Source: an optimization exercise on an open RTL-to-GDS flow (aim: small area, a short achievable clock period and few clock cycles). Production flows keep margins and buffers that such runs may drop.
RTL that was checked went through simulation tests only; none was proved equivalent to the original.
Not every run is shown, and edits may drop behaviour that the tests do not exercise.
Function not checked in run 3: the RTL went through the layout flow alone.
Power and IR drop assume default switching activity.

--- design/flow/design.v ---
`timescale 1ns / 1ps
module myCPU (
    input  wire         cpu_rst,
    input  wire         cpu_clk,
    output wire [13:0]  inst_addr,
    input  wire [31:0]  inst,
    output wire [31:0]  Bus_addr,
    input  wire [31:0]  Bus_rdata,
    output wire         Bus_wen,
    output wire [31:0]  Bus_wdata
);
    reg  [31:0] e_pc;
    reg  [31:0] e_base;      
    reg  [31:0] e_imm;
    reg  [31:0] e_a;         
    reg  [31:0] e_b;         
    reg  [4:0]  e_rd;
    reg  [2:0]  e_f3;
    reg         e_alt;       
    reg  [1:0]  e_rsel;      
    reg         e_we;        
    reg         e_st;
    reg         e_br;
    reg         e_jmp;
    wire [31:0] agu = e_base + e_imm;
    wire [31:0] pc4 = e_pc + 32'd4;
    wire eq  = (e_a == e_b);
    wire lo  = (e_a[30:0] < e_b[30:0]);
    wire sd  = e_a[31] ^ e_b[31];
    wire ltu = sd ? e_b[31] : lo;
    wire lt  = sd ? e_a[31] : lo;
    wire cmp = e_f3[2] ? (e_f3[1] ? ltu : lt) : eq;
    wire taken = e_jmp | (e_br & (cmp ^ e_f3[0]));
    wire [31:0] npc = taken ? {agu[31:1], 1'b0} : pc4;
    wire [31:0] sum = e_alt ? (e_a - e_b) : (e_a + e_b);
    wire        sleft = ~e_f3[2];
    wire [31:0] a_rev;
    genvar gi;
    generate
        for (gi = 0; gi < 32; gi = gi + 1) begin : g_rev
            assign a_rev[gi] = e_a[31 - gi];
        end
    endgenerate
    wire [31:0] sh_in = sleft ? a_rev : e_a;
    wire signed [32:0] sh_ext = {e_alt & ~sleft & e_a[31], sh_in};
    wire signed [32:0] sh_out = sh_ext >>> e_b[4:0];
    wire [31:0] sh_r = sh_out[31:0];
    wire [31:0] sh_l;
    generate
        for (gi = 0; gi < 32; gi = gi + 1) begin : g_rev2
            assign sh_l[gi] = sh_r[31 - gi];
        end
    endgenerate
    reg [31:0] alu;
    always @(*) begin
        case (e_f3)
            3'b000: alu = sum;
            3'b001: alu = sh_l;
            3'b010: alu = {31'b0, lt};
            3'b011: alu = {31'b0, ltu};
            3'b100: alu = e_a ^ e_b;
            3'b101: alu = sh_r;
            3'b110: alu = e_a | e_b;
            default: alu = e_a & e_b;
        endcase
    end
    wire [31:0] rsh = Bus_rdata >> {agu[1:0], 3'b000};
    wire [31:0] ld = e_f3[1] ? Bus_rdata :
                     e_f3[0] ? {{16{~e_f3[2] & rsh[15]}}, rsh[15:0]} :
                               {{24{~e_f3[2] & rsh[7]}}, rsh[7:0]};
    reg [31:0] res;
    always @(*) begin
        case (e_rsel)
            2'd0: res = alu;
            2'd1: res = ld;
            2'd2: res = pc4;
            default: res = agu;
        endcase
    end
    wire [3:0] wm = e_f3[1] ? 4'b1111 :
                    e_f3[0] ? (agu[1] ? 4'b1100 : 4'b0011) :
                              (4'b0001 << agu[1:0]);
    assign inst_addr = npc[15:2];
    assign Bus_addr  = agu;
    assign Bus_wen   = e_st;
    assign Bus_wdata = {wm[3] ? e_b[31:24] : Bus_rdata[31:24],
                        wm[2] ? e_b[23:16] : Bus_rdata[23:16],
                        wm[1] ? e_b[15:8]  : Bus_rdata[15:8],
                        wm[0] ? e_b[7:0]   : Bus_rdata[7:0]};
    reg [31:0] rf [1:31];
    always @(posedge cpu_clk) begin
        if (e_we)
            rf[e_rd] <= res;
    end
    wire [4:0] op  = inst[6:2];
    wire [2:0] f3  = inst[14:12];
    wire [4:0] rs1 = inst[19:15];
    wire [4:0] rs2 = inst[24:20];
    wire [4:0] rd  = inst[11:7];
    wire is_lui   = (op == 5'b01101);
    wire is_auipc = (op == 5'b00101);
    wire is_jal   = (op == 5'b11011);
    wire is_jalr  = (op == 5'b11001);
    wire is_br    = (op == 5'b11000);
    wire is_ld    = (op == 5'b00000);
    wire is_st    = (op == 5'b01000);
    wire is_opi   = (op == 5'b00100);
    wire is_op    = (op == 5'b01100);
    wire [31:0] r1 = (rs1 == 5'd0) ? 32'd0 :
                     (e_we && e_rd == rs1) ? res : rf[rs1];
    wire [31:0] r2 = (rs2 == 5'd0) ? 32'd0 :
                     (e_we && e_rd == rs2) ? res : rf[rs2];
    wire [31:0] imm_i = {{21{inst[31]}}, inst[30:20]};
    wire [31:0] imm_s = {{21{inst[31]}}, inst[30:25], inst[11:7]};
    wire [31:0] imm_b = {{20{inst[31]}}, inst[7], inst[30:25], inst[11:8], 1'b0};
    wire [31:0] imm_u = {inst[31:12], 12'b0};
    wire [31:0] imm_j = {{12{inst[31]}}, inst[19:12], inst[20], inst[30:21], 1'b0};
    reg [31:0] imm;
    always @(*) begin
        if (is_st)
            imm = imm_s;
        else if (is_br)
            imm = imm_b;
        else if (is_lui | is_auipc)
            imm = imm_u;
        else if (is_jal)
            imm = imm_j;
        else
            imm = imm_i;
    end
    wire [31:0] st_data = f3[1] ? r2 :
                          f3[0] ? {2{r2[15:0]}} : {4{r2[7:0]}};
    always @(posedge cpu_clk) begin
        e_imm  <= imm;
        e_base <= (is_jalr | is_ld | is_st) ? r1 : (is_lui ? 32'd0 : npc);
        e_a    <= r1;
        e_b    <= is_st ? st_data : (is_opi ? imm_i : r2);
        e_rd   <= rd;
        e_f3   <= f3;
        e_alt  <= inst[30] & (is_op | f3 == 3'b101);
        e_rsel <= (is_op | is_opi) ? 2'd0 :
                  is_ld ? 2'd1 :
                  (is_jal | is_jalr) ? 2'd2 : 2'd3;
    end
    always @(posedge cpu_clk or posedge cpu_rst) begin
        if (cpu_rst) begin
            e_pc  <= 32'hFFFF_FFFC;
            e_we  <= 1'b0;
            e_st  <= 1'b0;
            e_br  <= 1'b0;
            e_jmp <= 1'b0;
        end else begin
            e_pc  <= npc;
            e_we  <= (is_lui | is_auipc | is_jal | is_jalr | is_ld | is_opi | is_op) & (rd != 5'd0);
            e_st  <= is_st;
            e_br  <= is_br;
            e_jmp <= is_jal | is_jalr;
        end
    end
endmodule
--- design/flow/config.mk ---
export PLATFORM = sky130hd
export DESIGN_NAME = myCPU
export DESIGN_NICKNAME = myCPU
export VERILOG_FILES = /design/flow/design.v
export SDC_FILE = /design/flow/constraint.sdc
export NUM_CORES = 4
export LEC_CHECK = 0
export CAP_MARGIN = 20
export CORE_MARGIN = 2
export CORE_UTILIZATION = 30
export SLEW_MARGIN = 20
--- design/flow/run.sh ---
#!/bin/bash
# synth_recipe.tcl (not shown) runs the flow's synth.tcl, then flattens the netlist and writes it again
# the make line also repeats each setting of config.mk as NAME=value (left out here)
make -C /OpenROAD-flow-scripts/flow DESIGN_CONFIG=/design/flow/config.mk WORK_HOME=/design/flow/orfs CLKGATE_MAP_FILE= SYNTH_SCRIPT=/design/flow/synth_recipe.tcl finish
--- design/flow/constraint.sdc ---
create_clock -name core_clock -period 10.0 [get_ports {cpu_clk}]
set_input_delay 2.0000 -clock core_clock [delete_from_list [all_inputs] [get_ports {cpu_clk}]]
set_output_delay 2.0000 -clock core_clock [all_outputs]
set_load 0.01 [all_outputs]
Figure 1. Cell classes on the final placement (run 1).
Scale bar: 100 um.
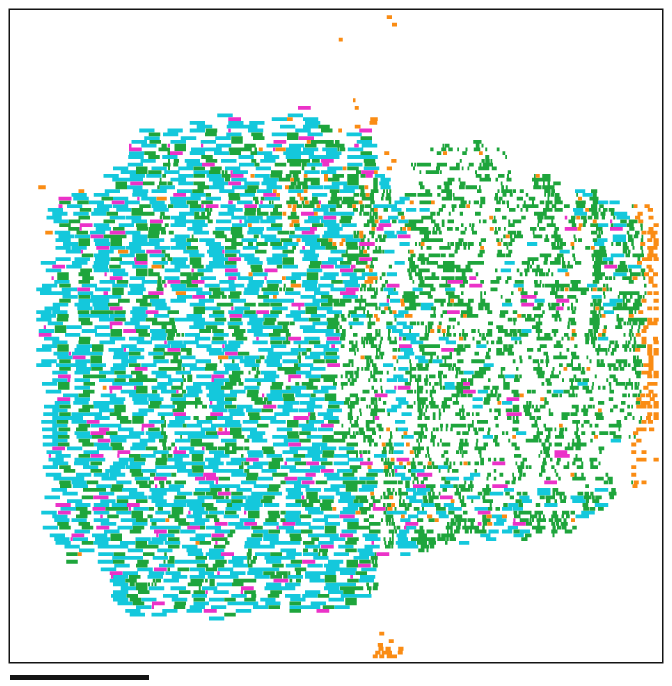
Cyan stands for flip-flops, cells 1,167. Orange stands for other buffers and delay cells, cells 287. Magenta stands for clock drivers and dummy loads, cells 243. Green stands for all other logic, cells 3,100.

Figure 2. Metal layers overlaid (run 1).
Scale bar: 100 um. Two of the layers only.
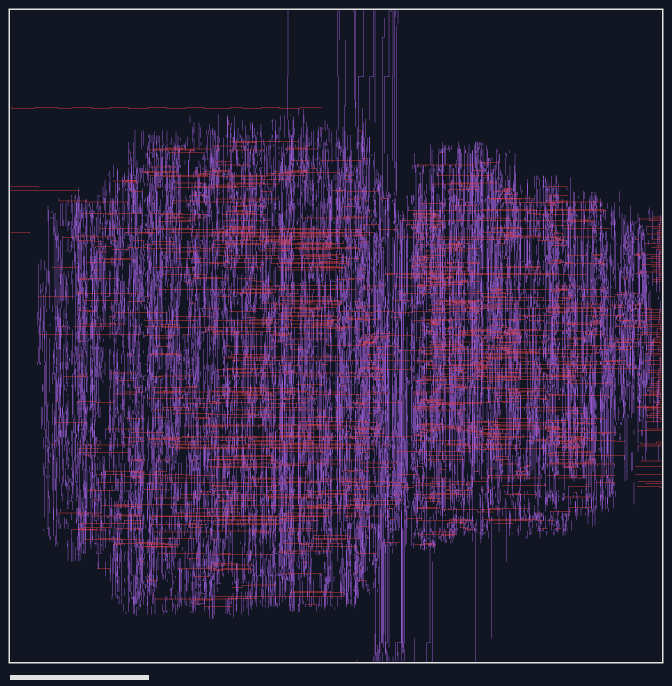
Purple stands for met2, wire length 117 mm. Red stands for met3, wire length 24.7 mm.

==> summary.txt, run 1 <==
Data arrival, critical path: 6.37 ns
FF-to-FF setup slack: 3.39 ns
Pwr top: sequential cells
met2 Use GR: 35.6%
Final GP Congestion: 0.987
Worst Path Required: 8.00 ns
Comb group: 5990 uW
switching pwr: 6500 uW
layout overhead on the synthesized area: 14.4%
DRT antenna net count: 0
Top Layer Used: met5
Routed WL per cell: 33.0 um
r2r endpoint: e_base[26]
Worst Setup SP: e_a[1]
Synth cell types: 94
Leak: 0.0248 uW
crit path time final: 8.37 ns
Critical Path Sink: inst_addr[3]
vias in the first global route: 44,700
Root Buffer Master: clkbuf_16
fin cells: 7,638
# IOs: 145
Post-synth EDFFs: 992
Hold WS: 0.531 ns
maximum vdd drop: 0.174 mV
top post-synthesis cells by area: edfxtp_1, mux4_2, dfxtp_1, mux2i_1, ha_1
Post-DP Area: 69,700 sq um
syn nets: 4,825
wire length on met1: 99,200 um
Die Span Y: 469 um
first-pass GRT wire length: 350,000 um
Final Cycle Share: 83.7%
dpl ws: 2.61 ns
syn avg cell area: 14.0 sq um
RSZ-0062 raised after global routing: false
GRT Total Usage: 22.5%
layout filler cell count: 20,500
Crit Path Class: reg -> out
antenna violations before repair: 23
Worst Min Path Start: e_pc[1]
Syn Inst Count: 4,623
met2 wire length: 117,000 um
Detailed Routing Iterations Pass 1: 6
status: no timing/DRC/antenna violations
met3 Resource Use GR: 4.69%
post-CTS setup repair buffer count: 0
Setup WS post-layout: 1.63 ns
most numerous cell in the Yosys netlist: edfxtp_1
Post-synth ARST share: 3.08%
FP Rows: 170
DR vias: 45,900
Port Buffers: 142
Hold EP: e_pc[1]
met3 wire length: 24,700 um
R2R depth: 14
area of the die: 220,000 sq um
ys flop type: edfxtp_1
Core Area: 215,000 sq um
maxcap violations: 0
grt ovf: 0
post-DP HPWL: 166,000 um
share of cells above drive strength 1: 23.1%
CTS buffer count: 132
DRC Markers: 0
area leader, netlist: edfxtp_1
vias per cell: 6.01
Int Pwr: 11,300 uW
initial core utilization: 30.2%
Hold Buf Count CTS: 0
Clk network pwr share: 27.6%
largest net degree at the start of global routing: 116
total power: 17,800 uW
Net count, final: 4,890
Tightest Pin Transition: 1.29 ns
CTS resizes: 0
total negative setup slack: 0 ns
Core Util, Final: 34.5%
Max-slew headroom: 13.5%
TritonCTS clock tree: built
share of the synthesized area in the top cell type: 46.0%
Clock Latency Late Sink: 0.81 ns
synthesized flop and latch total: 1,167
hold crit path type: reg -> reg
Clk pin slew, worst setup/hold paths: 0.06 ns
Post-Layout Inst Area: 74,100 sq um
synth warn: 1
Synth Cell Area: 64,800 sq um
most frequent cells after synthesis: edfxtp_1, mux4_2, nor2_1
die width: 469 um
global-route met1 utilization: 30.1%
CTS Sinks: 1,167
pins over their slew limit: 0
Gate power share: 33.7%
Clock Power: 4900 uW
Hold Crit Depth: 1
critical path peak fanout: 14
Critical Path Start Type: flop
maximum root-to-sink buffer count: 3
Clock Skew: 0.0576 ns
Initial DRC Count: 6,201
CP endpoint kind: output port
total wire length: 252,000 um
Flop pwr share: 38.8%
top achievable clock speed: 119 MHz
Testbench counts for the RTL of run 1, summed over its fixed seeds: cycles 176,016.
Figure 3. Wires at chosen ports, followed through buffers (run 1).
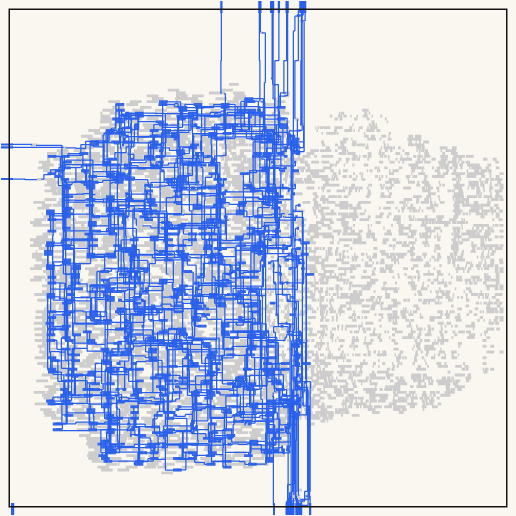
Blue stands for inst, direction input, edge 16 bottom, 13 top, 3 left, end cells 976, buffers 53, wire 34.5 mm.

-- run 1: critical path, stage by stage, from the launching register on --
cell,delay [ns]
dfxtp_1,0.65
inv_1,0.16
ha_1,0.39
or2_2,0.30
a221oi_1,0.42
o21a_1,0.38
a211oi_2,0.18
o21ai_1,0.51
a21o_1,0.28
o31ai_4,0.08
xnor2_2,0.16
a21oi_4,0.58
buf_4,0.40
mux2i_1,0.44
clkdlybuf4s50_1,0.62
-- run 1: cell type report --
cell class	instances	area, sq um	area share, %
flip-flops and latches	1167	33500	45.2
multi-input cells	2964	29600	39.9
well taps	2838	3550	4.79
clock buffers	169	3510	4.74
repair buffers	287	2620	3.54
clock inverters	74	853	1.15
inverters	136	510	0.688
diodes	3	7.51	0.0101
-- run 1: layout by cell type, fill, tap and decap left out, types with 30 or more instances in the layout --
cell type / Yosys / final
edfxtp_1: 992 / 992
mux4_2: 605 / 605
nor2_1: 330 / 296
nand2_1: 279 / 279
a21oi_1: 255 / 251
o21ai_0: 195 / 195
mux2i_1: 195 / 195
buf_4: 25 / 137
dfxtp_1: 139 / 136
ha_1: 133 / 133
clkbuf_16: 0 / 132
clkdlybuf4s50_1: 0 / 132
inv_1: 131 / 130
a211oi_1: 96 / 94
nand3_1: 60 / 58
nor3_1: 53 / 51
xnor2_1: 46 / 46
a21o_1: 37 / 37
xor2_1: 35 / 35
and2_1: 33 / 33
o211ai_1: 32 / 32
nor2_4: 0 / 32
o21a_1: 31 / 31
clkbuf_1: 214 / 30
dfstp_2: 30 / 30
-- run 1: cells by family after synthesis --
family,count (synthesis),share of synthesized area (%)
flip-flops,1167,51.7
AO/OA/AOI/OAI,978,10.1
AND/OR/NAND/NOR,928,6.51
multiplexers,840,24.8
buffers and inverters,492,3.17
adder cells (fa/ha/maj),136,2.66
XOR/XNOR,82,1.12
-- run 1: flip-flops by register name (all words and copies together) (netlist names) --
| signal | flops |
|---|---|
| e_br | 1 |
| e_st | 1 |
| e_rsel | 2 |
| e_jmp | 1 |
| e_pc | 32 |
| e_base | 32 |
| e_imm | 32 |
| e_b | 32 |
| e_f3 | 3 |
| e_a | 32 |
| e_we | 1 |
| e_rd | 5 |
| rf | 992 |
| e_alt | 1 |
Figure 4. Supply voltage drop heat map (run 1).
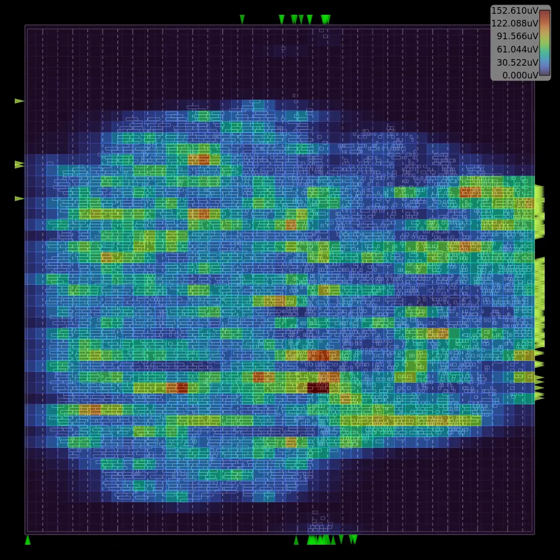

==> run 2: changes to the inputs <==
--- a/design/flow/config.mk
+++ b/design/flow/config.mk
@@ -6,6 +6,8 @@
 export NUM_CORES = 4
 export LEC_CHECK = 0
+export ABC_CLOCK_PERIOD_IN_PS = 3000
 export CAP_MARGIN = 20
 export CORE_MARGIN = 2
-export CORE_UTILIZATION = 30
+export CORE_UTILIZATION = 40
+export SETUP_SLACK_MARGIN = 5
 export SLEW_MARGIN = 20
Figure 5. Supply voltage drop heat map (run 2).
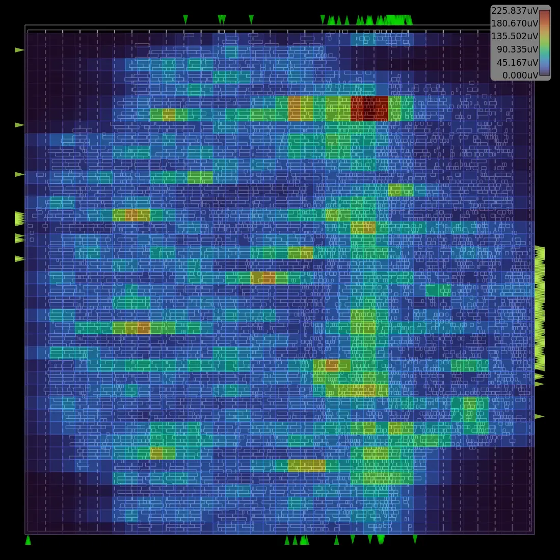
PwrDens: 246 nW/um^2
Int Pwr: 12,000 uW
switching pwr: 6890 uW
total power: 18,900 uW

Figure 6. Cell sizes after repair (run 2).
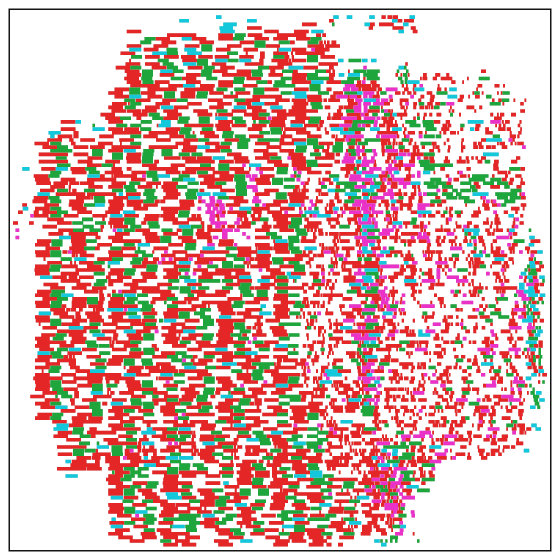
Green stands for drive 2, cells 900, share 18%. Cyan stands for drive 6 and up, cells 275, share 5.5%. Red stands for drive 1 or less, cells 3,364, share 67%. Magenta stands for drive 3 to 4, cells 460, share 9.2%.

==> run 2 against run 1 <==
  * Still clean on timing, DRC and antenna
  * Sequential share of layout area fell by 1.5 points
  * Non-clock buffer count rose by 206
  * Area after synthesis did not move
  * Combinational power rose by 25%
  * Final cell count fell by 6.3%
  * Critical path type unchanged
==> summary.txt, run 2 <==
dpl ws: 2.72 ns
max incr delay on CP: 0.51 ns
Post-synth EDFFs: 992
Flop pwr share: 36.5%
Multi-input gate area: 31,300 sq um
Setup WS post-layout: 3.78 ns
Clk pin slew, worst setup/hold paths: 0.06 ns
CP cell instances: buf_12, inv_16, ha_4, or4_4, o21a_4, a211oi_4, o21ai_4, a21o_1, o31ai_4, xnor2_2, a21oi_4, buf_6, buf_16, mux2_4, buf_6
register name with the most flops: rf
share of cells above drive strength 1: 32.7%
Critical Path Start Type: flop
Final GP Congestion: 1.04
Buf/Inv on CP: 5
met2 wire length: 117,000 um
Detailed Routing Iterations Pass 1: 5
CP dominant cell by count: buf_6
DRT antenna net count: 0
Max-slew headroom: 17.6%
FF/Latch Area: 33,600 sq um
largest net degree at the start of global routing: 121
vias per cell: 6.55
most numerous cell in the Yosys netlist: edfxtp_1
Synth cell types: 94
Clk network pwr share: 23.9%
Clock Power: 4520 uW
r2r endpoint: e_a[24]
Gate power share: 39.5%
Syn Inst Count: 4,623
critical path depth in cells: 15
Data arrival, critical path: 4.22 ns
CTS Sinks: 1,167
CP endpoint kind: output port
Worst Path Required: 8.00 ns
area of the die: 165,000 sq um
CP max-delay cell: or4_4
Final Cycle Share: 62.2%
Critical Path Sink: inst_addr[10]
Port Buffers: 142
number of flip-flops under the largest register name: 992
synthesized flop and latch total: 1,167
status: no timing/DRC/antenna violations
Net count, final: 5,094
maximum root-to-sink buffer count: 3
CTS buffer count: 120
syn nets: 4,825
Clock Latency Late Sink: 0.77 ns
Comb group: 7460 uW
die width: 407 um
Crit Path Class: reg -> out
crit path time final: 6.22 ns
Root Buffer Master: clkbuf_16
Routed WL per cell: 35.4 um
met3 wire length: 24,800 um
Leak: 0.0262 uW
Clock Skew: 0.0379 ns
maxcap violations: 0
most frequent cells after synthesis: edfxtp_1, mux4_2, nor2_1
DR vias: 46,900
hold crit path type: reg -> reg
top achievable clock speed: 161 MHz
Pwr top: combinational cells
layout overhead on the synthesized area: 18.6%
TritonCTS clock tree: built
commonest non-fill, non-tap cell in the layout: edfxtp_1
area leader, netlist: edfxtp_1
most frequent cells in the layout: edfxtp_1, mux4_2, nor2_1
Top Layer Used: met5
Tightest Pin Transition: 1.22 ns
first-pass GRT wire length: 348,000 um
top post-synthesis cells by area: edfxtp_1, mux4_2, dfxtp_1, mux2i_1, ha_1
Core Area: 161,000 sq um
Figure 7. Cell classes on the final placement (run 2).
Scale bar: 100 um.
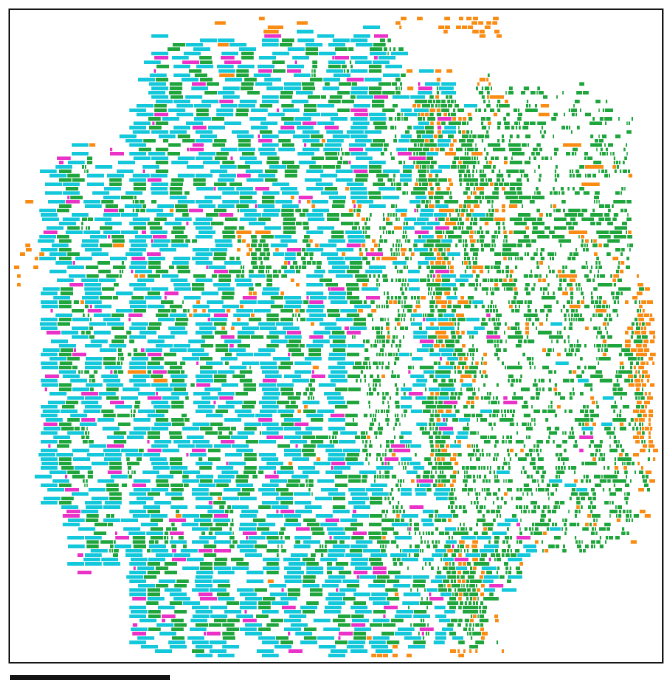
Cyan stands for flip-flops, cells 1,167. Green stands for all other logic, cells 3,110. Magenta stands for clock drivers and dummy loads, cells 229. Orange stands for other buffers and delay cells, cells 493.

-- run 2: final cells by class --
type                            count  area share, %
Sequential cell                  1167           43.7
Antenna cell                        1        0.00326
Timing Repair Buffer              493           6.09
Clock inverter                     79           1.05
Clock buffer                      150           4.08
Tap cell                         2160           3.52
Timing Repair inverter              7         0.0700
Inverter                          136          0.765
Multi-Input combinational cell   2967           40.7
-- run 2: how the worst min path moves through the flow --
stage | startpoint | slack (ns) | cells past startpoint | endpoint
2_1_floorplan | e_pc[0] | 0.48 | 1 | e_pc[0]
3_3_place_gp | e_pc[1] | 0.53 | 1 | e_pc[1]
3_5_place_dp | e_pc[1] | 0.52 | 1 | e_pc[1]
4_1_cts | e_pc[1] | 0.54 | 1 | e_pc[1]
5_1_grt | e_pc[1] | 0.57 | 1 | e_pc[1]
6_report | e_pc[1] | 0.54 | 1 | e_pc[1]
-- run 2: worst reg2reg max path, cell delays in order, from the launching register on --
cell and delay, ns:
dfxtp_2 0.34, ha_4 0.18, fa_2 0.58, buf_12 0.12, buf_8 0.13, buf_4 0.12
buf_6 0.09, buf_12 0.12, buf_4 0.13, mux4_2 0.56, or2_2 0.32, and4_2 0.33
nand2_1 0.23, o32a_1 0.22, o211ai_1 0.20, o22ai_4 0.48, clkinvlp_4 0.21, o21ai_0 0.43
nor2_1 0.14
-- run 2: repair_timing --
item,in CTS,in global routing
gates resized for setup,667,195
cloned,17,2
pin swaps,72,51
setup buffers,145,54
setup endpoints to repair,735,166
-- run 2: cell families after synthesis --
family | Yosys count | synth area share [%]
flops | 1167 | 51.7
simple gates | 928 | 6.51
compound gates | 978 | 10.1
mux | 840 | 24.8
buf+inv | 492 | 3.17
fa+ha+maj | 136 | 2.66
xor+xnor | 82 | 1.12
-- run 2: per-stage QoR --
step	total power, uW	std cells	util, %	instance area, sq um	hold slack [ns]
6_report	18900	7160	47.8	76900	0.542
3_5_place_dp	12800	6711	42.9	68900	0.522
2_1_floorplan	10100	4623	-	65000	0.478
3_3_place_gp	12700	6708	42.8	68900	0.534
4_1_cts	18400	7102	47.2	75900	0.537
5_1_grt	19400	7159	47.8	76900	0.565
-- run 2: per-layer routing --
layer | vias to the layer above | GRT usage, %
li1 | 19200 | -
met1 | 24100 | 38.2
met2 | 2847 | 47.9
met3 | 712 | 5.95
met4 | 20 | 17.8
met5 | - | 0
Figure 8. Wires at chosen ports, followed through buffers (run 2).
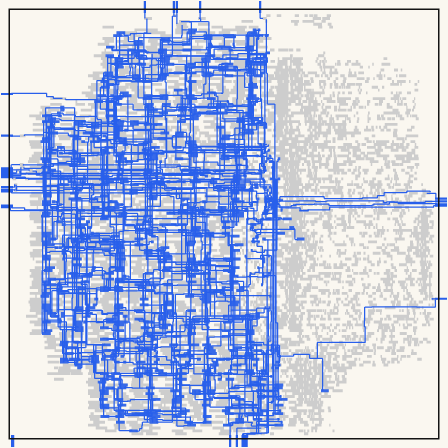

==> run 3: a larger rewrite; changed files in full <==
==> design/flow/design.v <==
`timescale 1ns / 1ps
module myCPU (
    input  wire         cpu_rst,
    input  wire         cpu_clk,
    output wire [13:0]  inst_addr,
    input  wire [31:0]  inst,
    output wire [31:0]  Bus_addr,
    input  wire [31:0]  Bus_rdata,
    output wire         Bus_wen,
    output wire [31:0]  Bus_wdata
);
    reg  [31:0] e_pc4;       
    reg  [31:0] e_ag;        
    reg  [31:0] e_a;         
    reg  [31:0] e_b;         
    reg  [4:0]  e_rd;
    reg  [2:0]  e_f3;
    reg         e_alt;       
    reg  [1:0]  e_rsel;      
    reg         e_we;        
    reg         e_st;
    reg         e_taken;
    reg         e_rmw;       
    wire [31:0] npc = e_taken ? {e_ag[31:1], 1'b0} : e_pc4;
    wire        lo  = (e_a[30:0] < e_b[30:0]);
    wire        sd  = e_a[31] ^ e_b[31];
    wire        ltu = sd ? e_b[31] : lo;
    wire        lt  = sd ? e_a[31] : lo;
    wire [31:0] sum = e_alt ? (e_a - e_b) : (e_a + e_b);
    wire        sleft = ~e_f3[2];
    wire [31:0] a_rev;
    genvar gi;
    generate
        for (gi = 0; gi < 32; gi = gi + 1) begin : g_rev
            assign a_rev[gi] = e_a[31 - gi];
        end
    endgenerate
    wire [31:0] sh_in = sleft ? a_rev : e_a;
    wire signed [32:0] sh_ext = {e_alt & ~sleft & e_a[31], sh_in};
    wire signed [32:0] sh_out = sh_ext >>> e_b[4:0];
    wire [31:0] sh_r = sh_out[31:0];
    wire [31:0] sh_l;
    generate
        for (gi = 0; gi < 32; gi = gi + 1) begin : g_rev2
            assign sh_l[gi] = sh_r[31 - gi];
        end
    endgenerate
    reg [31:0] alu;
    always @(*) begin
        case (e_f3)
            3'b000: alu = sum;
            3'b001: alu = sh_l;
            3'b010: alu = {31'b0, lt};
            3'b011: alu = {31'b0, ltu};
            3'b100: alu = e_a ^ e_b;
            3'b101: alu = sh_r;
            3'b110: alu = e_a | e_b;
            default: alu = e_a & e_b;
        endcase
    end
    wire [31:0] rsh = Bus_rdata >> {e_ag[1:0], 3'b000};
    wire [31:0] ld = e_f3[1] ? Bus_rdata :
                     e_f3[0] ? {{16{~e_f3[2] & rsh[15]}}, rsh[15:0]} :
                               {{24{~e_f3[2] & rsh[7]}}, rsh[7:0]};
    reg [31:0] res;
    always @(*) begin
        case (e_rsel)
            2'd0: res = alu;
            2'd1: res = ld;
            2'd2: res = e_pc4;
            default: res = e_ag;
        endcase
    end
    wire [3:0] wm = e_f3[1] ? 4'b1111 :
                    e_f3[0] ? (e_ag[1] ? 4'b1100 : 4'b0011) :
                              (4'b0001 << e_ag[1:0]);
    assign inst_addr = npc[15:2];
    assign Bus_addr  = e_ag;
    assign Bus_wen   = e_st;
    assign Bus_wdata = e_b;
    wire [31:0] merged = {wm[3] ? e_b[31:24] : Bus_rdata[31:24],
                          wm[2] ? e_b[23:16] : Bus_rdata[23:16],
                          wm[1] ? e_b[15:8]  : Bus_rdata[15:8],
                          wm[0] ? e_b[7:0]   : Bus_rdata[7:0]};
    reg [31:0] rf [1:31];
    always @(posedge cpu_clk) begin
        if (e_we)
            rf[e_rd] <= res;
    end
    wire [4:0] op  = inst[6:2];
    wire [2:0] f3  = inst[14:12];
    wire [4:0] rs1 = inst[19:15];
    wire [4:0] rs2 = inst[24:20];
    wire [4:0] rd  = inst[11:7];
    wire is_lui   = (op == 5'b01101);
    wire is_auipc = (op == 5'b00101);
    wire is_jal   = (op == 5'b11011);
    wire is_jalr  = (op == 5'b11001);
    wire is_br    = (op == 5'b11000);
    wire is_ld    = (op == 5'b00000);
    wire is_st    = (op == 5'b01000);
    wire is_opi   = (op == 5'b00100);
    wire is_op    = (op == 5'b01100);
    wire [31:0] r1 = (rs1 == 5'd0) ? 32'd0 :
                     (e_we && e_rd == rs1) ? res : rf[rs1];
    wire [31:0] r2 = (rs2 == 5'd0) ? 32'd0 :
                     (e_we && e_rd == rs2) ? res : rf[rs2];
    wire [31:0] imm_i = {{21{inst[31]}}, inst[30:20]};
    wire [31:0] imm_s = {{21{inst[31]}}, inst[30:25], inst[11:7]};
    wire [31:0] imm_b = {{20{inst[31]}}, inst[7], inst[30:25], inst[11:8], 1'b0};
    wire [31:0] imm_u = {inst[31:12], 12'b0};
    wire [31:0] imm_j = {{12{inst[31]}}, inst[19:12], inst[20], inst[30:21], 1'b0};
    reg [31:0] imm;
    always @(*) begin
        if (is_st)
            imm = imm_s;
        else if (is_br)
            imm = imm_b;
        else if (is_lui | is_auipc)
            imm = imm_u;
        else if (is_jal)
            imm = imm_j;
        else
            imm = imm_i;
    end
    wire [31:0] base = (is_jalr | is_ld | is_st) ? r1 : (is_lui ? 32'd0 : npc);
    wire d_lo  = (r1[30:0] < r2[30:0]);
    wire d_sd  = r1[31] ^ r2[31];
    wire d_ltu = d_sd ? r2[31] : d_lo;
    wire d_lt  = d_sd ? r1[31] : d_lo;
    wire d_eq  = (r1 == r2);
    wire d_cmp = f3[2] ? (f3[1] ? d_ltu : d_lt) : d_eq;
    wire d_taken = is_jal | is_jalr | (is_br & (d_cmp ^ f3[0]));
    wire rmw1 = is_st & ~f3[1] & ~e_rmw;     
    wire rmw2 = e_rmw;                       
    wire [31:0] st_data = f3[1] ? r2 :
                          f3[0] ? {2{r2[15:0]}} : {4{r2[7:0]}};
    always @(posedge cpu_clk) begin
        e_ag   <= base + imm;
        e_a    <= r1;
        e_b    <= rmw2 ? merged : is_st ? st_data : (is_opi ? imm_i : r2);
        e_rd   <= rd;
        e_f3   <= f3;
        e_alt  <= inst[30] & (is_op | f3 == 3'b101);
        e_rsel <= (is_op | is_opi) ? 2'd0 :
                  is_ld ? 2'd1 :
                  (is_jal | is_jalr) ? 2'd2 : 2'd3;
    end
    always @(posedge cpu_clk or posedge cpu_rst) begin
        if (cpu_rst) begin
            e_pc4   <= 32'd0;
            e_we    <= 1'b0;
            e_st    <= 1'b0;
            e_taken <= 1'b0;
            e_rmw   <= 1'b0;
        end else begin
            e_pc4   <= rmw1 ? npc : npc + 32'd4;
            e_rmw   <= rmw1;
            e_we    <= (is_lui | is_auipc | is_jal | is_jalr | is_ld | is_opi | is_op) & (rd != 5'd0);
            e_st    <= is_st & ~rmw1;
            e_taken <= d_taken;
        end
    end
endmodule
Figure 9. Wires at chosen ports, followed through buffers (run 3).
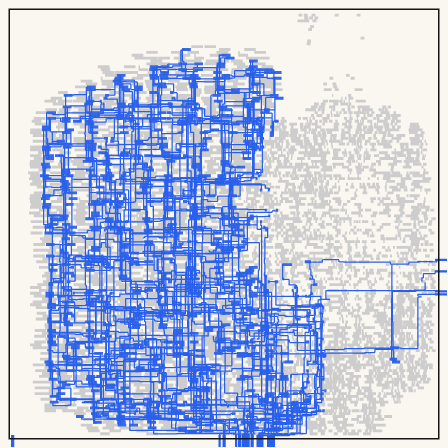
Blue stands for inst, direction input, edge 28 bottom, 4 right, end cells 1,029, buffers 88, wire 36.1 mm.

Figure 10. Metal layers overlaid (run 3).
Scale bar: 100 um. Two of the layers only.
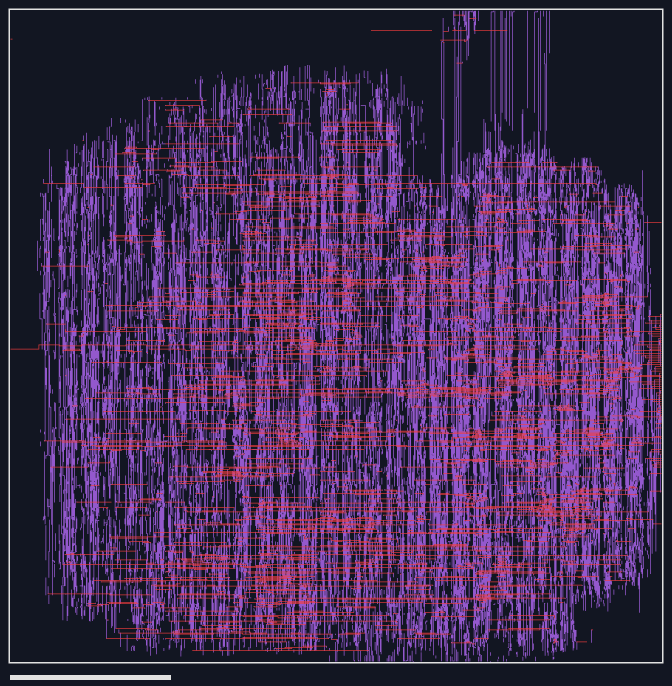
Purple stands for met2, wire length 121 mm. Red stands for met3, wire length 27.3 mm.

==> run 3 against run 2 <==
  * Synthesized cell count about the same
  * Via count rose by 1.0%
  * Register-to-register slack lost 1.6 ns
  * Still clean on timing, DRC and antenna
  * Clock power decreased by 2%
  * Power fell by 13%
  * Global-route usage rose by 1.2 points
==> summary.txt, run 3 <==
status: no timing/DRC/antenna violations
simple-gate portion of the synthesized area: 6.28%
maxcap violations: 0
max incr delay on CP: 0.51 ns
XOR/XNOR Fraction of Synth Area: 1.71%
DRT antenna net count: 0
Data arrival, critical path: 7.30 ns
Post-synth EDFFs: 1,024
Crit path max-delay family: simple AND/OR/NAND/NOR gates
DRC Markers: 0
Core Util, Final: 48.6%
Clock Skew: 0.0510 ns
most numerous cell in the Yosys netlist: edfxtp_1
antenna violations before repair: 18
maximum root-to-sink buffer count: 3
maximum vdd drop: 0.166 mV
Buf/Inv on CP: 3
CTS buffer count: 120
Routed WL per cell: 36.3 um
largest net degree at the start of global routing: 86
Flop pwr share: 38.4%
initial core utilization: 40.3%
most frequent cells after synthesis: edfxtp_1, mux4_2, nor2_1
total negative setup slack: 0 ns
Max-slew headroom: 20.3%
combinational family with the most area after synthesis: multiplexers
Syn Inst Count: 4,622
syn nets: 4,879
die width: 406 um
fin cells: 7,202
Synth Cell Area: 64,700 sq um
Clock Latency Late Sink: 0.77 ns
post-DP HPWL: 163,000 um
area leader, netlist: edfxtp_1
share of the synthesized area in the top cell type: 47.5%
switching pwr: 5700 uW
Worst Path Required: 10.66 ns
htree depth: 3
RSZ-0062 raised after global routing: true
commonest non-fill, non-tap cell in the layout: edfxtp_1
hold crit path type: reg -> reg
top achievable clock speed: 151 MHz
share of cells above drive strength 1: 32.3%
area of the die: 165,000 sq um
Int Pwr: 10,700 uW
CP endpoint kind: flop
register name with the most flops: rf
Tightest Pin Transition: 1.16 ns
Crit Path Class: reg -> reg
Die Span Y: 406 um
layout overhead on the synthesized area: 20.6%
placed cells: 6,757
Clk pin slew, worst setup/hold paths: 0.06 ns
CP max-delay cell: edfxtp_1
DR vias: 47,400
post-synthesis compound-gate area fraction: 9.42%
CTS Sinks: 1,135
Detailed Routing Iterations Pass 1: 6
Initial DRC Count: 5,998
most frequent cells in the layout: edfxtp_1, mux4_2, nor2_1
Post-synth ARST share: 3.17%
vias in the first global route: 46,200
Root Buffer Master: clkbuf_16
top post-synthesis cells by area: edfxtp_1, mux4_2, ha_1, mux2i_1, dfxtp_1
Gate power share: 34.6%
Final Cycle Share: 66.4%
Post-Layout Inst Area: 78,000 sq um
grt ovf: 0
synth warn: 1
PwrDens: 211 nW/um^2
Final GP Congestion: 1.03
multiplexer area fraction after synthesis: 24.5%
total wire length: 262,000 um
CP dominant cell by count: nor2_4
Post-DP Area: 69,200 sq um
Port Buffers: 142
pins over their slew limit: 0
syn avg cell area: 14.0 sq um
TritonCTS clock tree: built
ys flop type: edfxtp_1
crit path time final: 6.64 ns
vias per cell: 6.58
Core Area: 161,000 sq um
Figure 11. Cell classes on the final placement (run 3).
Scale bar: 100 um.
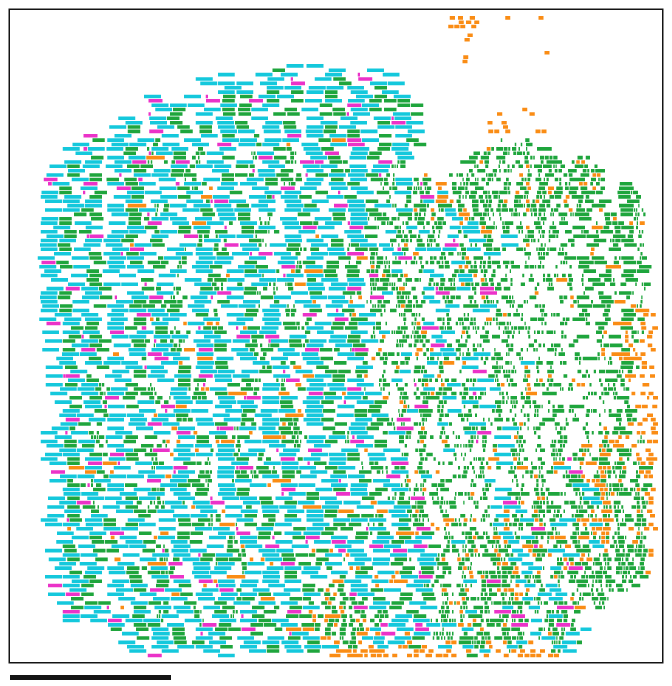
Cyan stands for flip-flops, cells 1,135. Green stands for all other logic, cells 3,159. Magenta stands for clock drivers and dummy loads, cells 219. Orange stands for other buffers and delay cells, cells 518.

[run 3: cell count changes in the layout (fill, tap and decap cells not counted), sizes merged, moves of 19 or more]
cell and change:
dfrtp +30, nand3 -19, and2 -19, edfxtp +32, ha +56, mux2i +22
dfstp -30, nor2 +30, xnor2 +46, clkdlybuf4s50 +66, dfxtp -64, a21oi +36
buf -53
[run 3: final timing paths]
check	startpoint	to	slack [ns]	cells past startpoint
setup / recovery	e_b[4]	e_taken	3.36	32
hold / removal	e_pc4[0]	e_pc4[0]	0.57	2
setup reg to reg	e_b[4]	e_taken	3.36	32
hold reg to reg	e_pc4[0]	e_pc4[0]	0.57	2
max in group asynchronous	cpu_rst	e_taken	7.52	2
min in group asynchronous	cpu_rst	e_pc4[2]	1.79	2
[run 3: repair_timing]
action                                  in CTS  in global routing
endpoints found under the setup margin     687                144
cloned                                      25                  9
hold buffers                                 0                  0
buffers inserted                           116                 64
pin swaps                                  108                 97
gates resized for setup                    431                235
[run 3: cell families (layout without fill, tap and decap cells)]
group,Yosys count,in the layout
simple gates,910,912
fa+ha+maj,191,191
compound gates,951,956
xor+xnor,126,126
mux,842,842
other cells,0,11
buf+inv,467,869
flops,1135,1135
[run 3: final cells by class]
type	instances	area, sq um
diodes	11	27.5
well taps	2160	2700
fillers	13800	82600
clock buffers	150	3200
repair buffers	518	5550
repair inverters	4	31.3
multi-input cells	3027	32100
clock inverters	69	637
inverters	128	548
flip-flops and latches	1135	33200
[run 3: routing by layer]
metal | track usage, % | vias to the layer above | wire, um
met2 | 49.0 | 3026 | 121000
met1 | 39.5 | 24400 | 94400
met5 | 0 | - | 63
met4 | 19.1 | 10 | 18800
li1 | - | 19200 | -
met3 | 7.16 | 741 | 27300
[run 3: power by group through the flow]
stage	logic [uW]	registers, uW	clock network, uW
final	5690	6320	4430
after global routing	5940	6310	4650
after CTS	5110	6300	4470
after detailed placement	4300	6400	0
after global placement	4280	6390	0
after floorplan	2640	6200	0
[run 3: per-stage QoR]
stage	setup slack (ns)	hold WS [ns]	power (uW)
3_3_place_gp	1.33	0.566	10700
2_1_floorplan	3.63	0.486	8840
4_1_cts	3.46	0.566	15900
5_1_grt	3.21	0.598	16900
6_report	3.36	0.573	16400
3_5_place_dp	1.39	0.556	10700
Figure 12. Supply voltage drop heat map (run 3).
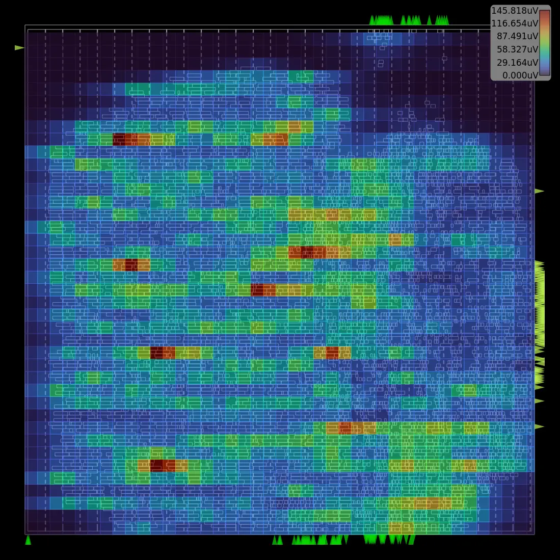

--- run 4 (changed files replaced; the others as in run 3) ---
==> design/flow/design.v <==
`timescale 1ns / 1ps
module myCPU (
    input  wire         cpu_rst,
    input  wire         cpu_clk,
    output wire [13:0]  inst_addr,
    input  wire [31:0]  inst,
    output wire [31:0]  Bus_addr,
    input  wire [31:0]  Bus_rdata,
    output wire         Bus_wen,
    output wire [31:0]  Bus_wdata
);
    genvar gi, gl;
    localparam WA = 4;           
    localparam NA = 32 / WA;
    localparam WC = 8;           
    localparam NC = 32 / WC;
    reg  [31:0]   e_pc4;     
    reg  [31:0]   e_tgt;     
    reg  [WA-1:0] e_s0;      
    reg  [31:WA]  e_sa;      
    reg  [31:WA]  e_sb;      
    reg  [NA-1:0] e_g;       
    reg  [NA-1:1] e_p;       
    reg  [NC-1:0] e_eq;      
    reg  [NC-1:0] e_lt;      
    reg  [31:0]   e_a;       
    reg  [31:0]   e_b;       
    reg  [4:0]    e_sh;      
    reg           e_sra;
    reg  [4:0]    e_rd;
    reg  [2:0]    e_f3;
    reg           s_add, s_slt, s_xor, s_or, s_and, s_sr, s_sl;
    reg           s_ld, s_pc4, s_tgt;
    reg           e_we;      
    reg           e_st;
    reg           e_rmw;     
    reg           e_jal;
    reg           e_jalr;
    reg           e_br;
    reg           e_beqt;    
    reg           e_binv;    
    wire [NA-1:0] cg [0:3];
    wire [NA-1:0] cp [0:3];
    assign cg[0] = e_g;
    assign cp[0] = {e_p, 1'b0};
    generate
        for (gl = 0; gl < 3; gl = gl + 1) begin : g_lvl
            for (gi = 0; gi < NA; gi = gi + 1) begin : g_el
                if (gi >= (1 << gl)) begin : g_c
                    assign cg[gl+1][gi] = cg[gl][gi] | cp[gl][gi] & cg[gl][gi - (1 << gl)];
                    assign cp[gl+1][gi] = cp[gl][gi] & cp[gl][gi - (1 << gl)];
                end else begin : g_p
                    assign cg[gl+1][gi] = cg[gl][gi];
                    assign cp[gl+1][gi] = cp[gl][gi];
                end
            end
        end
    endgenerate
    wire [NA-1:0] cin_k = {cg[3][NA-2:0], 1'b0};
    wire [31:0] ag;
    assign ag[WA-1:0] = e_s0;
    generate
        for (gi = 1; gi < NA; gi = gi + 1) begin : g_sel
            assign ag[WA*gi +: WA] = cin_k[gi] ? e_sb[WA*gi +: WA] : e_sa[WA*gi +: WA];
        end
    endgenerate
    wire c_eq = &e_eq;
    wire c_lt = e_lt[3] | e_eq[3] & (e_lt[2] | e_eq[2] & (e_lt[1] | e_eq[1] & e_lt[0]));
    wire taken = e_jal | e_br & (e_binv ^ (e_beqt ? c_eq : c_lt));
    wire [31:0] jt  = {ag[31:1], 1'b0};
    wire [31:0] npc = e_jalr ? jt : taken ? e_tgt : e_pc4;
    wire signed [32:0] sh_ext = {e_sra & e_a[31], e_a};
    wire signed [32:0] sh_out = sh_ext >>> e_sh;
    wire [31:0] sh_r = sh_out[31:0];
    wire [31:0] sh_l;
    generate
        for (gi = 0; gi < 32; gi = gi + 1) begin : g_rev2
            assign sh_l[gi] = sh_r[31 - gi];
        end
    endgenerate
    wire [31:0] rsh = Bus_rdata >> {e_s0[1:0], 3'b000};
    wire [31:0] ld = e_f3[1] ? Bus_rdata :
                     e_f3[0] ? {{16{~e_f3[2] & rsh[15]}}, rsh[15:0]} :
                               {{24{~e_f3[2] & rsh[7]}}, rsh[7:0]};
    wire [31:0] res = ({32{s_add}}  & ag) |
                      ({32{s_slt}}  & {31'b0, c_lt}) |
                      ({32{s_xor}}  & (e_a ^ e_b)) |
                      ({32{s_or}}   & (e_a | e_b)) |
                      ({32{s_and}}  & (e_a & e_b)) |
                      ({32{s_sr}}   & sh_r) |
                      ({32{s_sl}}   & sh_l) |
                      ({32{s_ld}}   & ld) |
                      ({32{s_pc4}}  & e_pc4) |
                      ({32{s_tgt}}  & e_tgt);
    wire [3:0] wm = e_f3[0] ? (e_s0[1] ? 4'b1100 : 4'b0011) :
                              (4'b0001 << e_s0[1:0]);
    wire [31:0] merged = {wm[3] ? e_b[31:24] : Bus_rdata[31:24],
                          wm[2] ? e_b[23:16] : Bus_rdata[23:16],
                          wm[1] ? e_b[15:8]  : Bus_rdata[15:8],
                          wm[0] ? e_b[7:0]   : Bus_rdata[7:0]};
    assign inst_addr = npc[15:2];
    assign Bus_addr  = ag;
    assign Bus_wen   = e_st;
    assign Bus_wdata = e_b;
    reg [31:0] rf [1:31];
    always @(posedge cpu_clk) begin
        if (e_we)
            rf[e_rd] <= res;
    end
    wire [4:0] op  = inst[6:2];
    wire [2:0] f3  = inst[14:12];
    wire [4:0] rs1 = inst[19:15];
    wire [4:0] rs2 = inst[24:20];
    wire [4:0] rd  = inst[11:7];
    wire is_lui   = (op == 5'b01101);
    wire is_auipc = (op == 5'b00101);
    wire is_jal   = (op == 5'b11011);
    wire is_jalr  = (op == 5'b11001);
    wire is_br    = (op == 5'b11000);
    wire is_ld    = (op == 5'b00000);
    wire is_st    = (op == 5'b01000);
    wire is_opi   = (op == 5'b00100);
    wire is_op    = (op == 5'b01100);
    wire is_alu   = is_op | is_opi;
    reg [31:0] rf1, rf2;
    integer ri;
    always @(*) begin
        rf1 = 32'd0;
        rf2 = 32'd0;
        for (ri = 1; ri < 32; ri = ri + 1) begin
            rf1 = rf1 | ({32{rs1 == ri[4:0]}} & rf[ri]);
            rf2 = rf2 | ({32{rs2 == ri[4:0]}} & rf[ri]);
        end
    end
    wire [31:0] r1 = (e_we && e_rd == rs1) ? res : rf1;
    wire [31:0] r2 = (e_we && e_rd == rs2) ? res : rf2;
    wire [31:0] imm_i = {{21{inst[31]}}, inst[30:20]};
    wire [31:0] imm_s = {{21{inst[31]}}, inst[30:25], inst[11:7]};
    wire [31:0] imm_b = {{20{inst[31]}}, inst[7], inst[30:25], inst[11:8], 1'b0};
    wire [31:0] imm_u = {inst[31:12], 12'b0};
    wire [31:0] imm_j = {{12{inst[31]}}, inst[19:12], inst[20], inst[30:21], 1'b0};
    wire        use_r2 = is_op | is_br;
    wire [31:0] imm_a  = is_st ? imm_s : imm_i;
    wire [31:0] opb    = use_r2 ? r2 : imm_a;
    wire        sub   = is_op & inst[30] & (f3 == 3'b000);
    wire [31:0] addb  = sub ? ~r2 : opb;
    wire [WA+1:0] d_s0c = {1'b0, r1[WA-1:0], sub} + {1'b0, addb[WA-1:0], sub};
    wire [31:WA]  d_sa, d_sb;
    wire [NA-1:1] d_g, d_p;
    generate
        for (gi = 1; gi < NA; gi = gi + 1) begin : g_add
            wire [WA:0]   t0 = {1'b0, r1[WA*gi +: WA]} + {1'b0, addb[WA*gi +: WA]};
            wire [WA+1:0] t1 = {1'b0, r1[WA*gi +: WA], 1'b1} + {1'b0, addb[WA*gi +: WA], 1'b1};
            assign d_sa[WA*gi +: WA] = t0[WA-1:0];
            assign d_g[gi]           = t0[WA];
            assign d_sb[WA*gi +: WA] = t1[WA:1];
            assign d_p[gi]           = t1[WA+1];
        end
    endgenerate
    wire sgn = is_br ? ~f3[1] : ~f3[0];
    wire [NC-1:0] d_eq, d_ltu;
    generate
        for (gi = 0; gi < NC; gi = gi + 1) begin : g_cmp
            assign d_eq[gi]  = (r1[WC*gi +: WC] == opb[WC*gi +: WC]);
            assign d_ltu[gi] = (r1[WC*gi +: WC] <  opb[WC*gi +: WC]);
        end
    endgenerate
    wire d_ltt = (sgn & (r1[31] ^ opb[31])) ? r1[31] : d_ltu[NC-1];
    wire [31:0] imm_t = is_br ? imm_b : is_jal ? imm_j : imm_u;
    wire [31:0] t_j = jt + imm_t;
    wire [31:0] t_t = e_tgt + imm_t;
    wire [31:0] t_p = e_pc4 + imm_t;
    wire [31:0] d_tgt = is_lui ? imm_u : e_jalr ? t_j : taken ? t_t : t_p;
    wire        shl = is_alu & (f3 == 3'b001);
    wire [31:0] r1_rev;
    generate
        for (gi = 0; gi < 32; gi = gi + 1) begin : g_rev
            assign r1_rev[gi] = r1[31 - gi];
        end
    endgenerate
    wire rmw1 = is_st & ~f3[1] & ~e_rmw;     
    wire rmw2 = e_rmw;                       
    wire [31:0] st_data = f3[1] ? r2 :
                          f3[0] ? {2{r2[15:0]}} : {4{r2[7:0]}};
    always @(posedge cpu_clk) begin
        e_tgt  <= d_tgt;
        e_s0   <= d_s0c[WA:1];
        e_sa   <= d_sa;
        e_sb   <= d_sb;
        e_g    <= {d_g, d_s0c[WA+1]};
        e_p    <= d_p;
        e_eq   <= d_eq;
        e_lt   <= {d_ltt, d_ltu[NC-2:0]};
        e_a    <= shl ? r1_rev : r1;
        e_b    <= rmw2 ? merged : is_st ? st_data : opb;
        e_sh   <= opb[4:0];
        e_sra  <= inst[30] & (f3 == 3'b101);
        e_rd   <= rd;
        e_f3   <= f3;
        s_add  <= is_alu & (f3 == 3'b000);
        s_slt  <= is_alu & (f3[2:1] == 2'b01);
        s_xor  <= is_alu & (f3 == 3'b100);
        s_or   <= is_alu & (f3 == 3'b110);
        s_and  <= is_alu & (f3 == 3'b111);
        s_sr   <= is_alu & (f3 == 3'b101);
        s_sl   <= shl;
        s_ld   <= is_ld;
        s_pc4  <= is_jal | is_jalr;
        s_tgt  <= is_lui | is_auipc;
        e_beqt <= ~f3[2];
        e_binv <= f3[0];
    end
    always @(posedge cpu_clk or posedge cpu_rst) begin
        if (cpu_rst) begin
            e_pc4  <= 32'd0;
            e_we   <= 1'b0;
            e_st   <= 1'b0;
            e_rmw  <= 1'b0;
            e_jal  <= 1'b0;
            e_jalr <= 1'b0;
            e_br   <= 1'b0;
        end else begin
            e_pc4  <= rmw1 ? npc : npc + 32'd4;
            e_we   <= (is_lui | is_auipc | is_jal | is_jalr | is_ld | is_alu) & (rd != 5'd0);
            e_st   <= is_st & ~rmw1;
            e_rmw  <= rmw1;
            e_jal  <= is_jal;
            e_jalr <= is_jalr;
            e_br   <= is_br;
        end
    end
endmodule
==> design/flow/config.mk <==
export PLATFORM = sky130hd
export DESIGN_NAME = myCPU
export DESIGN_NICKNAME = myCPU
export VERILOG_FILES = /design/flow/design.v
export SDC_FILE = /design/flow/constraint.sdc
export NUM_CORES = 4
export LEC_CHECK = 0
export CAP_MARGIN = 20
export CORE_MARGIN = 2
export CORE_UTILIZATION = 30
export SETUP_SLACK_MARGIN = 5
export SLEW_MARGIN = 20
Figure 13. Supply voltage drop heat map (run 4).
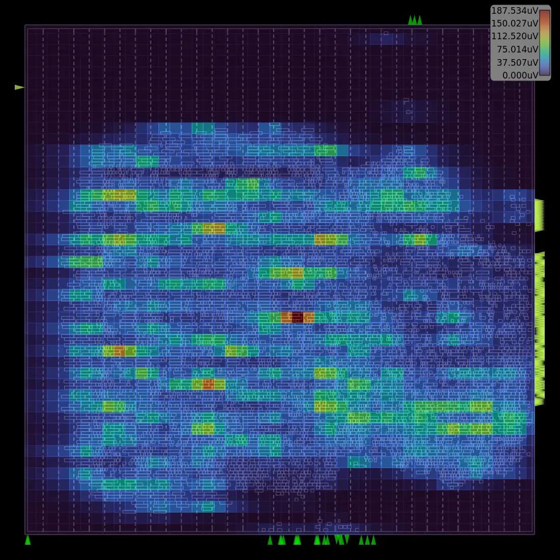
total power: 14,600 uW
switching pwr: 4610 uW
PwrDens: 190 nW/um^2
Int Pwr: 9950 uW

Figure 14. Metal layers overlaid (run 4).
Scale bar: 100 um. Two of the layers only.
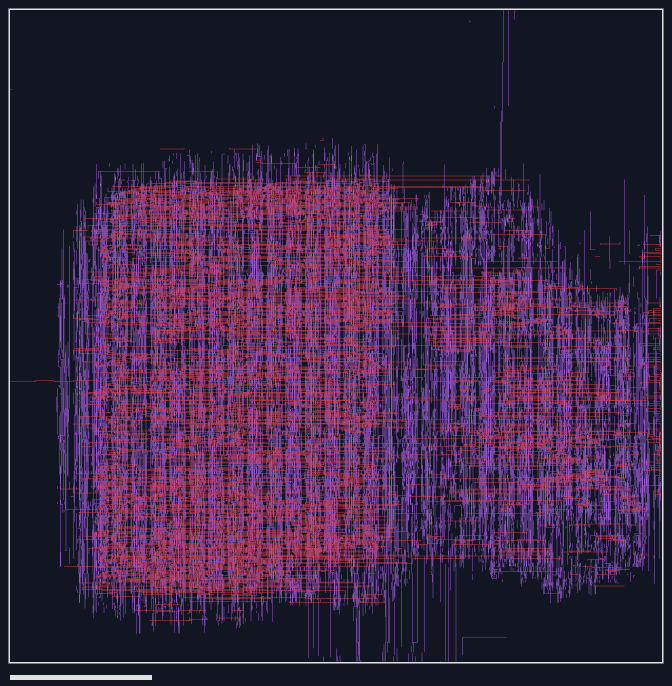
Purple stands for met2, wire length 133 mm. Red stands for met3, wire length 57.8 mm.

Figure 15. Cell classes on the final placement (run 4).
Scale bar: 100 um.
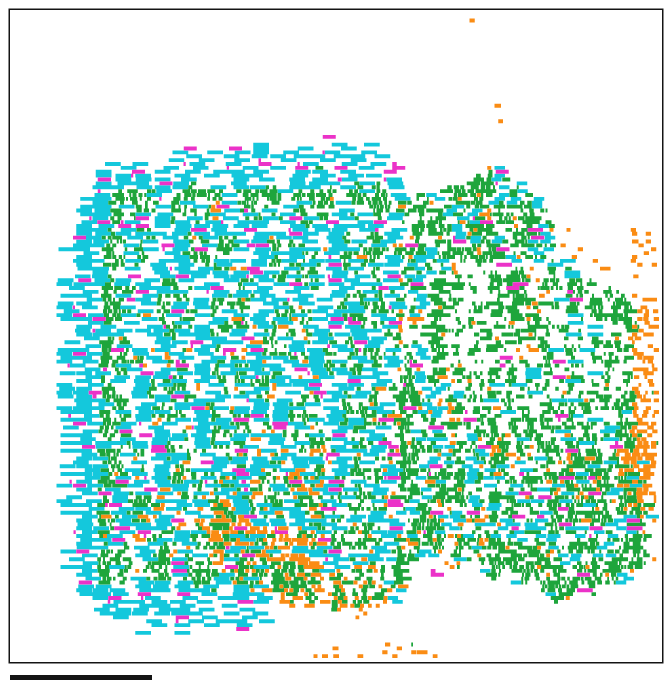
Green stands for all other logic, cells 3,655. Orange stands for other buffers and delay cells, cells 642. Magenta stands for clock drivers and dummy loads, cells 241. Cyan stands for flip-flops, cells 1,232.

==> run 4 against run 3 <==
  * Highest routed layer unchanged
  * Die area rose by 27%
  * Clock power rose by 15%
  * Clock skew barely moved
  * Critical path type is now in -> reg
  * Global-route usage fell by 0.53 points
  * Still clean on timing, DRC and antenna
==> summary.txt, run 4 <==
status: no timing/DRC/antenna violations
total negative setup slack: 0 ns
DRT antenna net count: 0
top achievable clock speed: 197 MHz
Setup WS post-layout: 4.92 ns
Die Span Y: 458 um
maxcap violations: 0
antenna violations before repair: 16
Synth cell types: 96
FP Rows: 166
Critical Path Start Type: input port
Post-synth EDFFs: 1,024
Hold Buf Count CTS: 0
Leak: 0.0284 uW
CTS buffer count: 132
maximum vdd drop: 0.169 mV
Synth Cell Area: 61,700 sq um
Crit Path Class: in -> reg
share of the synthesized area in the top cell type: 49.8%
Max-slew headroom: 14.2%
met3 wire length: 57,800 um
CTS Sinks: 1,232
setup violators final: 0
Post-synth ARST share: 3.08%
RSZ-0062 raised after global routing: true
Clock Skew: 0.0510 ns
R2R depth: 36
Top Layer Used: met5
global routing's busiest layer: met2
register name with the most flops: rf
hold crit path type: reg -> reg
Hold Crit Depth: 2
total wire length: 339,000 um
Port Buffers: 142
Worst Setup SP: inst[20]
layout overhead on the synthesized area: 24.3%
first-pass GRT wire length: 446,000 um
GRT Total Usage: 30.7%
area leader, netlist: edfxtp_1
Final GP Congestion: 0.992
largest net degree at the start of global routing: 50
syn nets: 5,491
die width: 458 um
vias in the first global route: 52,800
synthesized flop and latch total: 1,232
DRC Markers: 0
CP endpoint kind: flop
post-DP HPWL: 195,000 um
FF-to-FF setup slack: 5.03 ns
synth warn: 1
vias per cell: 6.80
Clock Latency Late Sink: 0.82 ns
Data arrival, critical path: 5.74 ns
initial core utilization: 30.2%
Net count, final: 5,910
most numerous cell in the Yosys netlist: edfxtp_1
syn avg cell area: 11.8 sq um
Initial DRC Count: 14,100
Clk pin slew, worst setup/hold paths: 0.06 ns
top post-synthesis cells by area: edfxtp_1, a22oi_1, dfxtp_1, ha_1, nand2_1
# IOs: 145
Root Buffer Master: clkbuf_16
most frequent cells in the layout: edfxtp_1, a22oi_1, nand2_1
maximum root-to-sink buffer count: 3
Routed WL per cell: 40.0 um
global-route met1 utilization: 36.5%
area of the die: 209,000 sq um
critical path peak fanout: 24
TritonCTS clock tree: built
DR vias: 57,600
Detailed Routing Iterations Pass 1: 14
crit path time final: 5.08 ns
number of flip-flops under the largest register name: 992
layout filler cell count: 19,500
Syn Inst Count: 5,244
met2 Use GR: 42.9%
dpl ws: 2.29 ns
htree depth: 4
sequential share of the synthesized area: 56.9%
Core Area: 205,000 sq um
Worst Path Required: 10.67 ns
commonest non-fill, non-tap cell in the layout: edfxtp_1
Final Cycle Share: 50.8%
pins over their slew limit: 0
Critical Path Sink: cg[0][2]
share of cells above drive strength 1: 21.4%
grt ovf: 0
r2r endpoint: e_pc4[19]
ys flop type: edfxtp_1
met3 Resource Use GR: 13.9%
Critical R2R Launch: e_lt[2]
most frequent cells after synthesis: edfxtp_1, a22oi_1, nand2_1
wire length on met1: 113,000 um
met2 wire length: 133,000 um
Tightest Pin Transition: 1.28 ns
Final Hold Violating Endpoints: 0
Testbench counts for the RTL of run 4, summed over its fixed seeds: cycles 179,035.
run 4: cell types whose count changed after synthesis, moves of 101 or more:
cell and delta:
a21oi_1 -162, nand2_1 +120, nand3_1 +137, mux4_2 -533
a22oi_1 +869, mux2i_1 -127, nand4_1 +101
run 4: stage by stage:
stage	hold slack (ns)	cell area, sq um	std cells	util (%)
after global placement	0.513	67700	7919	33.1
after CTS	0.540	75100	8359	36.7
after detailed placement	0.523	67700	7919	33.1
final	0.551	76700	8472	37.5
after global routing	0.586	76700	8461	37.5
after floorplan	0.489	62200	5244	-
run 4: worst max-delay path: stages:
cell,delay (ns)
buf_6,0.24
buf_6,0.24
nor2b_4,0.09
and2_4,0.23
buf_12,0.19
a22oi_1,0.27
nand2_1,0.09
nor4_2,0.29
nand4_1,0.39
o21ai_4,0.28
o21ai_4,0.11
mux2_4,0.29
ha_4,0.17
fa_2,0.36
a21o_1,0.17
a21o_1,0.17
run 4: what timing repair did:
action / in CTS / in global routing
endpoints found under the setup margin: 201 / 98
cloned: 12 / 3
gates resized for setup: 356 / 220
endpoints found under the hold margin: 0 / 0
pin swaps: 73 / 56
buffers inserted: 187 / 94
run 4: cell type report:
class | instances | area (sq um) | area share [%]
Timing Repair Buffer | 642 | 6200 | 8.08
Tap cell | 2688 | 3360 | 4.38
Inverter | 209 | 806 | 1.05
Clock inverter | 82 | 910 | 1.19
Antenna cell | 14 | 35.0 | 0.0457
Timing Repair inverter | 2 | 10.0 | 0.0130
Clock buffer | 159 | 3500 | 4.56
Sequential cell | 1232 | 35100 | 45.8
Multi-Input combinational cell | 3444 | 26800 | 34.9
run 4: power by group:
part | total, uW | internal (uW) | switching [uW]
Clock | 5110 | 2850 | 2260
Sequential | 6210 | 5870 | 338
Combinational | 3240 | 1230 | 2020
Total | 14600 | 9950 | 4610
run 4: worst min path at each step:
stage                     startpoint        to
final                       e_tgt[0]  e_pc4[0]
after global routing        e_tgt[0]  e_pc4[0]
after CTS                   e_tgt[0]  e_pc4[0]
after detailed placement    e_tgt[0]  e_pc4[0]
after global placement      e_tgt[0]  e_pc4[0]
after floorplan             e_tgt[0]  e_pc4[0]
run 4: kinds of logic after synthesis:
group           after synthesis  synth area share [%]
buf+inv                     578                  3.76
flops                      1232                  56.9
compound gates             1623                  19.3
mux                         194                  4.33
simple gates               1341                  10.6
xor+xnor                     95                  1.35
fa+ha+maj                   181                  3.86
Figure 16. Wires at chosen ports, followed through buffers (run 4).
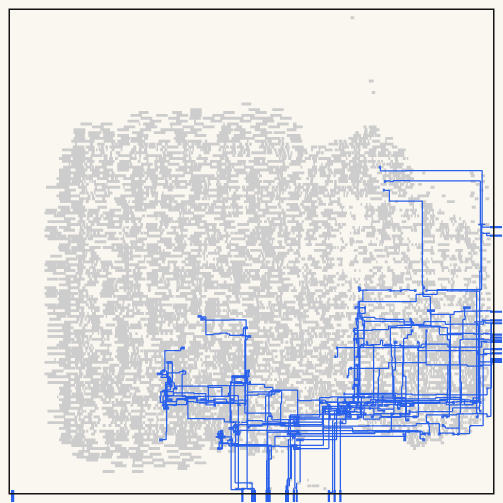

==> run 5: changes to the inputs <==
--- a/design/flow/design.v
+++ b/design/flow/design.v
@@ -34,5 +34,4 @@
     reg           e_we;      
     reg           e_st;
-    reg           e_rmw;     
     reg           e_jal;
     reg           e_jalr;
@@ -93,14 +92,14 @@
                       ({32{s_pc4}}  & e_pc4) |
                       ({32{s_tgt}}  & e_tgt);
-    wire [3:0] wm = e_f3[0] ? (e_s0[1] ? 4'b1100 : 4'b0011) :
+    wire [3:0] wm = e_f3[1] ? 4'b1111 :
+                    e_f3[0] ? (e_s0[1] ? 4'b1100 : 4'b0011) :
                               (4'b0001 << e_s0[1:0]);
-    wire [31:0] merged = {wm[3] ? e_b[31:24] : Bus_rdata[31:24],
-                          wm[2] ? e_b[23:16] : Bus_rdata[23:16],
-                          wm[1] ? e_b[15:8]  : Bus_rdata[15:8],
-                          wm[0] ? e_b[7:0]   : Bus_rdata[7:0]};
     assign inst_addr = npc[15:2];
     assign Bus_addr  = ag;
     assign Bus_wen   = e_st;
-    assign Bus_wdata = e_b;
+    assign Bus_wdata = {wm[3] ? e_b[31:24] : Bus_rdata[31:24],
+                        wm[2] ? e_b[23:16] : Bus_rdata[23:16],
+                        wm[1] ? e_b[15:8]  : Bus_rdata[15:8],
+                        wm[0] ? e_b[7:0]   : Bus_rdata[7:0]};
     reg [31:0] rf [1:31];
     always @(posedge cpu_clk) begin
@@ -141,8 +140,9 @@
     wire [31:0] imm_j = {{12{inst[31]}}, inst[19:12], inst[20], inst[30:21], 1'b0};
     wire        use_r2 = is_op | is_br;
+    wire        sub    = is_op & inst[30] & (f3 == 3'b000);
     wire [31:0] imm_a  = is_st ? imm_s : imm_i;
-    wire [31:0] opb    = use_r2 ? r2 : imm_a;
-    wire        sub   = is_op & inst[30] & (f3 == 3'b000);
-    wire [31:0] addb  = sub ? ~r2 : opb;
+    wire [31:0] opb    = ({32{use_r2}} & r2) | ({32{~use_r2}} & imm_a);
+    wire [31:0] addb   = ({32{use_r2 & ~sub}} & r2) | ({32{sub}} & ~r2) |
+                         ({32{~use_r2}} & imm_a);
     wire [WA+1:0] d_s0c = {1'b0, r1[WA-1:0], sub} + {1'b0, addb[WA-1:0], sub};
     wire [31:WA]  d_sa, d_sb;
@@ -179,6 +179,4 @@
         end
     endgenerate
-    wire rmw1 = is_st & ~f3[1] & ~e_rmw;     
-    wire rmw2 = e_rmw;                       
     wire [31:0] st_data = f3[1] ? r2 :
                           f3[0] ? {2{r2[15:0]}} : {4{r2[7:0]}};
@@ -193,5 +191,5 @@
         e_lt   <= {d_ltt, d_ltu[NC-2:0]};
         e_a    <= shl ? r1_rev : r1;
-        e_b    <= rmw2 ? merged : is_st ? st_data : opb;
+        e_b    <= is_st ? st_data : opb;
         e_sh   <= opb[4:0];
         e_sra  <= inst[30] & (f3 == 3'b101);
@@ -208,6 +206,6 @@
         s_pc4  <= is_jal | is_jalr;
         s_tgt  <= is_lui | is_auipc;
-        e_beqt <= ~f3[2];
-        e_binv <= f3[0];
+        e_beqt <= is_br & ~f3[2];
+        e_binv <= is_br & f3[0];
     end
     always @(posedge cpu_clk or posedge cpu_rst) begin
@@ -216,13 +214,11 @@
             e_we   <= 1'b0;
             e_st   <= 1'b0;
-            e_rmw  <= 1'b0;
             e_jal  <= 1'b0;
             e_jalr <= 1'b0;
             e_br   <= 1'b0;
         end else begin
-            e_pc4  <= rmw1 ? npc : npc + 32'd4;
+            e_pc4  <= npc + 32'd4;
             e_we   <= (is_lui | is_auipc | is_jal | is_jalr | is_ld | is_alu) & (rd != 5'd0);
-            e_st   <= is_st & ~rmw1;
-            e_rmw  <= rmw1;
+            e_st   <= is_st;
             e_jal  <= is_jal;
             e_jalr <= is_jalr;
==> design/flow/flow/run.sh (new file) <==
#!/bin/bash
# The standard layout (standard.sh, with config.mk's settings), with one
# change to how it is made: the port buffers are plain sky130_fd_sc_hd__buf_4
# cells. make's full output goes to flow_make.log; ORFS keeps each step's log
# under orfs/logs/.
set -euo pipefail
bash standard.sh "BUFFER_PORTS_ARGS=-buffer_cell sky130_fd_sc_hd__buf_4" finish > flow_make.log 2>&1
==> design/flow/standard.sh (new file) <==
#!/bin/bash
# synth_recipe.tcl (not shown) runs the flow's synth.tcl, then flattens the netlist and writes it again
# the make line also repeats each setting of config.mk as NAME=value (left out here)
make -C /OpenROAD-flow-scripts/flow DESIGN_CONFIG=/design/flow/config.mk WORK_HOME=/design/flow/orfs CLKGATE_MAP_FILE= SYNTH_SCRIPT=/design/flow/synth_recipe.tcl "${@:-finish}"
removed: design/flow/run.sh
Figure 17. Wires at chosen ports, followed through buffers (run 5).
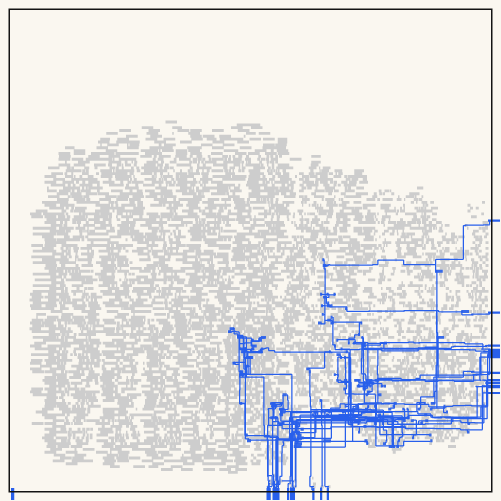
Blue stands for inst, direction input, edge 17 bottom, 15 right, end cells 177, buffers 30, wire 8,060 um.

Figure 18. Metal layers overlaid (run 5).
Scale bar: 100 um. Two of the layers only.
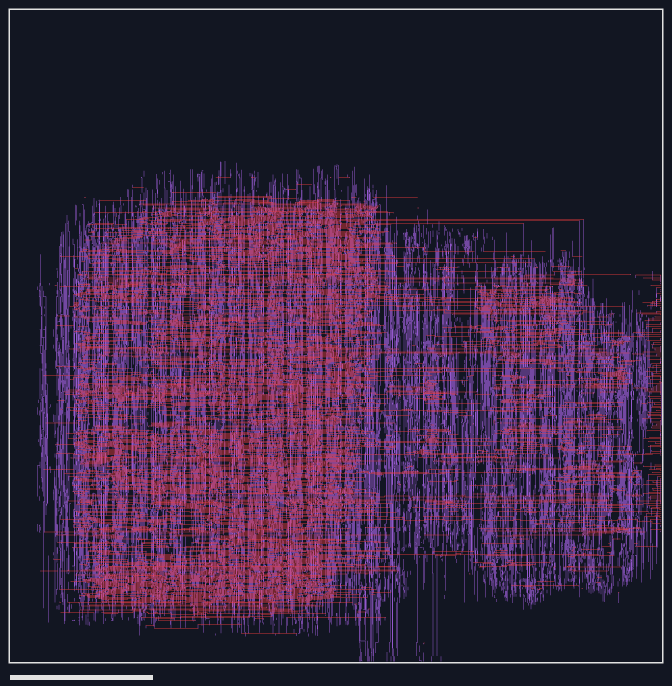
Red stands for met3, wire length 61.3 mm. Purple stands for met2, wire length 126 mm.

Figure 19. Supply voltage drop heat map (run 5).
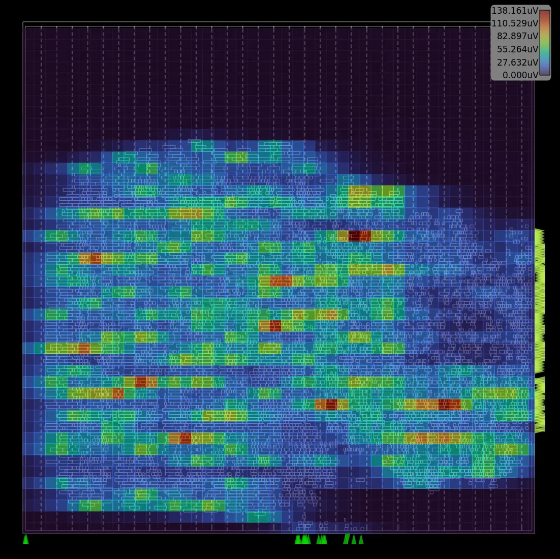
PwrDens: 196 nW/um^2
switching pwr: 4610 uW
total power: 14,300 uW
Int Pwr: 9720 uW

==> run 5 against run 4 <==
  * Power fell by 1.6%
  * Setup slack worse by 0.014 ns
  * First-iteration DRC count down 4.5%
  * Hold slack better by 0.063 ns
  * Sequential share of layout area is 1.8 points higher
  * Synthesized cell count decreased by 0.61%
  * Clock-buffer cell count is 8 lower
  * Fmax shrank 0.28%
  * Combinational power is essentially flat
  * Clock skew rose by 0.032 ns
  * Critical path type unchanged
==> summary.txt, run 5 <==
DRT antenna net count: 0
Max-slew headroom: 15.2%
maximum vdd drop: 0.152 mV
CP max-delay cell: or3_1
share of the synthesized area in the top cell type: 48.7%
die width: 456 um
grt ovf: 0
area of the die: 208,000 sq um
commonest non-fill, non-tap cell in the layout: edfxtp_1
max incr delay on CP: 0.57 ns
Gate power share: 22.8%
CTS buffer count: 119
total wire length: 320,000 um
Net count, final: 5,708
layout filler cell count: 19,500
Tightest Pin Transition: 1.27 ns
sequential share of the synthesized area: 56.9%
crit path time final: 5.09 ns
Comb group: 3260 uW
Data arrival, critical path: 5.76 ns
Final Hold Violating Endpoints: 0
critical path peak fanout: 18
Hold WS: 0.614 ns
Leak: 0.0266 uW
GRT Total Usage: 28.9%
vias per cell: 6.81
Port Buffers: 142
DRC Markers: 0
global-route met1 utilization: 35.4%
top achievable clock speed: 196 MHz
hold crit path type: reg -> reg
Synth Cell Area: 61,200 sq um
Clock Latency Late Sink: 0.83 ns
Setup WS post-layout: 4.91 ns
CP endpoint kind: flop
Initial DRC Count: 13,500
Multi-input gate area: 26,000 sq um
Critical Path Start Type: input port
vias in the first global route: 50,800
layout overhead on the synthesized area: 19.4%
register name with the most flops: rf
Post-synth ARST share: 3.00%
Synth cell types: 87
FF/Latch Area: 34,800 sq um
met3 Resource Use GR: 14.9%
status: no timing/DRC/antenna violations
most numerous cell in the Yosys netlist: edfxtp_1
setup violators final: 0
share of cells above drive strength 1: 18.9%
Testbench counts for the RTL of run 5, summed over its fixed seeds: cycles 176,016.
==> run 5: cell types whose count changed after synthesis, moves of 14 or more <==
cell      change
a22oi_1      +27
a21o_1       -17
inv_1        -34
dfxtp_1      +33
edfxtp_1     -32
nor2_1       +35
a211oi_1     -14
o21ai_1      +15
nand2_1      +18
mux2i_1      +20
nand2b_1     -21
o211ai_1     +26
==> run 5: layout make-up <==
cell class / count / area share (%)
Antenna cell: 8 / 0.0274
Clock buffer: 151 / 4.49
Clock inverter: 70 / 1.09
Inverter: 178 / 0.932
Multi-Input combinational cell: 3454 / 35.6
Sequential cell: 1232 / 47.6
Tap cell: 2672 / 4.58
Timing Repair Buffer: 476 / 5.63
==> run 5: final timing paths <==
| check | slack (ns) | to | startpoint | cells past startpoint |
|---|---|---|---|---|
| worst max-delay path | 4.91 | cg[0][1] | inst[22] | 15 |
| worst min-delay path | 0.61 | e_pc4[0] | e_tgt[0] | 2 |
| worst max register to register | 5.12 | e_sa[23] | e_sh[0] | 13 |
| worst min register to register | 0.61 | e_pc4[0] | e_tgt[0] | 2 |
| max in group asynchronous | 8.20 | e_jal | cpu_rst | 3 |
| min in group asynchronous | 1.38 | e_pc4[2] | cpu_rst | 3 |
==> run 5: critical path: cells and delay by family <==
family,cells,cell delay [ns]
AO/OA/AOI/OAI,4,0.66
AND/OR/NAND/NOR,7,1.77
buffers and inverters,2,0.59
adder cells (fa/ha/maj),2,0.71
==> run 5: through the flow <==
stage / util (%) / instance area [sq um] / std cells
CTS: 35.6 / 72000 / 8176
finish: 36.1 / 73000 / 8241
global placement: 32.9 / 66500 / 7852
global route: 36.1 / 73000 / 8233
detailed placement: 32.9 / 66500 / 7852
floorplan: - / 61500 / 5212
==> run 5: logic make-up (layout without fill, tap and decap cells) <==
logic type,count (synthesis),after routing,share of synthesized area (%)
fa+ha+maj,181,181,3.90
flops,1232,1232,56.9
buf+inv,533,875,3.45
compound gates,1644,1648,19.6
xor+xnor,93,93,1.33
other cells,0,8,0
mux,213,213,4.65
simple gates,1316,1319,10.2
==> run 5: what timing repair did <==
item,in CTS,in global routing
setup endpoints to repair,130,92
setup buffers,100,50
gates cloned,3,7
hold buffers,0,0
pin swaps,46,21
resized for setup,135,115
==> run 5: per-layer routing <==
layer  wire length (um)  vias up
li1                   -    21100
met1             108000    26900
met2             126000     6377
met3              61300     1661
met4              24900       27
met5                300        -
Figure 20. Cell classes on the final placement (run 5).
Scale bar: 100 um.
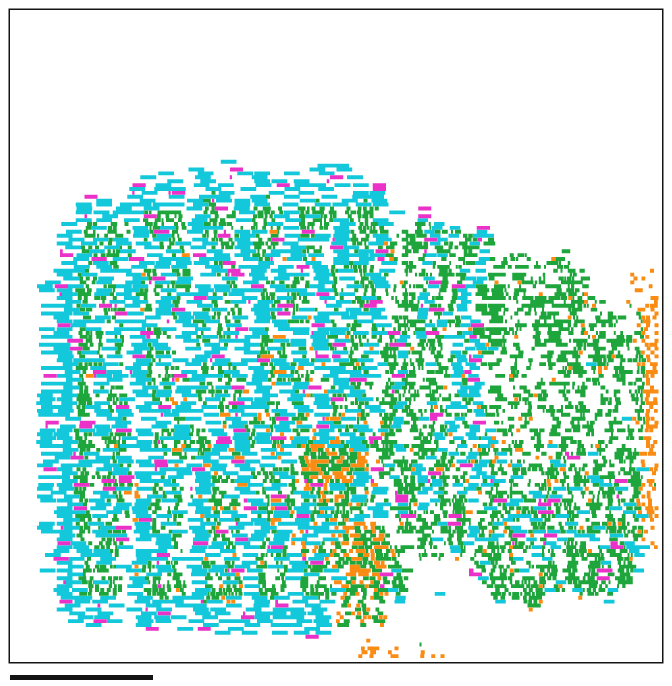

==> run 6: changes to the inputs <==
--- a/design/flow/config.mk
+++ b/design/flow/config.mk
@@ -9,4 +9,5 @@
 export CORE_MARGIN = 2
 export CORE_UTILIZATION = 30
+export CTS_BUF_LIST = sky130_fd_sc_hd__clkbuf_8
 export SETUP_SLACK_MARGIN = 5
 export SLEW_MARGIN = 20
Figure 21. Cell classes on the final placement (run 6).
Scale bar: 100 um.
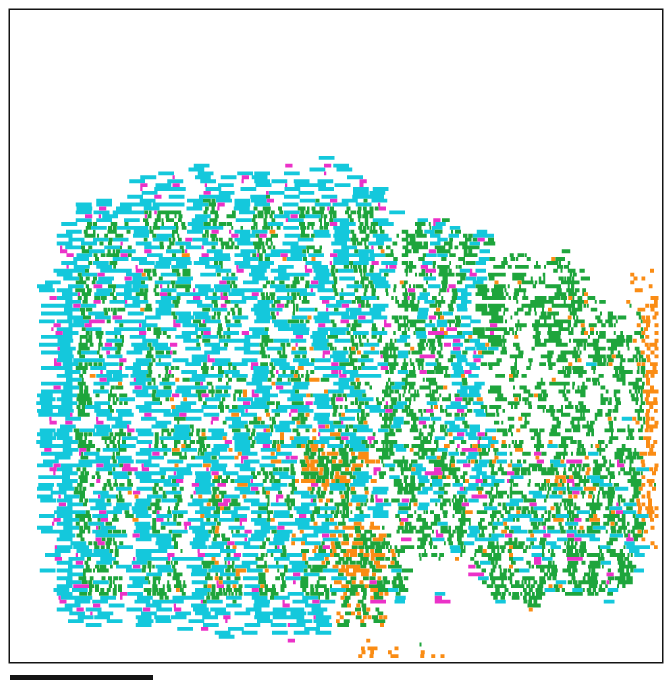
Cyan stands for flip-flops, cells 1,232. Green stands for all other logic, cells 3,629. Magenta stands for clock drivers and dummy loads, cells 350. Orange stands for other buffers and delay cells, cells 470.

Figure 22. Wires at chosen ports, followed through buffers (run 6).
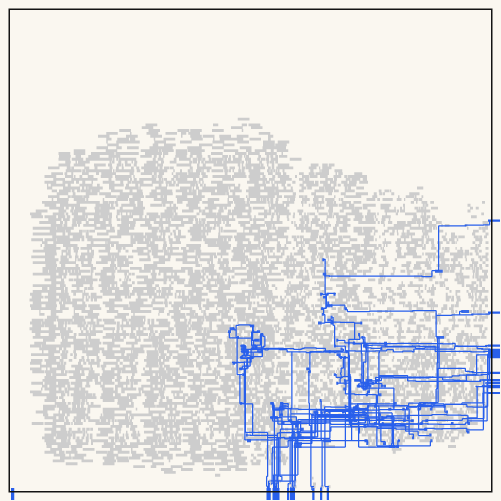
Blue stands for inst, direction input, edge 17 bottom, 15 right, end cells 177, buffers 30, wire 8,090 um.

==> run 6 against run 5 <==
  * Still clean
  * Sequential share of layout area increased by 0.37 points
  * Clock skew increased by 0.017 ns
  * Non-clock buffer count decreased by 6
  * Clock power decreased by 9.4%
  * Clock-buffer cell count increased by 47
  * Register-to-register slack got worse by 0.04 ns
  * Critical path type unchanged
  * Largest cell class unchanged
  * Largest power group unchanged
==> summary.txt, run 6 <==
sequential share of the synthesized area: 56.9%
GRT Total Usage: 28.7%
layout overhead on the synthesized area: 18.5%
crit path time final: 5.08 ns
grt ovf: 0
Synth Cell Area: 61,200 sq um
r2r endpoint: e_p[1]
max incr delay on CP: 0.61 ns
most frequent cells after synthesis: edfxtp_1, a22oi_1, nand2_1
Post-Layout Inst Area: 72,500 sq um
Critical R2R Launch: e_sh[0]
Hold Buf Count CTS: 0
Clk pin slew, worst setup/hold paths: 0.07 ns
Post-synth EDFFs: 992
share of the synthesized area in the top cell type: 48.7%
# IOs: 145
Clock Skew: 0.100 ns
CP cell instances: buf_4, or3_1, nor2_4, buf_4, buf_6, a22oi_1, nand3_1, nor2_1, and3_1, a21oi_1, ha_1, nor2b_1, o21ai_0, nand2b_1
synth warn: 1
Post-synth ARST share: 3.00%
maximum vdd drop: 0.146 mV
Tightest Pin Transition: 1.21 ns
CTS buffer count: 190
Adder-Cell Fraction of Synth Area: 3.90%
number of flip-flops under the largest register name: 992
total negative setup slack: 0 ns
Syn Inst Count: 5,212
DRC Markers: 0
setup violators final: 0
htree depth: 4
maxcap violations: 0
simple-gate portion of the synthesized area: 10.2%
Synth cell types: 87
die width: 456 um
most frequent cells in the layout: edfxtp_1, a22oi_1, buf_4
vias in the first global route: 51,200
register name with the most flops: rf
Buf/Inv on CP: 3
status: no timing/DRC/antenna violations
syn avg cell area: 11.7 sq um
hold crit path type: reg -> reg
synthesized flop and latch total: 1,232
FF-to-FF setup slack: 5.08 ns
RSZ-0062 raised after global routing: true
Core Area: 202,000 sq um
TritonCTS clock tree: built
Routed WL per cell: 37.8 um
PwrDens: 192 nW/um^2
first-pass GRT wire length: 418,000 um
CP dominant cell by count: buf_4
R2R depth: 14
area leader, netlist: edfxtp_1
maximum root-to-sink buffer count: 3
combinational family with the most area after synthesis: compound AO/OA/AOI/OAI gates
Clock Latency Late Sink: 1.01 ns
commonest non-fill, non-tap cell in the layout: edfxtp_1
Crit Path Class: in -> reg
Initial DRC Count: 13,200
syn nets: 5,459
Gate power share: 23.6%
Post-DP Area: 66,500 sq um
Crit path max-delay family: simple AND/OR/NAND/NOR gates
Leak: 0.0266 uW
Die Span Y: 456 um
share of cells above drive strength 1: 19.5%
Setup WS post-layout: 4.92 ns
Final Cycle Share: 50.8%
FP Rows: 165
DR vias: 56,100
top post-synthesis cells by area: edfxtp_1, a22oi_1, dfxtp_1, ha_1, nand2_1
ys flop type: edfxtp_1
Worst Path Required: 10.80 ns
Max-slew headroom: 19.2%
Final GP Congestion: 1.00
Critical Path Start Type: input port
Data arrival, critical path: 5.88 ns
area of the die: 208,000 sq um
largest net degree at the start of global routing: 53
CTS Sinks: 1,232
top achievable clock speed: 197 MHz
multiplexer area fraction after synthesis: 4.65%
antenna violations before repair: 11
critical path peak fanout: 19
Hold Crit Depth: 2
post-DP HPWL: 183,000 um
Hold EP: e_pc4[0]
most numerous cell in the Yosys netlist: edfxtp_1
DRT antenna net count: 0
Clk network pwr share: 31.3%
CP endpoint kind: flop
pins over their slew limit: 0
Port Buffers: 142
Root Buffer Master: clkbuf_8
vias per cell: 6.72
initial core utilization: 30.2%
Detailed Routing Iterations Pass 1: 12
Final Hold Violating Endpoints: 0
total wire length: 316,000 um
XOR/XNOR Fraction of Synth Area: 1.33%
Worst Min Path Start: e_tgt[0]
dpl ws: 3.17 ns
Net count, final: 5,770
CP max-delay cell: a21oi_1
post-synthesis compound-gate area fraction: 19.6%
Flop pwr share: 45.0%
Sw Share: 33.8%
Figure 23. Supply voltage drop heat map (run 6).
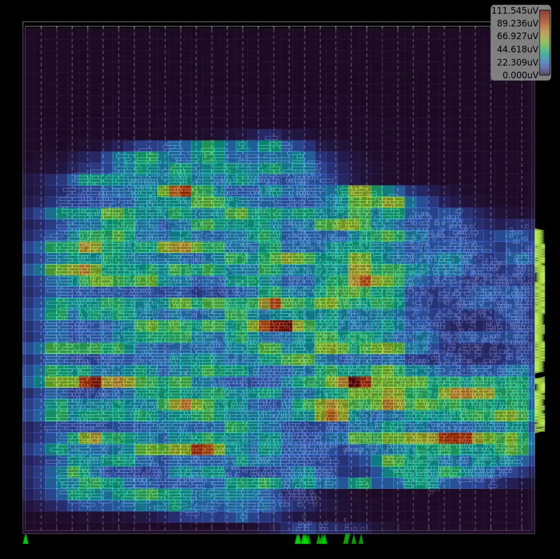
Int Pwr: 9210 uW
switching pwr: 4710 uW
total power: 13,900 uW

[run 6: kinds of logic (layout without fill, tap and decap cells)]
family                     count (synthesis)  count (layout)
adders and majority gates                181             181
xor gates and xnor gates                  93              93
AOI/OAI and AO/OA                       1644            1646
DFF                                     1232            1232
muxes                                    213             213
other                                      0               6
and+or+nand+nor                         1316            1318
buffers and inverters                    533             998
[run 6: layout make-up]
| cell class | instances | area, sq um |
|---|---|---|
| diodes | 6 | 15.0 |
| clock buffers | 198 | 2730 |
| clock inverters | 152 | 1060 |
| fillers | 19600 | 130000 |
| inverters | 178 | 682 |
| multi-input cells | 3451 | 25900 |
| flip-flops and latches | 1232 | 34800 |
| well taps | 2672 | 3340 |
| repair buffers | 470 | 3950 |
[run 6: through the flow]
| step | instances | hold slack, ns | utilization (%) |
|---|---|---|---|
| 6_report | 8359 | 0.591 | 35.8 |
| 3_5_place_dp | 7852 | 0.573 | 32.9 |
| 4_1_cts | 8299 | 0.587 | 35.4 |
| 5_1_grt | 8353 | 0.638 | 35.8 |
| 2_1_floorplan | 5212 | 0.490 | - |
| 3_3_place_gp | 7852 | 0.565 | 32.9 |
[run 6: per-layer routing]
metal	track usage, %	wire [um]
met1	35.8	109000
met4	17.4	25300
met2	39.9	125000
met3	13.3	56700
met5	0.0918	205
[run 6: tightest hold or removal path, cell delays in order (launching register included)]
cell     delay [ns]
dfxtp_1        0.36
mux2i_1        0.10
nor2_1         0.09
[run 6: worst max path at each step]
stage / start / end / cells after the start
2_1_floorplan: inst[23] / cg[0][3] / 17
3_3_place_gp: inst[20] / cg[0][1] / 15
3_5_place_dp: inst[20] / cg[0][1] / 15
4_1_cts: e_jalr / inst_addr[7] / 5
5_1_grt: inst[21] / e_sb[31] / 16
6_report: inst[19] / e_p[0] / 14
[run 6: power by group through the flow]
stage | Combinational (uW) | Sequential (uW) | Clock (uW)
after floorplan | 1740 | 6130 | 0
after global placement | 2910 | 6330 | 0
after detailed placement | 2940 | 6340 | 0
after CTS | 3090 | 6250 | 4340
after global routing | 3420 | 6270 | 4570
final | 3290 | 6270 | 4360
[run 6: timing repair]
| action | 4_1_cts | 5_1_grt |
|---|---|---|
| endpoints found under the hold margin | 0 | 0 |
| endpoints found under the setup margin | 130 | 89 |
| resized for setup | 127 | 113 |
| gates cloned | 0 | 4 |
| pin swaps | 44 | 19 |
| buffers inserted | 97 | 50 |
Figure 24. Metal layers overlaid (run 6).
Scale bar: 100 um. Two of the layers only.
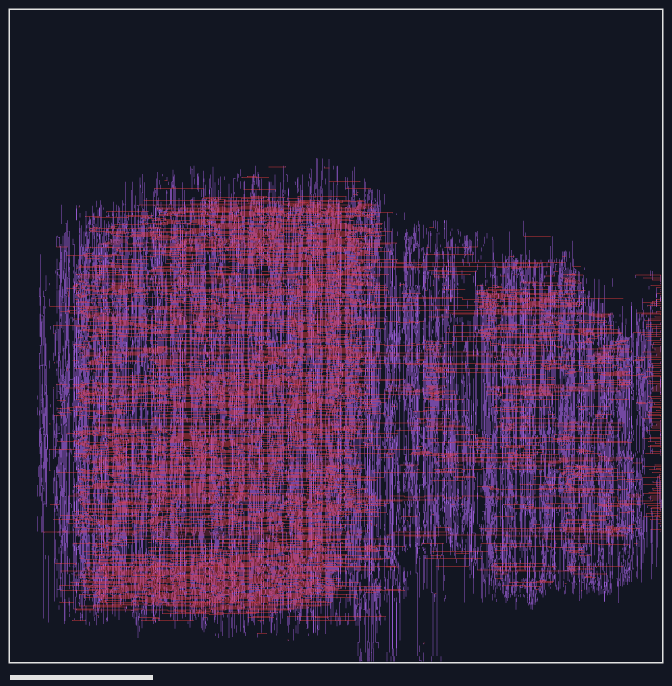

==> run 7: changes to the inputs <==
--- a/design/flow/config.mk
+++ b/design/flow/config.mk
@@ -10,4 +10,5 @@
 export CORE_UTILIZATION = 30
 export CTS_BUF_LIST = sky130_fd_sc_hd__clkbuf_8
+export PLACE_DENSITY = 0.5
 export SETUP_SLACK_MARGIN = 5
 export SLEW_MARGIN = 20
Figure 25. Metal layers overlaid (run 7).
Scale bar: 100 um. Two of the layers only.
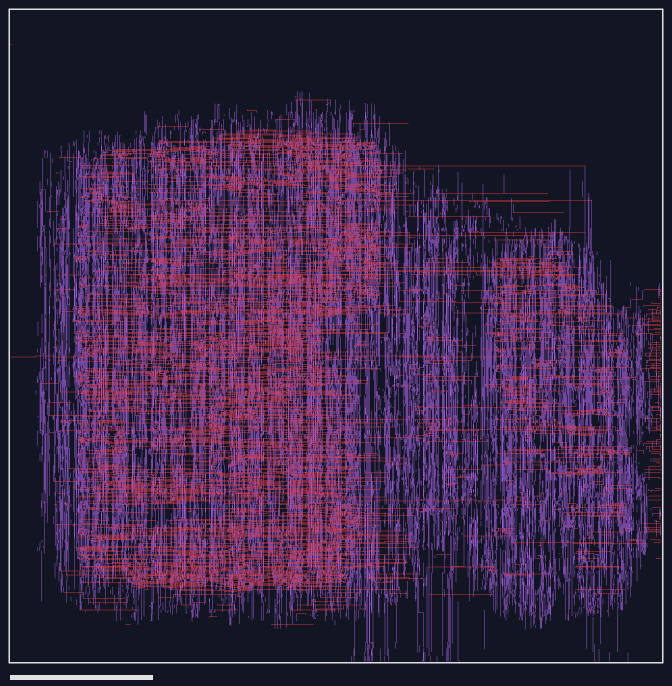
Red stands for met3, wire length 51.4 mm. Purple stands for met2, wire length 137 mm.

Figure 26. Wires at chosen ports, followed through buffers (run 7).
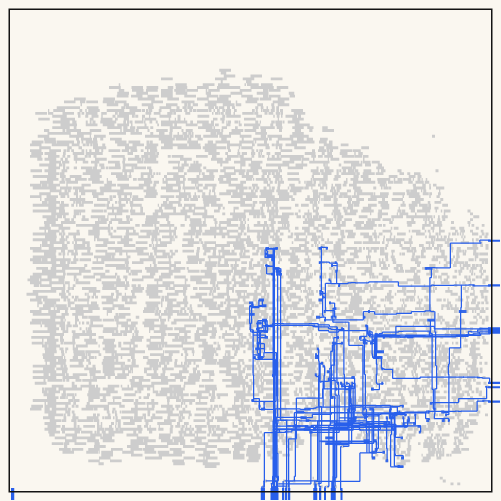
Blue stands for inst, direction input, edge 23 bottom, 9 right, end cells 177, buffers 30, wire 8,820 um.

==> run 7 against run 6 <==
  * Still clean on timing, DRC and antenna
  * Critical path depth is 1 higher
  * Non-clock buffer count fell by 33
  * Sequential share of layout area is essentially flat
  * Synthesized cell count unchanged
  * Core utilization hardly changed
  * Combinational power is essentially flat
  * Fmax down 0.12%
  * Critical endpoint is now cg[0][1]
  * Largest cell class unchanged
==> summary.txt, run 7 <==
DRC Markers: 0
area leader, netlist: edfxtp_1
top achievable clock speed: 197 MHz
hold crit path type: reg -> reg
crit path time final: 5.08 ns
Syn Inst Count: 5,212
most numerous cell in the Yosys netlist: edfxtp_1
Worst Setup SP: inst[22]
# IOs: 145
R2R depth: 13
placed cells: 7,842
Final GP Congestion: 0.963
status: no timing/DRC/antenna violations
Post-synth EDFFs: 992
Routed WL per cell: 39.7 um
Final Cycle Share: 50.8%
grt ovf: 0
Root Buffer Master: clkbuf_8
htree depth: 4
commonest non-fill, non-tap cell in the layout: edfxtp_1
Max-slew headroom: 22.0%
TritonCTS clock tree: built
fin cells: 8,346
pins over their slew limit: 0
Clk pin slew, worst setup/hold paths: 0.07 ns
RSZ-0062 raised after global routing: true
maximum vdd drop: 0.179 mV
Critical Path Start Type: input port
Worst Path Required: 10.83 ns
Port Buffers: 142
register name with the most flops: rf
Leak: 0.0266 uW
sequential share of the synthesized area: 56.9%
GRT Total Usage: 30.2%
Post-synth ARST share: 3.00%
initial core utilization: 30.2%
synthesized flop and latch total: 1,232
die width: 456 um
Synth cell types: 87
ys flop type: edfxtp_1
most frequent cells after synthesis: edfxtp_1, a22oi_1, nand2_1
Detailed Routing Iterations Pass 1: 10
syn avg cell area: 11.7 sq um
critical path peak fanout: 22
Crit Path Class: in -> reg
share of cells above drive strength 1: 19.4%
Die Span Y: 456 um
post-DP HPWL: 192,000 um
Core Area: 202,000 sq um
total wire length: 331,000 um
area of the die: 208,000 sq um
FP Rows: 165
vias in the first global route: 51,300
maximum root-to-sink buffer count: 3
synth warn: 1
Figure 27. Cell classes on the final placement (run 7).
Scale bar: 100 um.
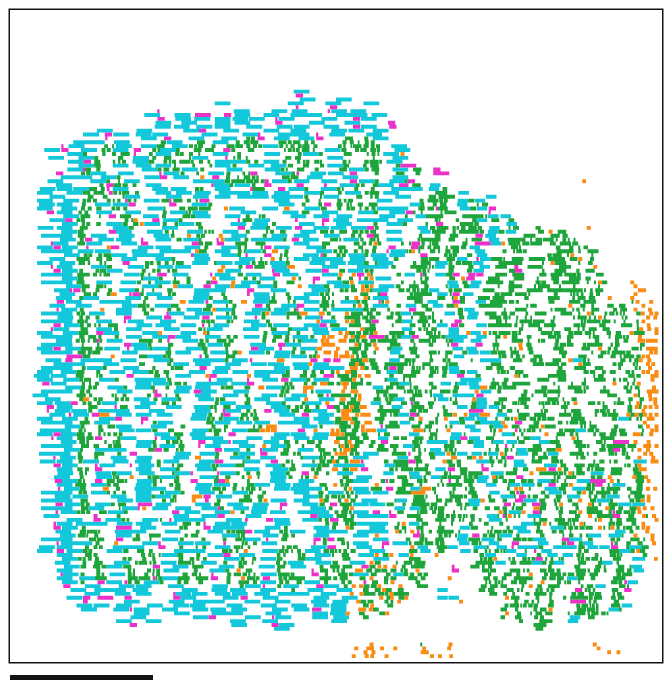
Orange stands for other buffers and delay cells, cells 437. Magenta stands for clock drivers and dummy loads, cells 363. Cyan stands for flip-flops, cells 1,232. Green stands for all other logic, cells 3,630.

## run 7: what timing repair did
item | 4_1_cts | 5_1_grt
endpoints found under the setup margin | 140 | 57
hold buffers | 0 | 0
gates cloned | 2 | 3
pin swaps | 56 | 17
endpoints found under the hold margin | 0 | 0
gates resized for setup | 159 | 86
buffers inserted | 88 | 35
## run 7: path summary, 6_finish.rpt
path                       slack (ns)   endpoint
setup / recovery                 4.92   cg[0][1]
hold / removal                   0.56   e_pc4[0]
setup reg to reg                 5.15     e_p[5]
hold reg to reg                  0.56   e_pc4[0]
max in group asynchronous        8.39      e_jal
min in group asynchronous        1.18  e_pc4[15]
## run 7: area by class of cell
cell class	instances	area (sq um)
Clock inverter	151	1040
Multi-Input combinational cell	3452	26000
Tap cell	2672	3340
Fill cell	19900	130000
Antenna cell	12	30.0
Sequential cell	1232	34800
Timing Repair Buffer	437	3670
Clock buffer	212	2920
Inverter	178	682
## run 7: routing by layer
metal / global-route usage [%] / routed length (um)
met1: 38.1 / 119000
met2: 44.0 / 137000
met3: 11.4 / 51400
met4: 17.6 / 23800
met5: 0.574 / 299
## run 7: per-stage QoR
stage,hold slack (ns),cell area (sq um),utilization [%],setup slack (ns),power [uW]
6_report,0.560,72500,35.8,4.92,14100
5_1_grt,0.607,72400,35.8,4.88,14400
4_1_cts,0.559,71700,35.4,4.89,13900
3_5_place_dp,0.543,66300,32.8,3.17,9340
3_3_place_gp,0.546,66300,32.8,3.18,9310
2_1_floorplan,0.490,61500,-,4.91,7870
## run 7: where the power goes
group          switching [uW]  leakage, uW  internal, uW
logic                    2130       0.0130          1170
registers                 377       0.0113          5900
clock network            2250      0.00221          2250
total                    4750       0.0266          9320
## run 7: cells by family after synthesis
group                      count (synthesis)  synth area share [%]
buffers and inverters                    533                  3.45
and+or+nand+nor                         1316                  10.2
adders and majority gates                181                  3.90
AOI/OAI and AO/OA                       1644                  19.6
DFF                                     1232                  56.9
muxes                                    213                  4.65
xor gates and xnor gates                  93                  1.33
## run 7: worst max-delay path: stages
cell,delay [ns]
buf_4,0.21
or3_1,0.57
nor2_4,0.20
clkbuf_8,0.46
a22oi_1,0.14
nand2_1,0.11
nor3_1,0.06
nand3_1,0.22
o21ai_2,0.21
and2_1,0.23
or3_1,0.35
ha_1,0.24
fa_1,0.47
a21o_1,0.20
a21o_1,0.17
Figure 28. Supply voltage drop heat map (run 7).
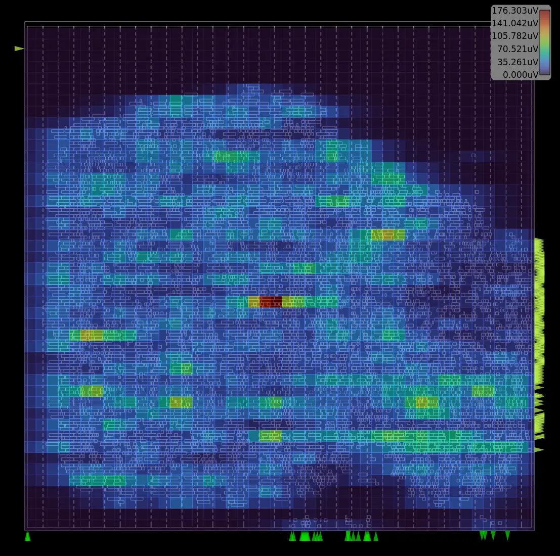

==> run 8: changes to the inputs <==
==> design/flow/flow/run.sh (replaced) <==
#!/bin/bash
# The standard layout (standard.sh, with config.mk's settings), with two
# changes to how it is made:
#  - the setup repair aims at a slack of 5.5 ns instead of config.mk's 5 (the
#    clock period and constraints are unchanged; config.mk's TNS_END_PERCENT
#    keeps the repair to the worst endpoints);
#  - the port buffers are plain sky130_fd_sc_hd__buf_4 cells.
# make's full output goes to flow_make.log; ORFS keeps each step's log under
# orfs/logs/.
set -euo pipefail
bash standard.sh SETUP_SLACK_MARGIN=5.5 "BUFFER_PORTS_ARGS=-buffer_cell sky130_fd_sc_hd__buf_4" finish > flow_make.log 2>&1
--- a/design/flow/config.mk
+++ b/design/flow/config.mk
@@ -10,5 +10,5 @@
 export CORE_UTILIZATION = 30
 export CTS_BUF_LIST = sky130_fd_sc_hd__clkbuf_8
-export PLACE_DENSITY = 0.5
 export SETUP_SLACK_MARGIN = 5
 export SLEW_MARGIN = 20
+export TNS_END_PERCENT = 10
Figure 29. Supply voltage drop heat map (run 8).
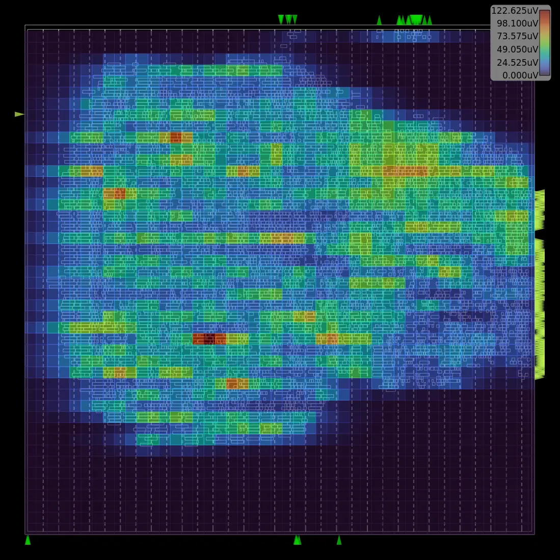
Int Pwr: 9390 uW
PwrDens: 191 nW/um^2

Figure 30. Metal layers overlaid (run 8).
Scale bar: 100 um. Two of the layers only.
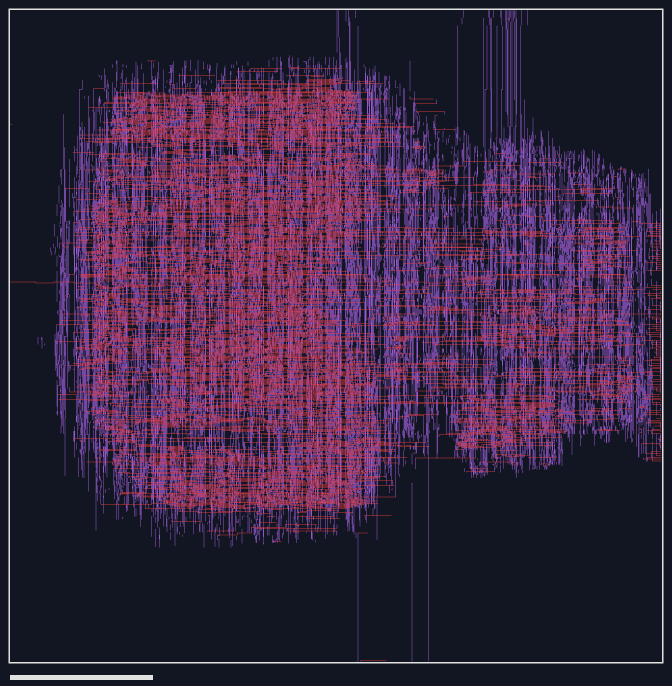
Purple stands for met2, wire length 125 mm. Red stands for met3, wire length 59.9 mm.

==> run 8 against run 7 <==
  * First-iteration DRC count rose by 14%
  * Fmax increased by 4.1%
  * Routed wire length is 2.1% lower
  * Die area is the same
  * Sequential power about the same
==> summary.txt, run 8 <==
status: no timing/DRC/antenna violations
post-CTS setup repair buffer count: 149
top achievable clock speed: 205 MHz
synth warn: 1
largest net degree at the start of global routing: 53
multiplexer area fraction after synthesis: 4.65%
Max-slew headroom: 18.6%
total negative setup slack: 0 ns
antenna violations before repair: 25
maximum root-to-sink buffer count: 3
Initial DRC Count: 13,400
Post-synth ARST share: 3.00%
Port Buffers: 142
crit path time final: 4.89 ns
Clock Latency Late Sink: 1.00 ns
max incr delay on CP: 0.79 ns
Setup WS post-layout: 5.11 ns
CTS buffer count: 190
Syn Inst Count: 5,212
Routed WL per cell: 38.5 um
Worst Min Path Start: e_tgt[0]
combinational family with the most area after synthesis: compound AO/OA/AOI/OAI gates
Post-synth EDFFs: 992
Hold Buf Count CTS: 0
r2r endpoint: cg[0][3]
Root Buffer Master: clkbuf_8
number of flip-flops under the largest register name: 992
Adder-Cell Fraction of Synth Area: 3.90%
Clock Skew: 0.0981 ns
Leak: 0.0271 uW
CTS resizes: 283
first-pass GRT wire length: 427,000 um
syn nets: 5,459
Tightest Pin Transition: 1.21 ns
DRC Markers: 0
share of the synthesized area in the top cell type: 48.7%
Worst Path Required: 10.78 ns
die width: 456 um
pins over their slew limit: 0
FF-to-FF setup slack: 5.11 ns
Final GP Congestion: 0.978
synthesized flop and latch total: 1,232
maximum vdd drop: 0.148 mV
htree depth: 4
ys flop type: edfxtp_1
Synth cell types: 87
syn avg cell area: 11.7 sq um
grt ovf: 0
Net count, final: 5,829
FP Rows: 165
most numerous cell in the Yosys netlist: edfxtp_1
Hold EP: e_pc4[0]
# IOs: 145
Figure 31. Cell classes on the final placement (run 8).
Scale bar: 100 um.
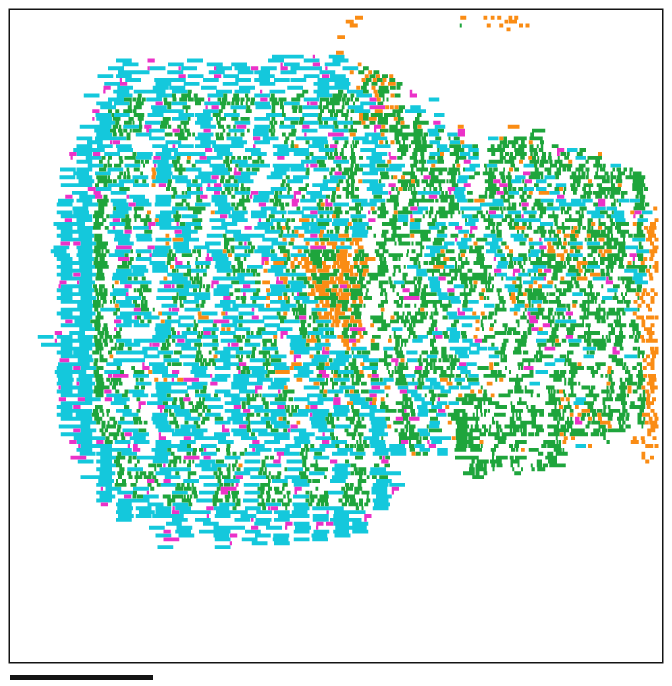
Magenta stands for clock drivers and dummy loads, cells 352. Orange stands for other buffers and delay cells, cells 522. Cyan stands for flip-flops, cells 1,232. Green stands for all other logic, cells 3,636.

-- run 8: cell counts after synthesis --
No cell type changed its count.
-- run 8: per-stage QoR --
| stage | hold WS [ns] | instance area (sq um) | cells | utilization (%) | power (uW) |
|---|---|---|---|---|---|
| after global routing | 0.606 | 73900 | 8421 | 36.5 | 14500 |
| after CTS | 0.571 | 73000 | 8363 | 36.1 | 13800 |
| after floorplan | 0.490 | 61800 | 5212 | - | 7900 |
| after global placement | 0.546 | 66700 | 7858 | 33.0 | 9210 |
| final | 0.585 | 73900 | 8430 | 36.5 | 14100 |
| after detailed placement | 0.556 | 66700 | 7858 | 33.0 | 9250 |
-- run 8: metal layers --
layer / global-route usage, % / vias to the layer above / share of wire, %
li1: - / 21400 / -
met2: 40.9 / 6572 / 39
met5: 2.50 / - / 0.28
met3: 14.2 / 2028 / 18
met4: 19.5 / 34 / 9.3
met1: 35.2 / 27500 / 33
-- run 8: worst max path at each step --
stage | from | end | slack (ns)
floorplan | Bus_rdata[23] | e_p[3] | 4.94
global placement | inst[20] | cg[0][0] | 3.02
detailed placement | inst[20] | cg[0][0] | 3.05
CTS | e_eq[1] | inst_addr[6] | 5.13
global route | e_eq[1] | inst_addr[12] | 5.05
finish | e_a[23] | cg[0][3] | 5.11
-- run 8: power breakdown --
group | switching, uW | total [uW] | leakage [uW] | internal [uW]
combinational | 2160 | 3440 | 0.0136 | 1280
sequential | 382 | 6280 | 0.0114 | 5900
clock | 2200 | 4420 | 0.00219 | 2210
total | 4750 | 14100 | 0.0271 | 9390
-- run 8: final cells by class --
cell class	instances	area, sq um
fillers	19500	128000
flip-flops and latches	1232	34800
multi-input cells	3458	26700
repair buffers	522	4500
well taps	2672	3340
clock buffers	199	2740
clock inverters	153	1100
inverters	178	698
diodes	16	40.0
-- run 8: worst max-delay path: cells and delay by family (launching register included) --
kind | cells | cell delay, ns
AO/OA/AOI/OAI | 5 | 1.59
multiplexers | 3 | 1.37
flip-flops | 1 | 0.72
adder cells (fa/ha/maj) | 2 | 0.63
AND/OR/NAND/NOR | 2 | 0.21
buffers and inverters | 1 | 0.18
-- run 8: logic make-up (layout without fill, tap and decap cells) --
group                      after synthesis  after routing
AOI/OAI and AO/OA                     1644           1651
and+or+nand+nor                       1316           1320
DFF                                   1232           1232
buffers and inverters                  533           1052
muxes                                  213            213
adders and majority gates              181            181
xor gates and xnor gates                93             93
other                                    0             16
Figure 32. Wires at chosen ports, followed through buffers (run 8).
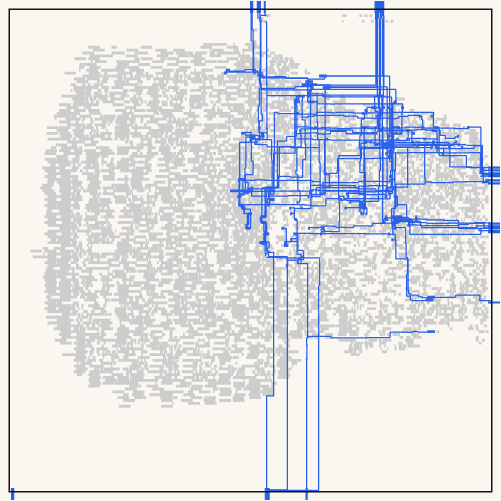

==> run 9: changes to the inputs <==
--- a/design/flow/config.mk
+++ b/design/flow/config.mk
@@ -9,5 +9,4 @@
 export CORE_MARGIN = 2
 export CORE_UTILIZATION = 30
-export CTS_BUF_LIST = sky130_fd_sc_hd__clkbuf_8
 export SETUP_SLACK_MARGIN = 5
 export SLEW_MARGIN = 20
Figure 33. Wires at chosen ports, followed through buffers (run 9).
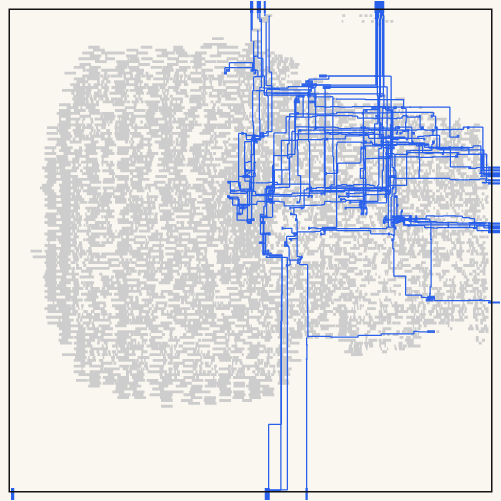
Blue stands for inst, direction input, edge 13 top, 13 right, 6 bottom, end cells 177, buffers 42, wire 11,200 um.

Figure 34. Supply voltage drop heat map (run 9).
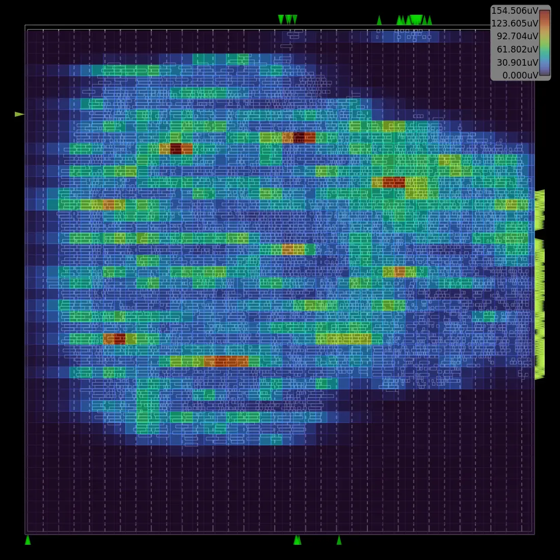
total power: 14,700 uW
switching pwr: 4740 uW

==> run 9 against run 8 <==
  * Still clean on timing, DRC and antenna
  * Via count decreased by 0.30%
  * Critical path depth increased by 5
  * Setup slack improved by 0.091 ns
  * Sequential power about the same
  * Fmax increased by 1.9%
  * Largest power group unchanged
==> summary.txt, run 9 <==
top achievable clock speed: 209 MHz
CP max-delay cell: a222oi_1
Final Hold Violating Endpoints: 0
Core Area: 202,000 sq um
share of cells above drive strength 1: 24.0%
Int Pwr: 9980 uW
ys flop type: edfxtp_1
Post-synth ARST share: 3.00%
RSZ-0062 raised after global routing: true
antenna violations before repair: 24
status: no timing/DRC/antenna violations
Synth cell types: 87
Leak: 0.0277 uW
PwrDens: 194 nW/um^2
met3 Resource Use GR: 15.8%
DRC Markers: 0
layout overhead on the synthesized area: 24.2%
setup violators final: 0
Crit path max-delay family: simple AND/OR/NAND/NOR gates
htree depth: 3
Critical Path Start Type: input port
fin cells: 8,390
register name with the most flops: rf
vias per cell: 6.84
Synth Cell Area: 61,200 sq um
GRT Total Usage: 29.9%
Clock Latency Late Sink: 0.82 ns
synthesized flop and latch total: 1,232
Routed WL per cell: 39.1 um
Buf/Inv on CP: 4
Worst Path Required: 10.67 ns
total wire length: 328,000 um
total negative setup slack: 0 ns
TritonCTS clock tree: built
pins over their slew limit: 0
layout filler cell count: 19,300
global routing's busiest layer: met2
most frequent cells after synthesis: edfxtp_1, a22oi_1, nand2_1
CP dominant cell by count: o21ai_1
die width: 456 um
vias in the first global route: 53,000
met2 Use GR: 41.3%
Gate power share: 24.1%
DR vias: 57,400
critical path peak fanout: 24
maxcap violations: 0
global-route met1 utilization: 35.6%
largest net degree at the start of global routing: 53
area leader, netlist: edfxtp_1
maximum vdd drop: 0.172 mV
Post-synth EDFFs: 992
first-pass GRT wire length: 435,000 um
Sw Share: 32.2%
max incr delay on CP: 0.45 ns
Crit Path Class: in -> reg
CTS buffer count: 121
number of flip-flops under the largest register name: 992
Clk network pwr share: 33.2%
Tightest Pin Transition: 1.21 ns
DRT antenna net count: 0
maximum root-to-sink buffer count: 3
grt ovf: 0
crit path time final: 4.79 ns
Final GP Congestion: 0.978
Port Buffers: 142
most frequent cells in the layout: edfxtp_1, a22oi_1, buf_4
Final Cycle Share: 47.9%
Die Span Y: 456 um
initial core utilization: 30.2%
Data arrival, critical path: 5.47 ns
Figure 35. Cell classes on the final placement (run 9).
Scale bar: 100 um.
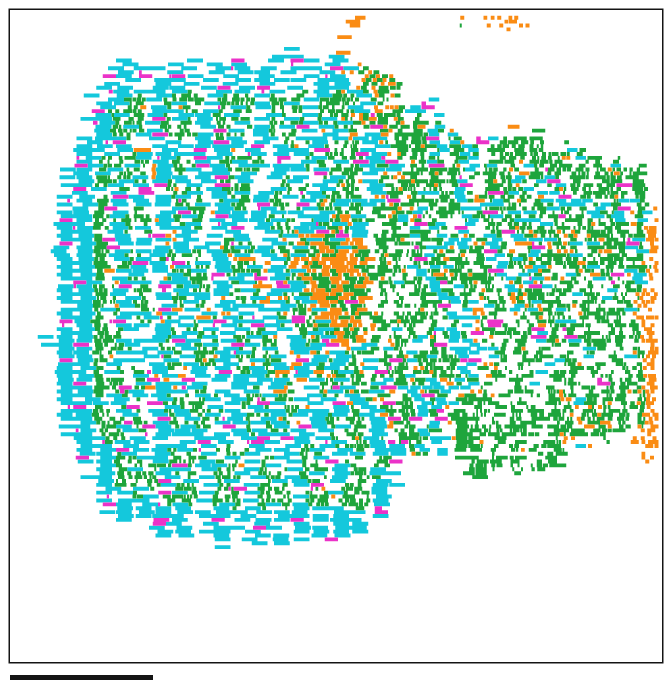
Orange stands for other buffers and delay cells, cells 605. Magenta stands for clock drivers and dummy loads, cells 226. Green stands for all other logic, cells 3,635. Cyan stands for flip-flops, cells 1,232.

-- run 9: cell counts after synthesis --
No cell type changed its count.
-- run 9: through the flow --
step	worst slack (ns)	cell area, sq um	hold slack (ns)	util (%)	power, uW
after floorplan	4.94	61800	0.490	-	7900
after global placement	3.02	66700	0.546	33.0	9210
after detailed placement	3.05	66700	0.556	33.0	9250
after CTS	5.29	74600	0.569	36.9	14400
after global routing	5.16	75900	0.604	37.5	15000
final	5.21	76000	0.571	37.5	14700
-- run 9: logic make-up (layout without fill, tap and decap cells) --
kind of cell / Yosys count / in the layout / synth area share, %
compound gates: 1644 / 1650 / 19.6
simple gates: 1316 / 1320 / 10.2
flops: 1232 / 1232 / 56.9
buf+inv: 533 / 1009 / 3.45
mux: 213 / 213 / 4.65
fa+ha+maj: 181 / 181 / 3.90
xor+xnor: 93 / 93 / 1.33
other cells: 0 / 20 / 0
-- run 9: area by class of cell --
cell class                      instances  area, sq um  share of cell area (%)
Clock buffer                          150         3320                    4.37
Multi-Input combinational cell       3457        27300                    35.9
Tap cell                             2672         3340                    4.40
Inverter                              178          703                   0.926
Clock inverter                         76          895                    1.18
Sequential cell                      1232        34800                    45.8
Timing Repair Buffer                  605         5600                    7.37
Antenna cell                           20         50.0                  0.0659
-- run 9: power groups by stage --
stage,clock (uW),sequential (uW),combinational [uW]
3_3_place_gp,0,6350,2870
3_5_place_dp,0,6350,2900
4_1_cts,4860,6260,3280
6_report,4890,6290,3550
5_1_grt,5080,6280,3660
2_1_floorplan,0,6130,1770
-- run 9: worst paths after layout --
kind,start,end,slack [ns],cells past startpoint
worst min register to register,e_tgt[0],e_pc4[0],0.57,2
max in group asynchronous,cpu_rst,e_br,8.19,3
worst min-delay path,e_tgt[0],e_pc4[0],0.57,2
worst max register to register,e_a[23],cg[0][3],5.31,13
worst max-delay path,inst[15],e_lt[3],5.21,18
min in group asynchronous,cpu_rst,e_pc4[2],1.35,3
-- run 9: routing by layer --
metal  vias up  part of all wire (%)
met1     27600                    33
met4        32                   9.3
met5         -                  0.24
li1      21400                     -
met3      1943                    18
met2      6443                    39
-- run 9: repair_timing --
action                     4_1_cts  5_1_grt
pin swaps                      103       72
setup endpoints to repair      235      135
gates cloned                    14        2
hold buffers                     0        0
setup buffers                  205       65
resized for setup              409      169

-- separate check: timing with driven ports --
The results above use ideal ports. As a check the final layouts listed here were re-extracted and re-timed, cells and wires unchanged.
Step 1, drivers: a clkbuf_16 drives cpu_clk and a buf_2 each remaining input, both assumed.
Step 2 times the ports against the registers' clock, not the clock port: input delays grow and output delays shrink by t, the midpoint of the rising clock arrivals with the driver on.
a / b / c = no drivers / after step 1 / after step 2; a / b = the first two.
run	shift t [ns]	setup slack, ns	latest minus earliest clock arrival (ns)
run 1	0.863	1.631 / 1.545 / 2.408	0.057 / 0.057
run 2	0.835	3.784 / 3.701 / 4.184	0.039 / 0.040
run 3	0.818	3.363 / 3.363 / 2.729	0.054 / 0.054
run 4	0.885	4.923 / 4.897 / 4.091	0.052 / 0.051
run 5	0.872	4.909 / 4.919 / 4.094	0.084 / 0.084
run 6	1.039	4.923 / 4.906 / 3.946	0.102 / 0.103
run 7	1.024	4.917 / 4.930 / 3.955	0.083 / 0.083
run 8	1.030	5.115 / 5.040 / 4.035	0.103 / 0.102
run 9	0.863	5.206 / 5.136 / 4.273	0.081 / 0.081
After both steps setup and hold are still met in every run listed. For run 8, which loses most, drivers alone change the setup slack by -0.075 ns; drivers and shift together by -1.080 ns.
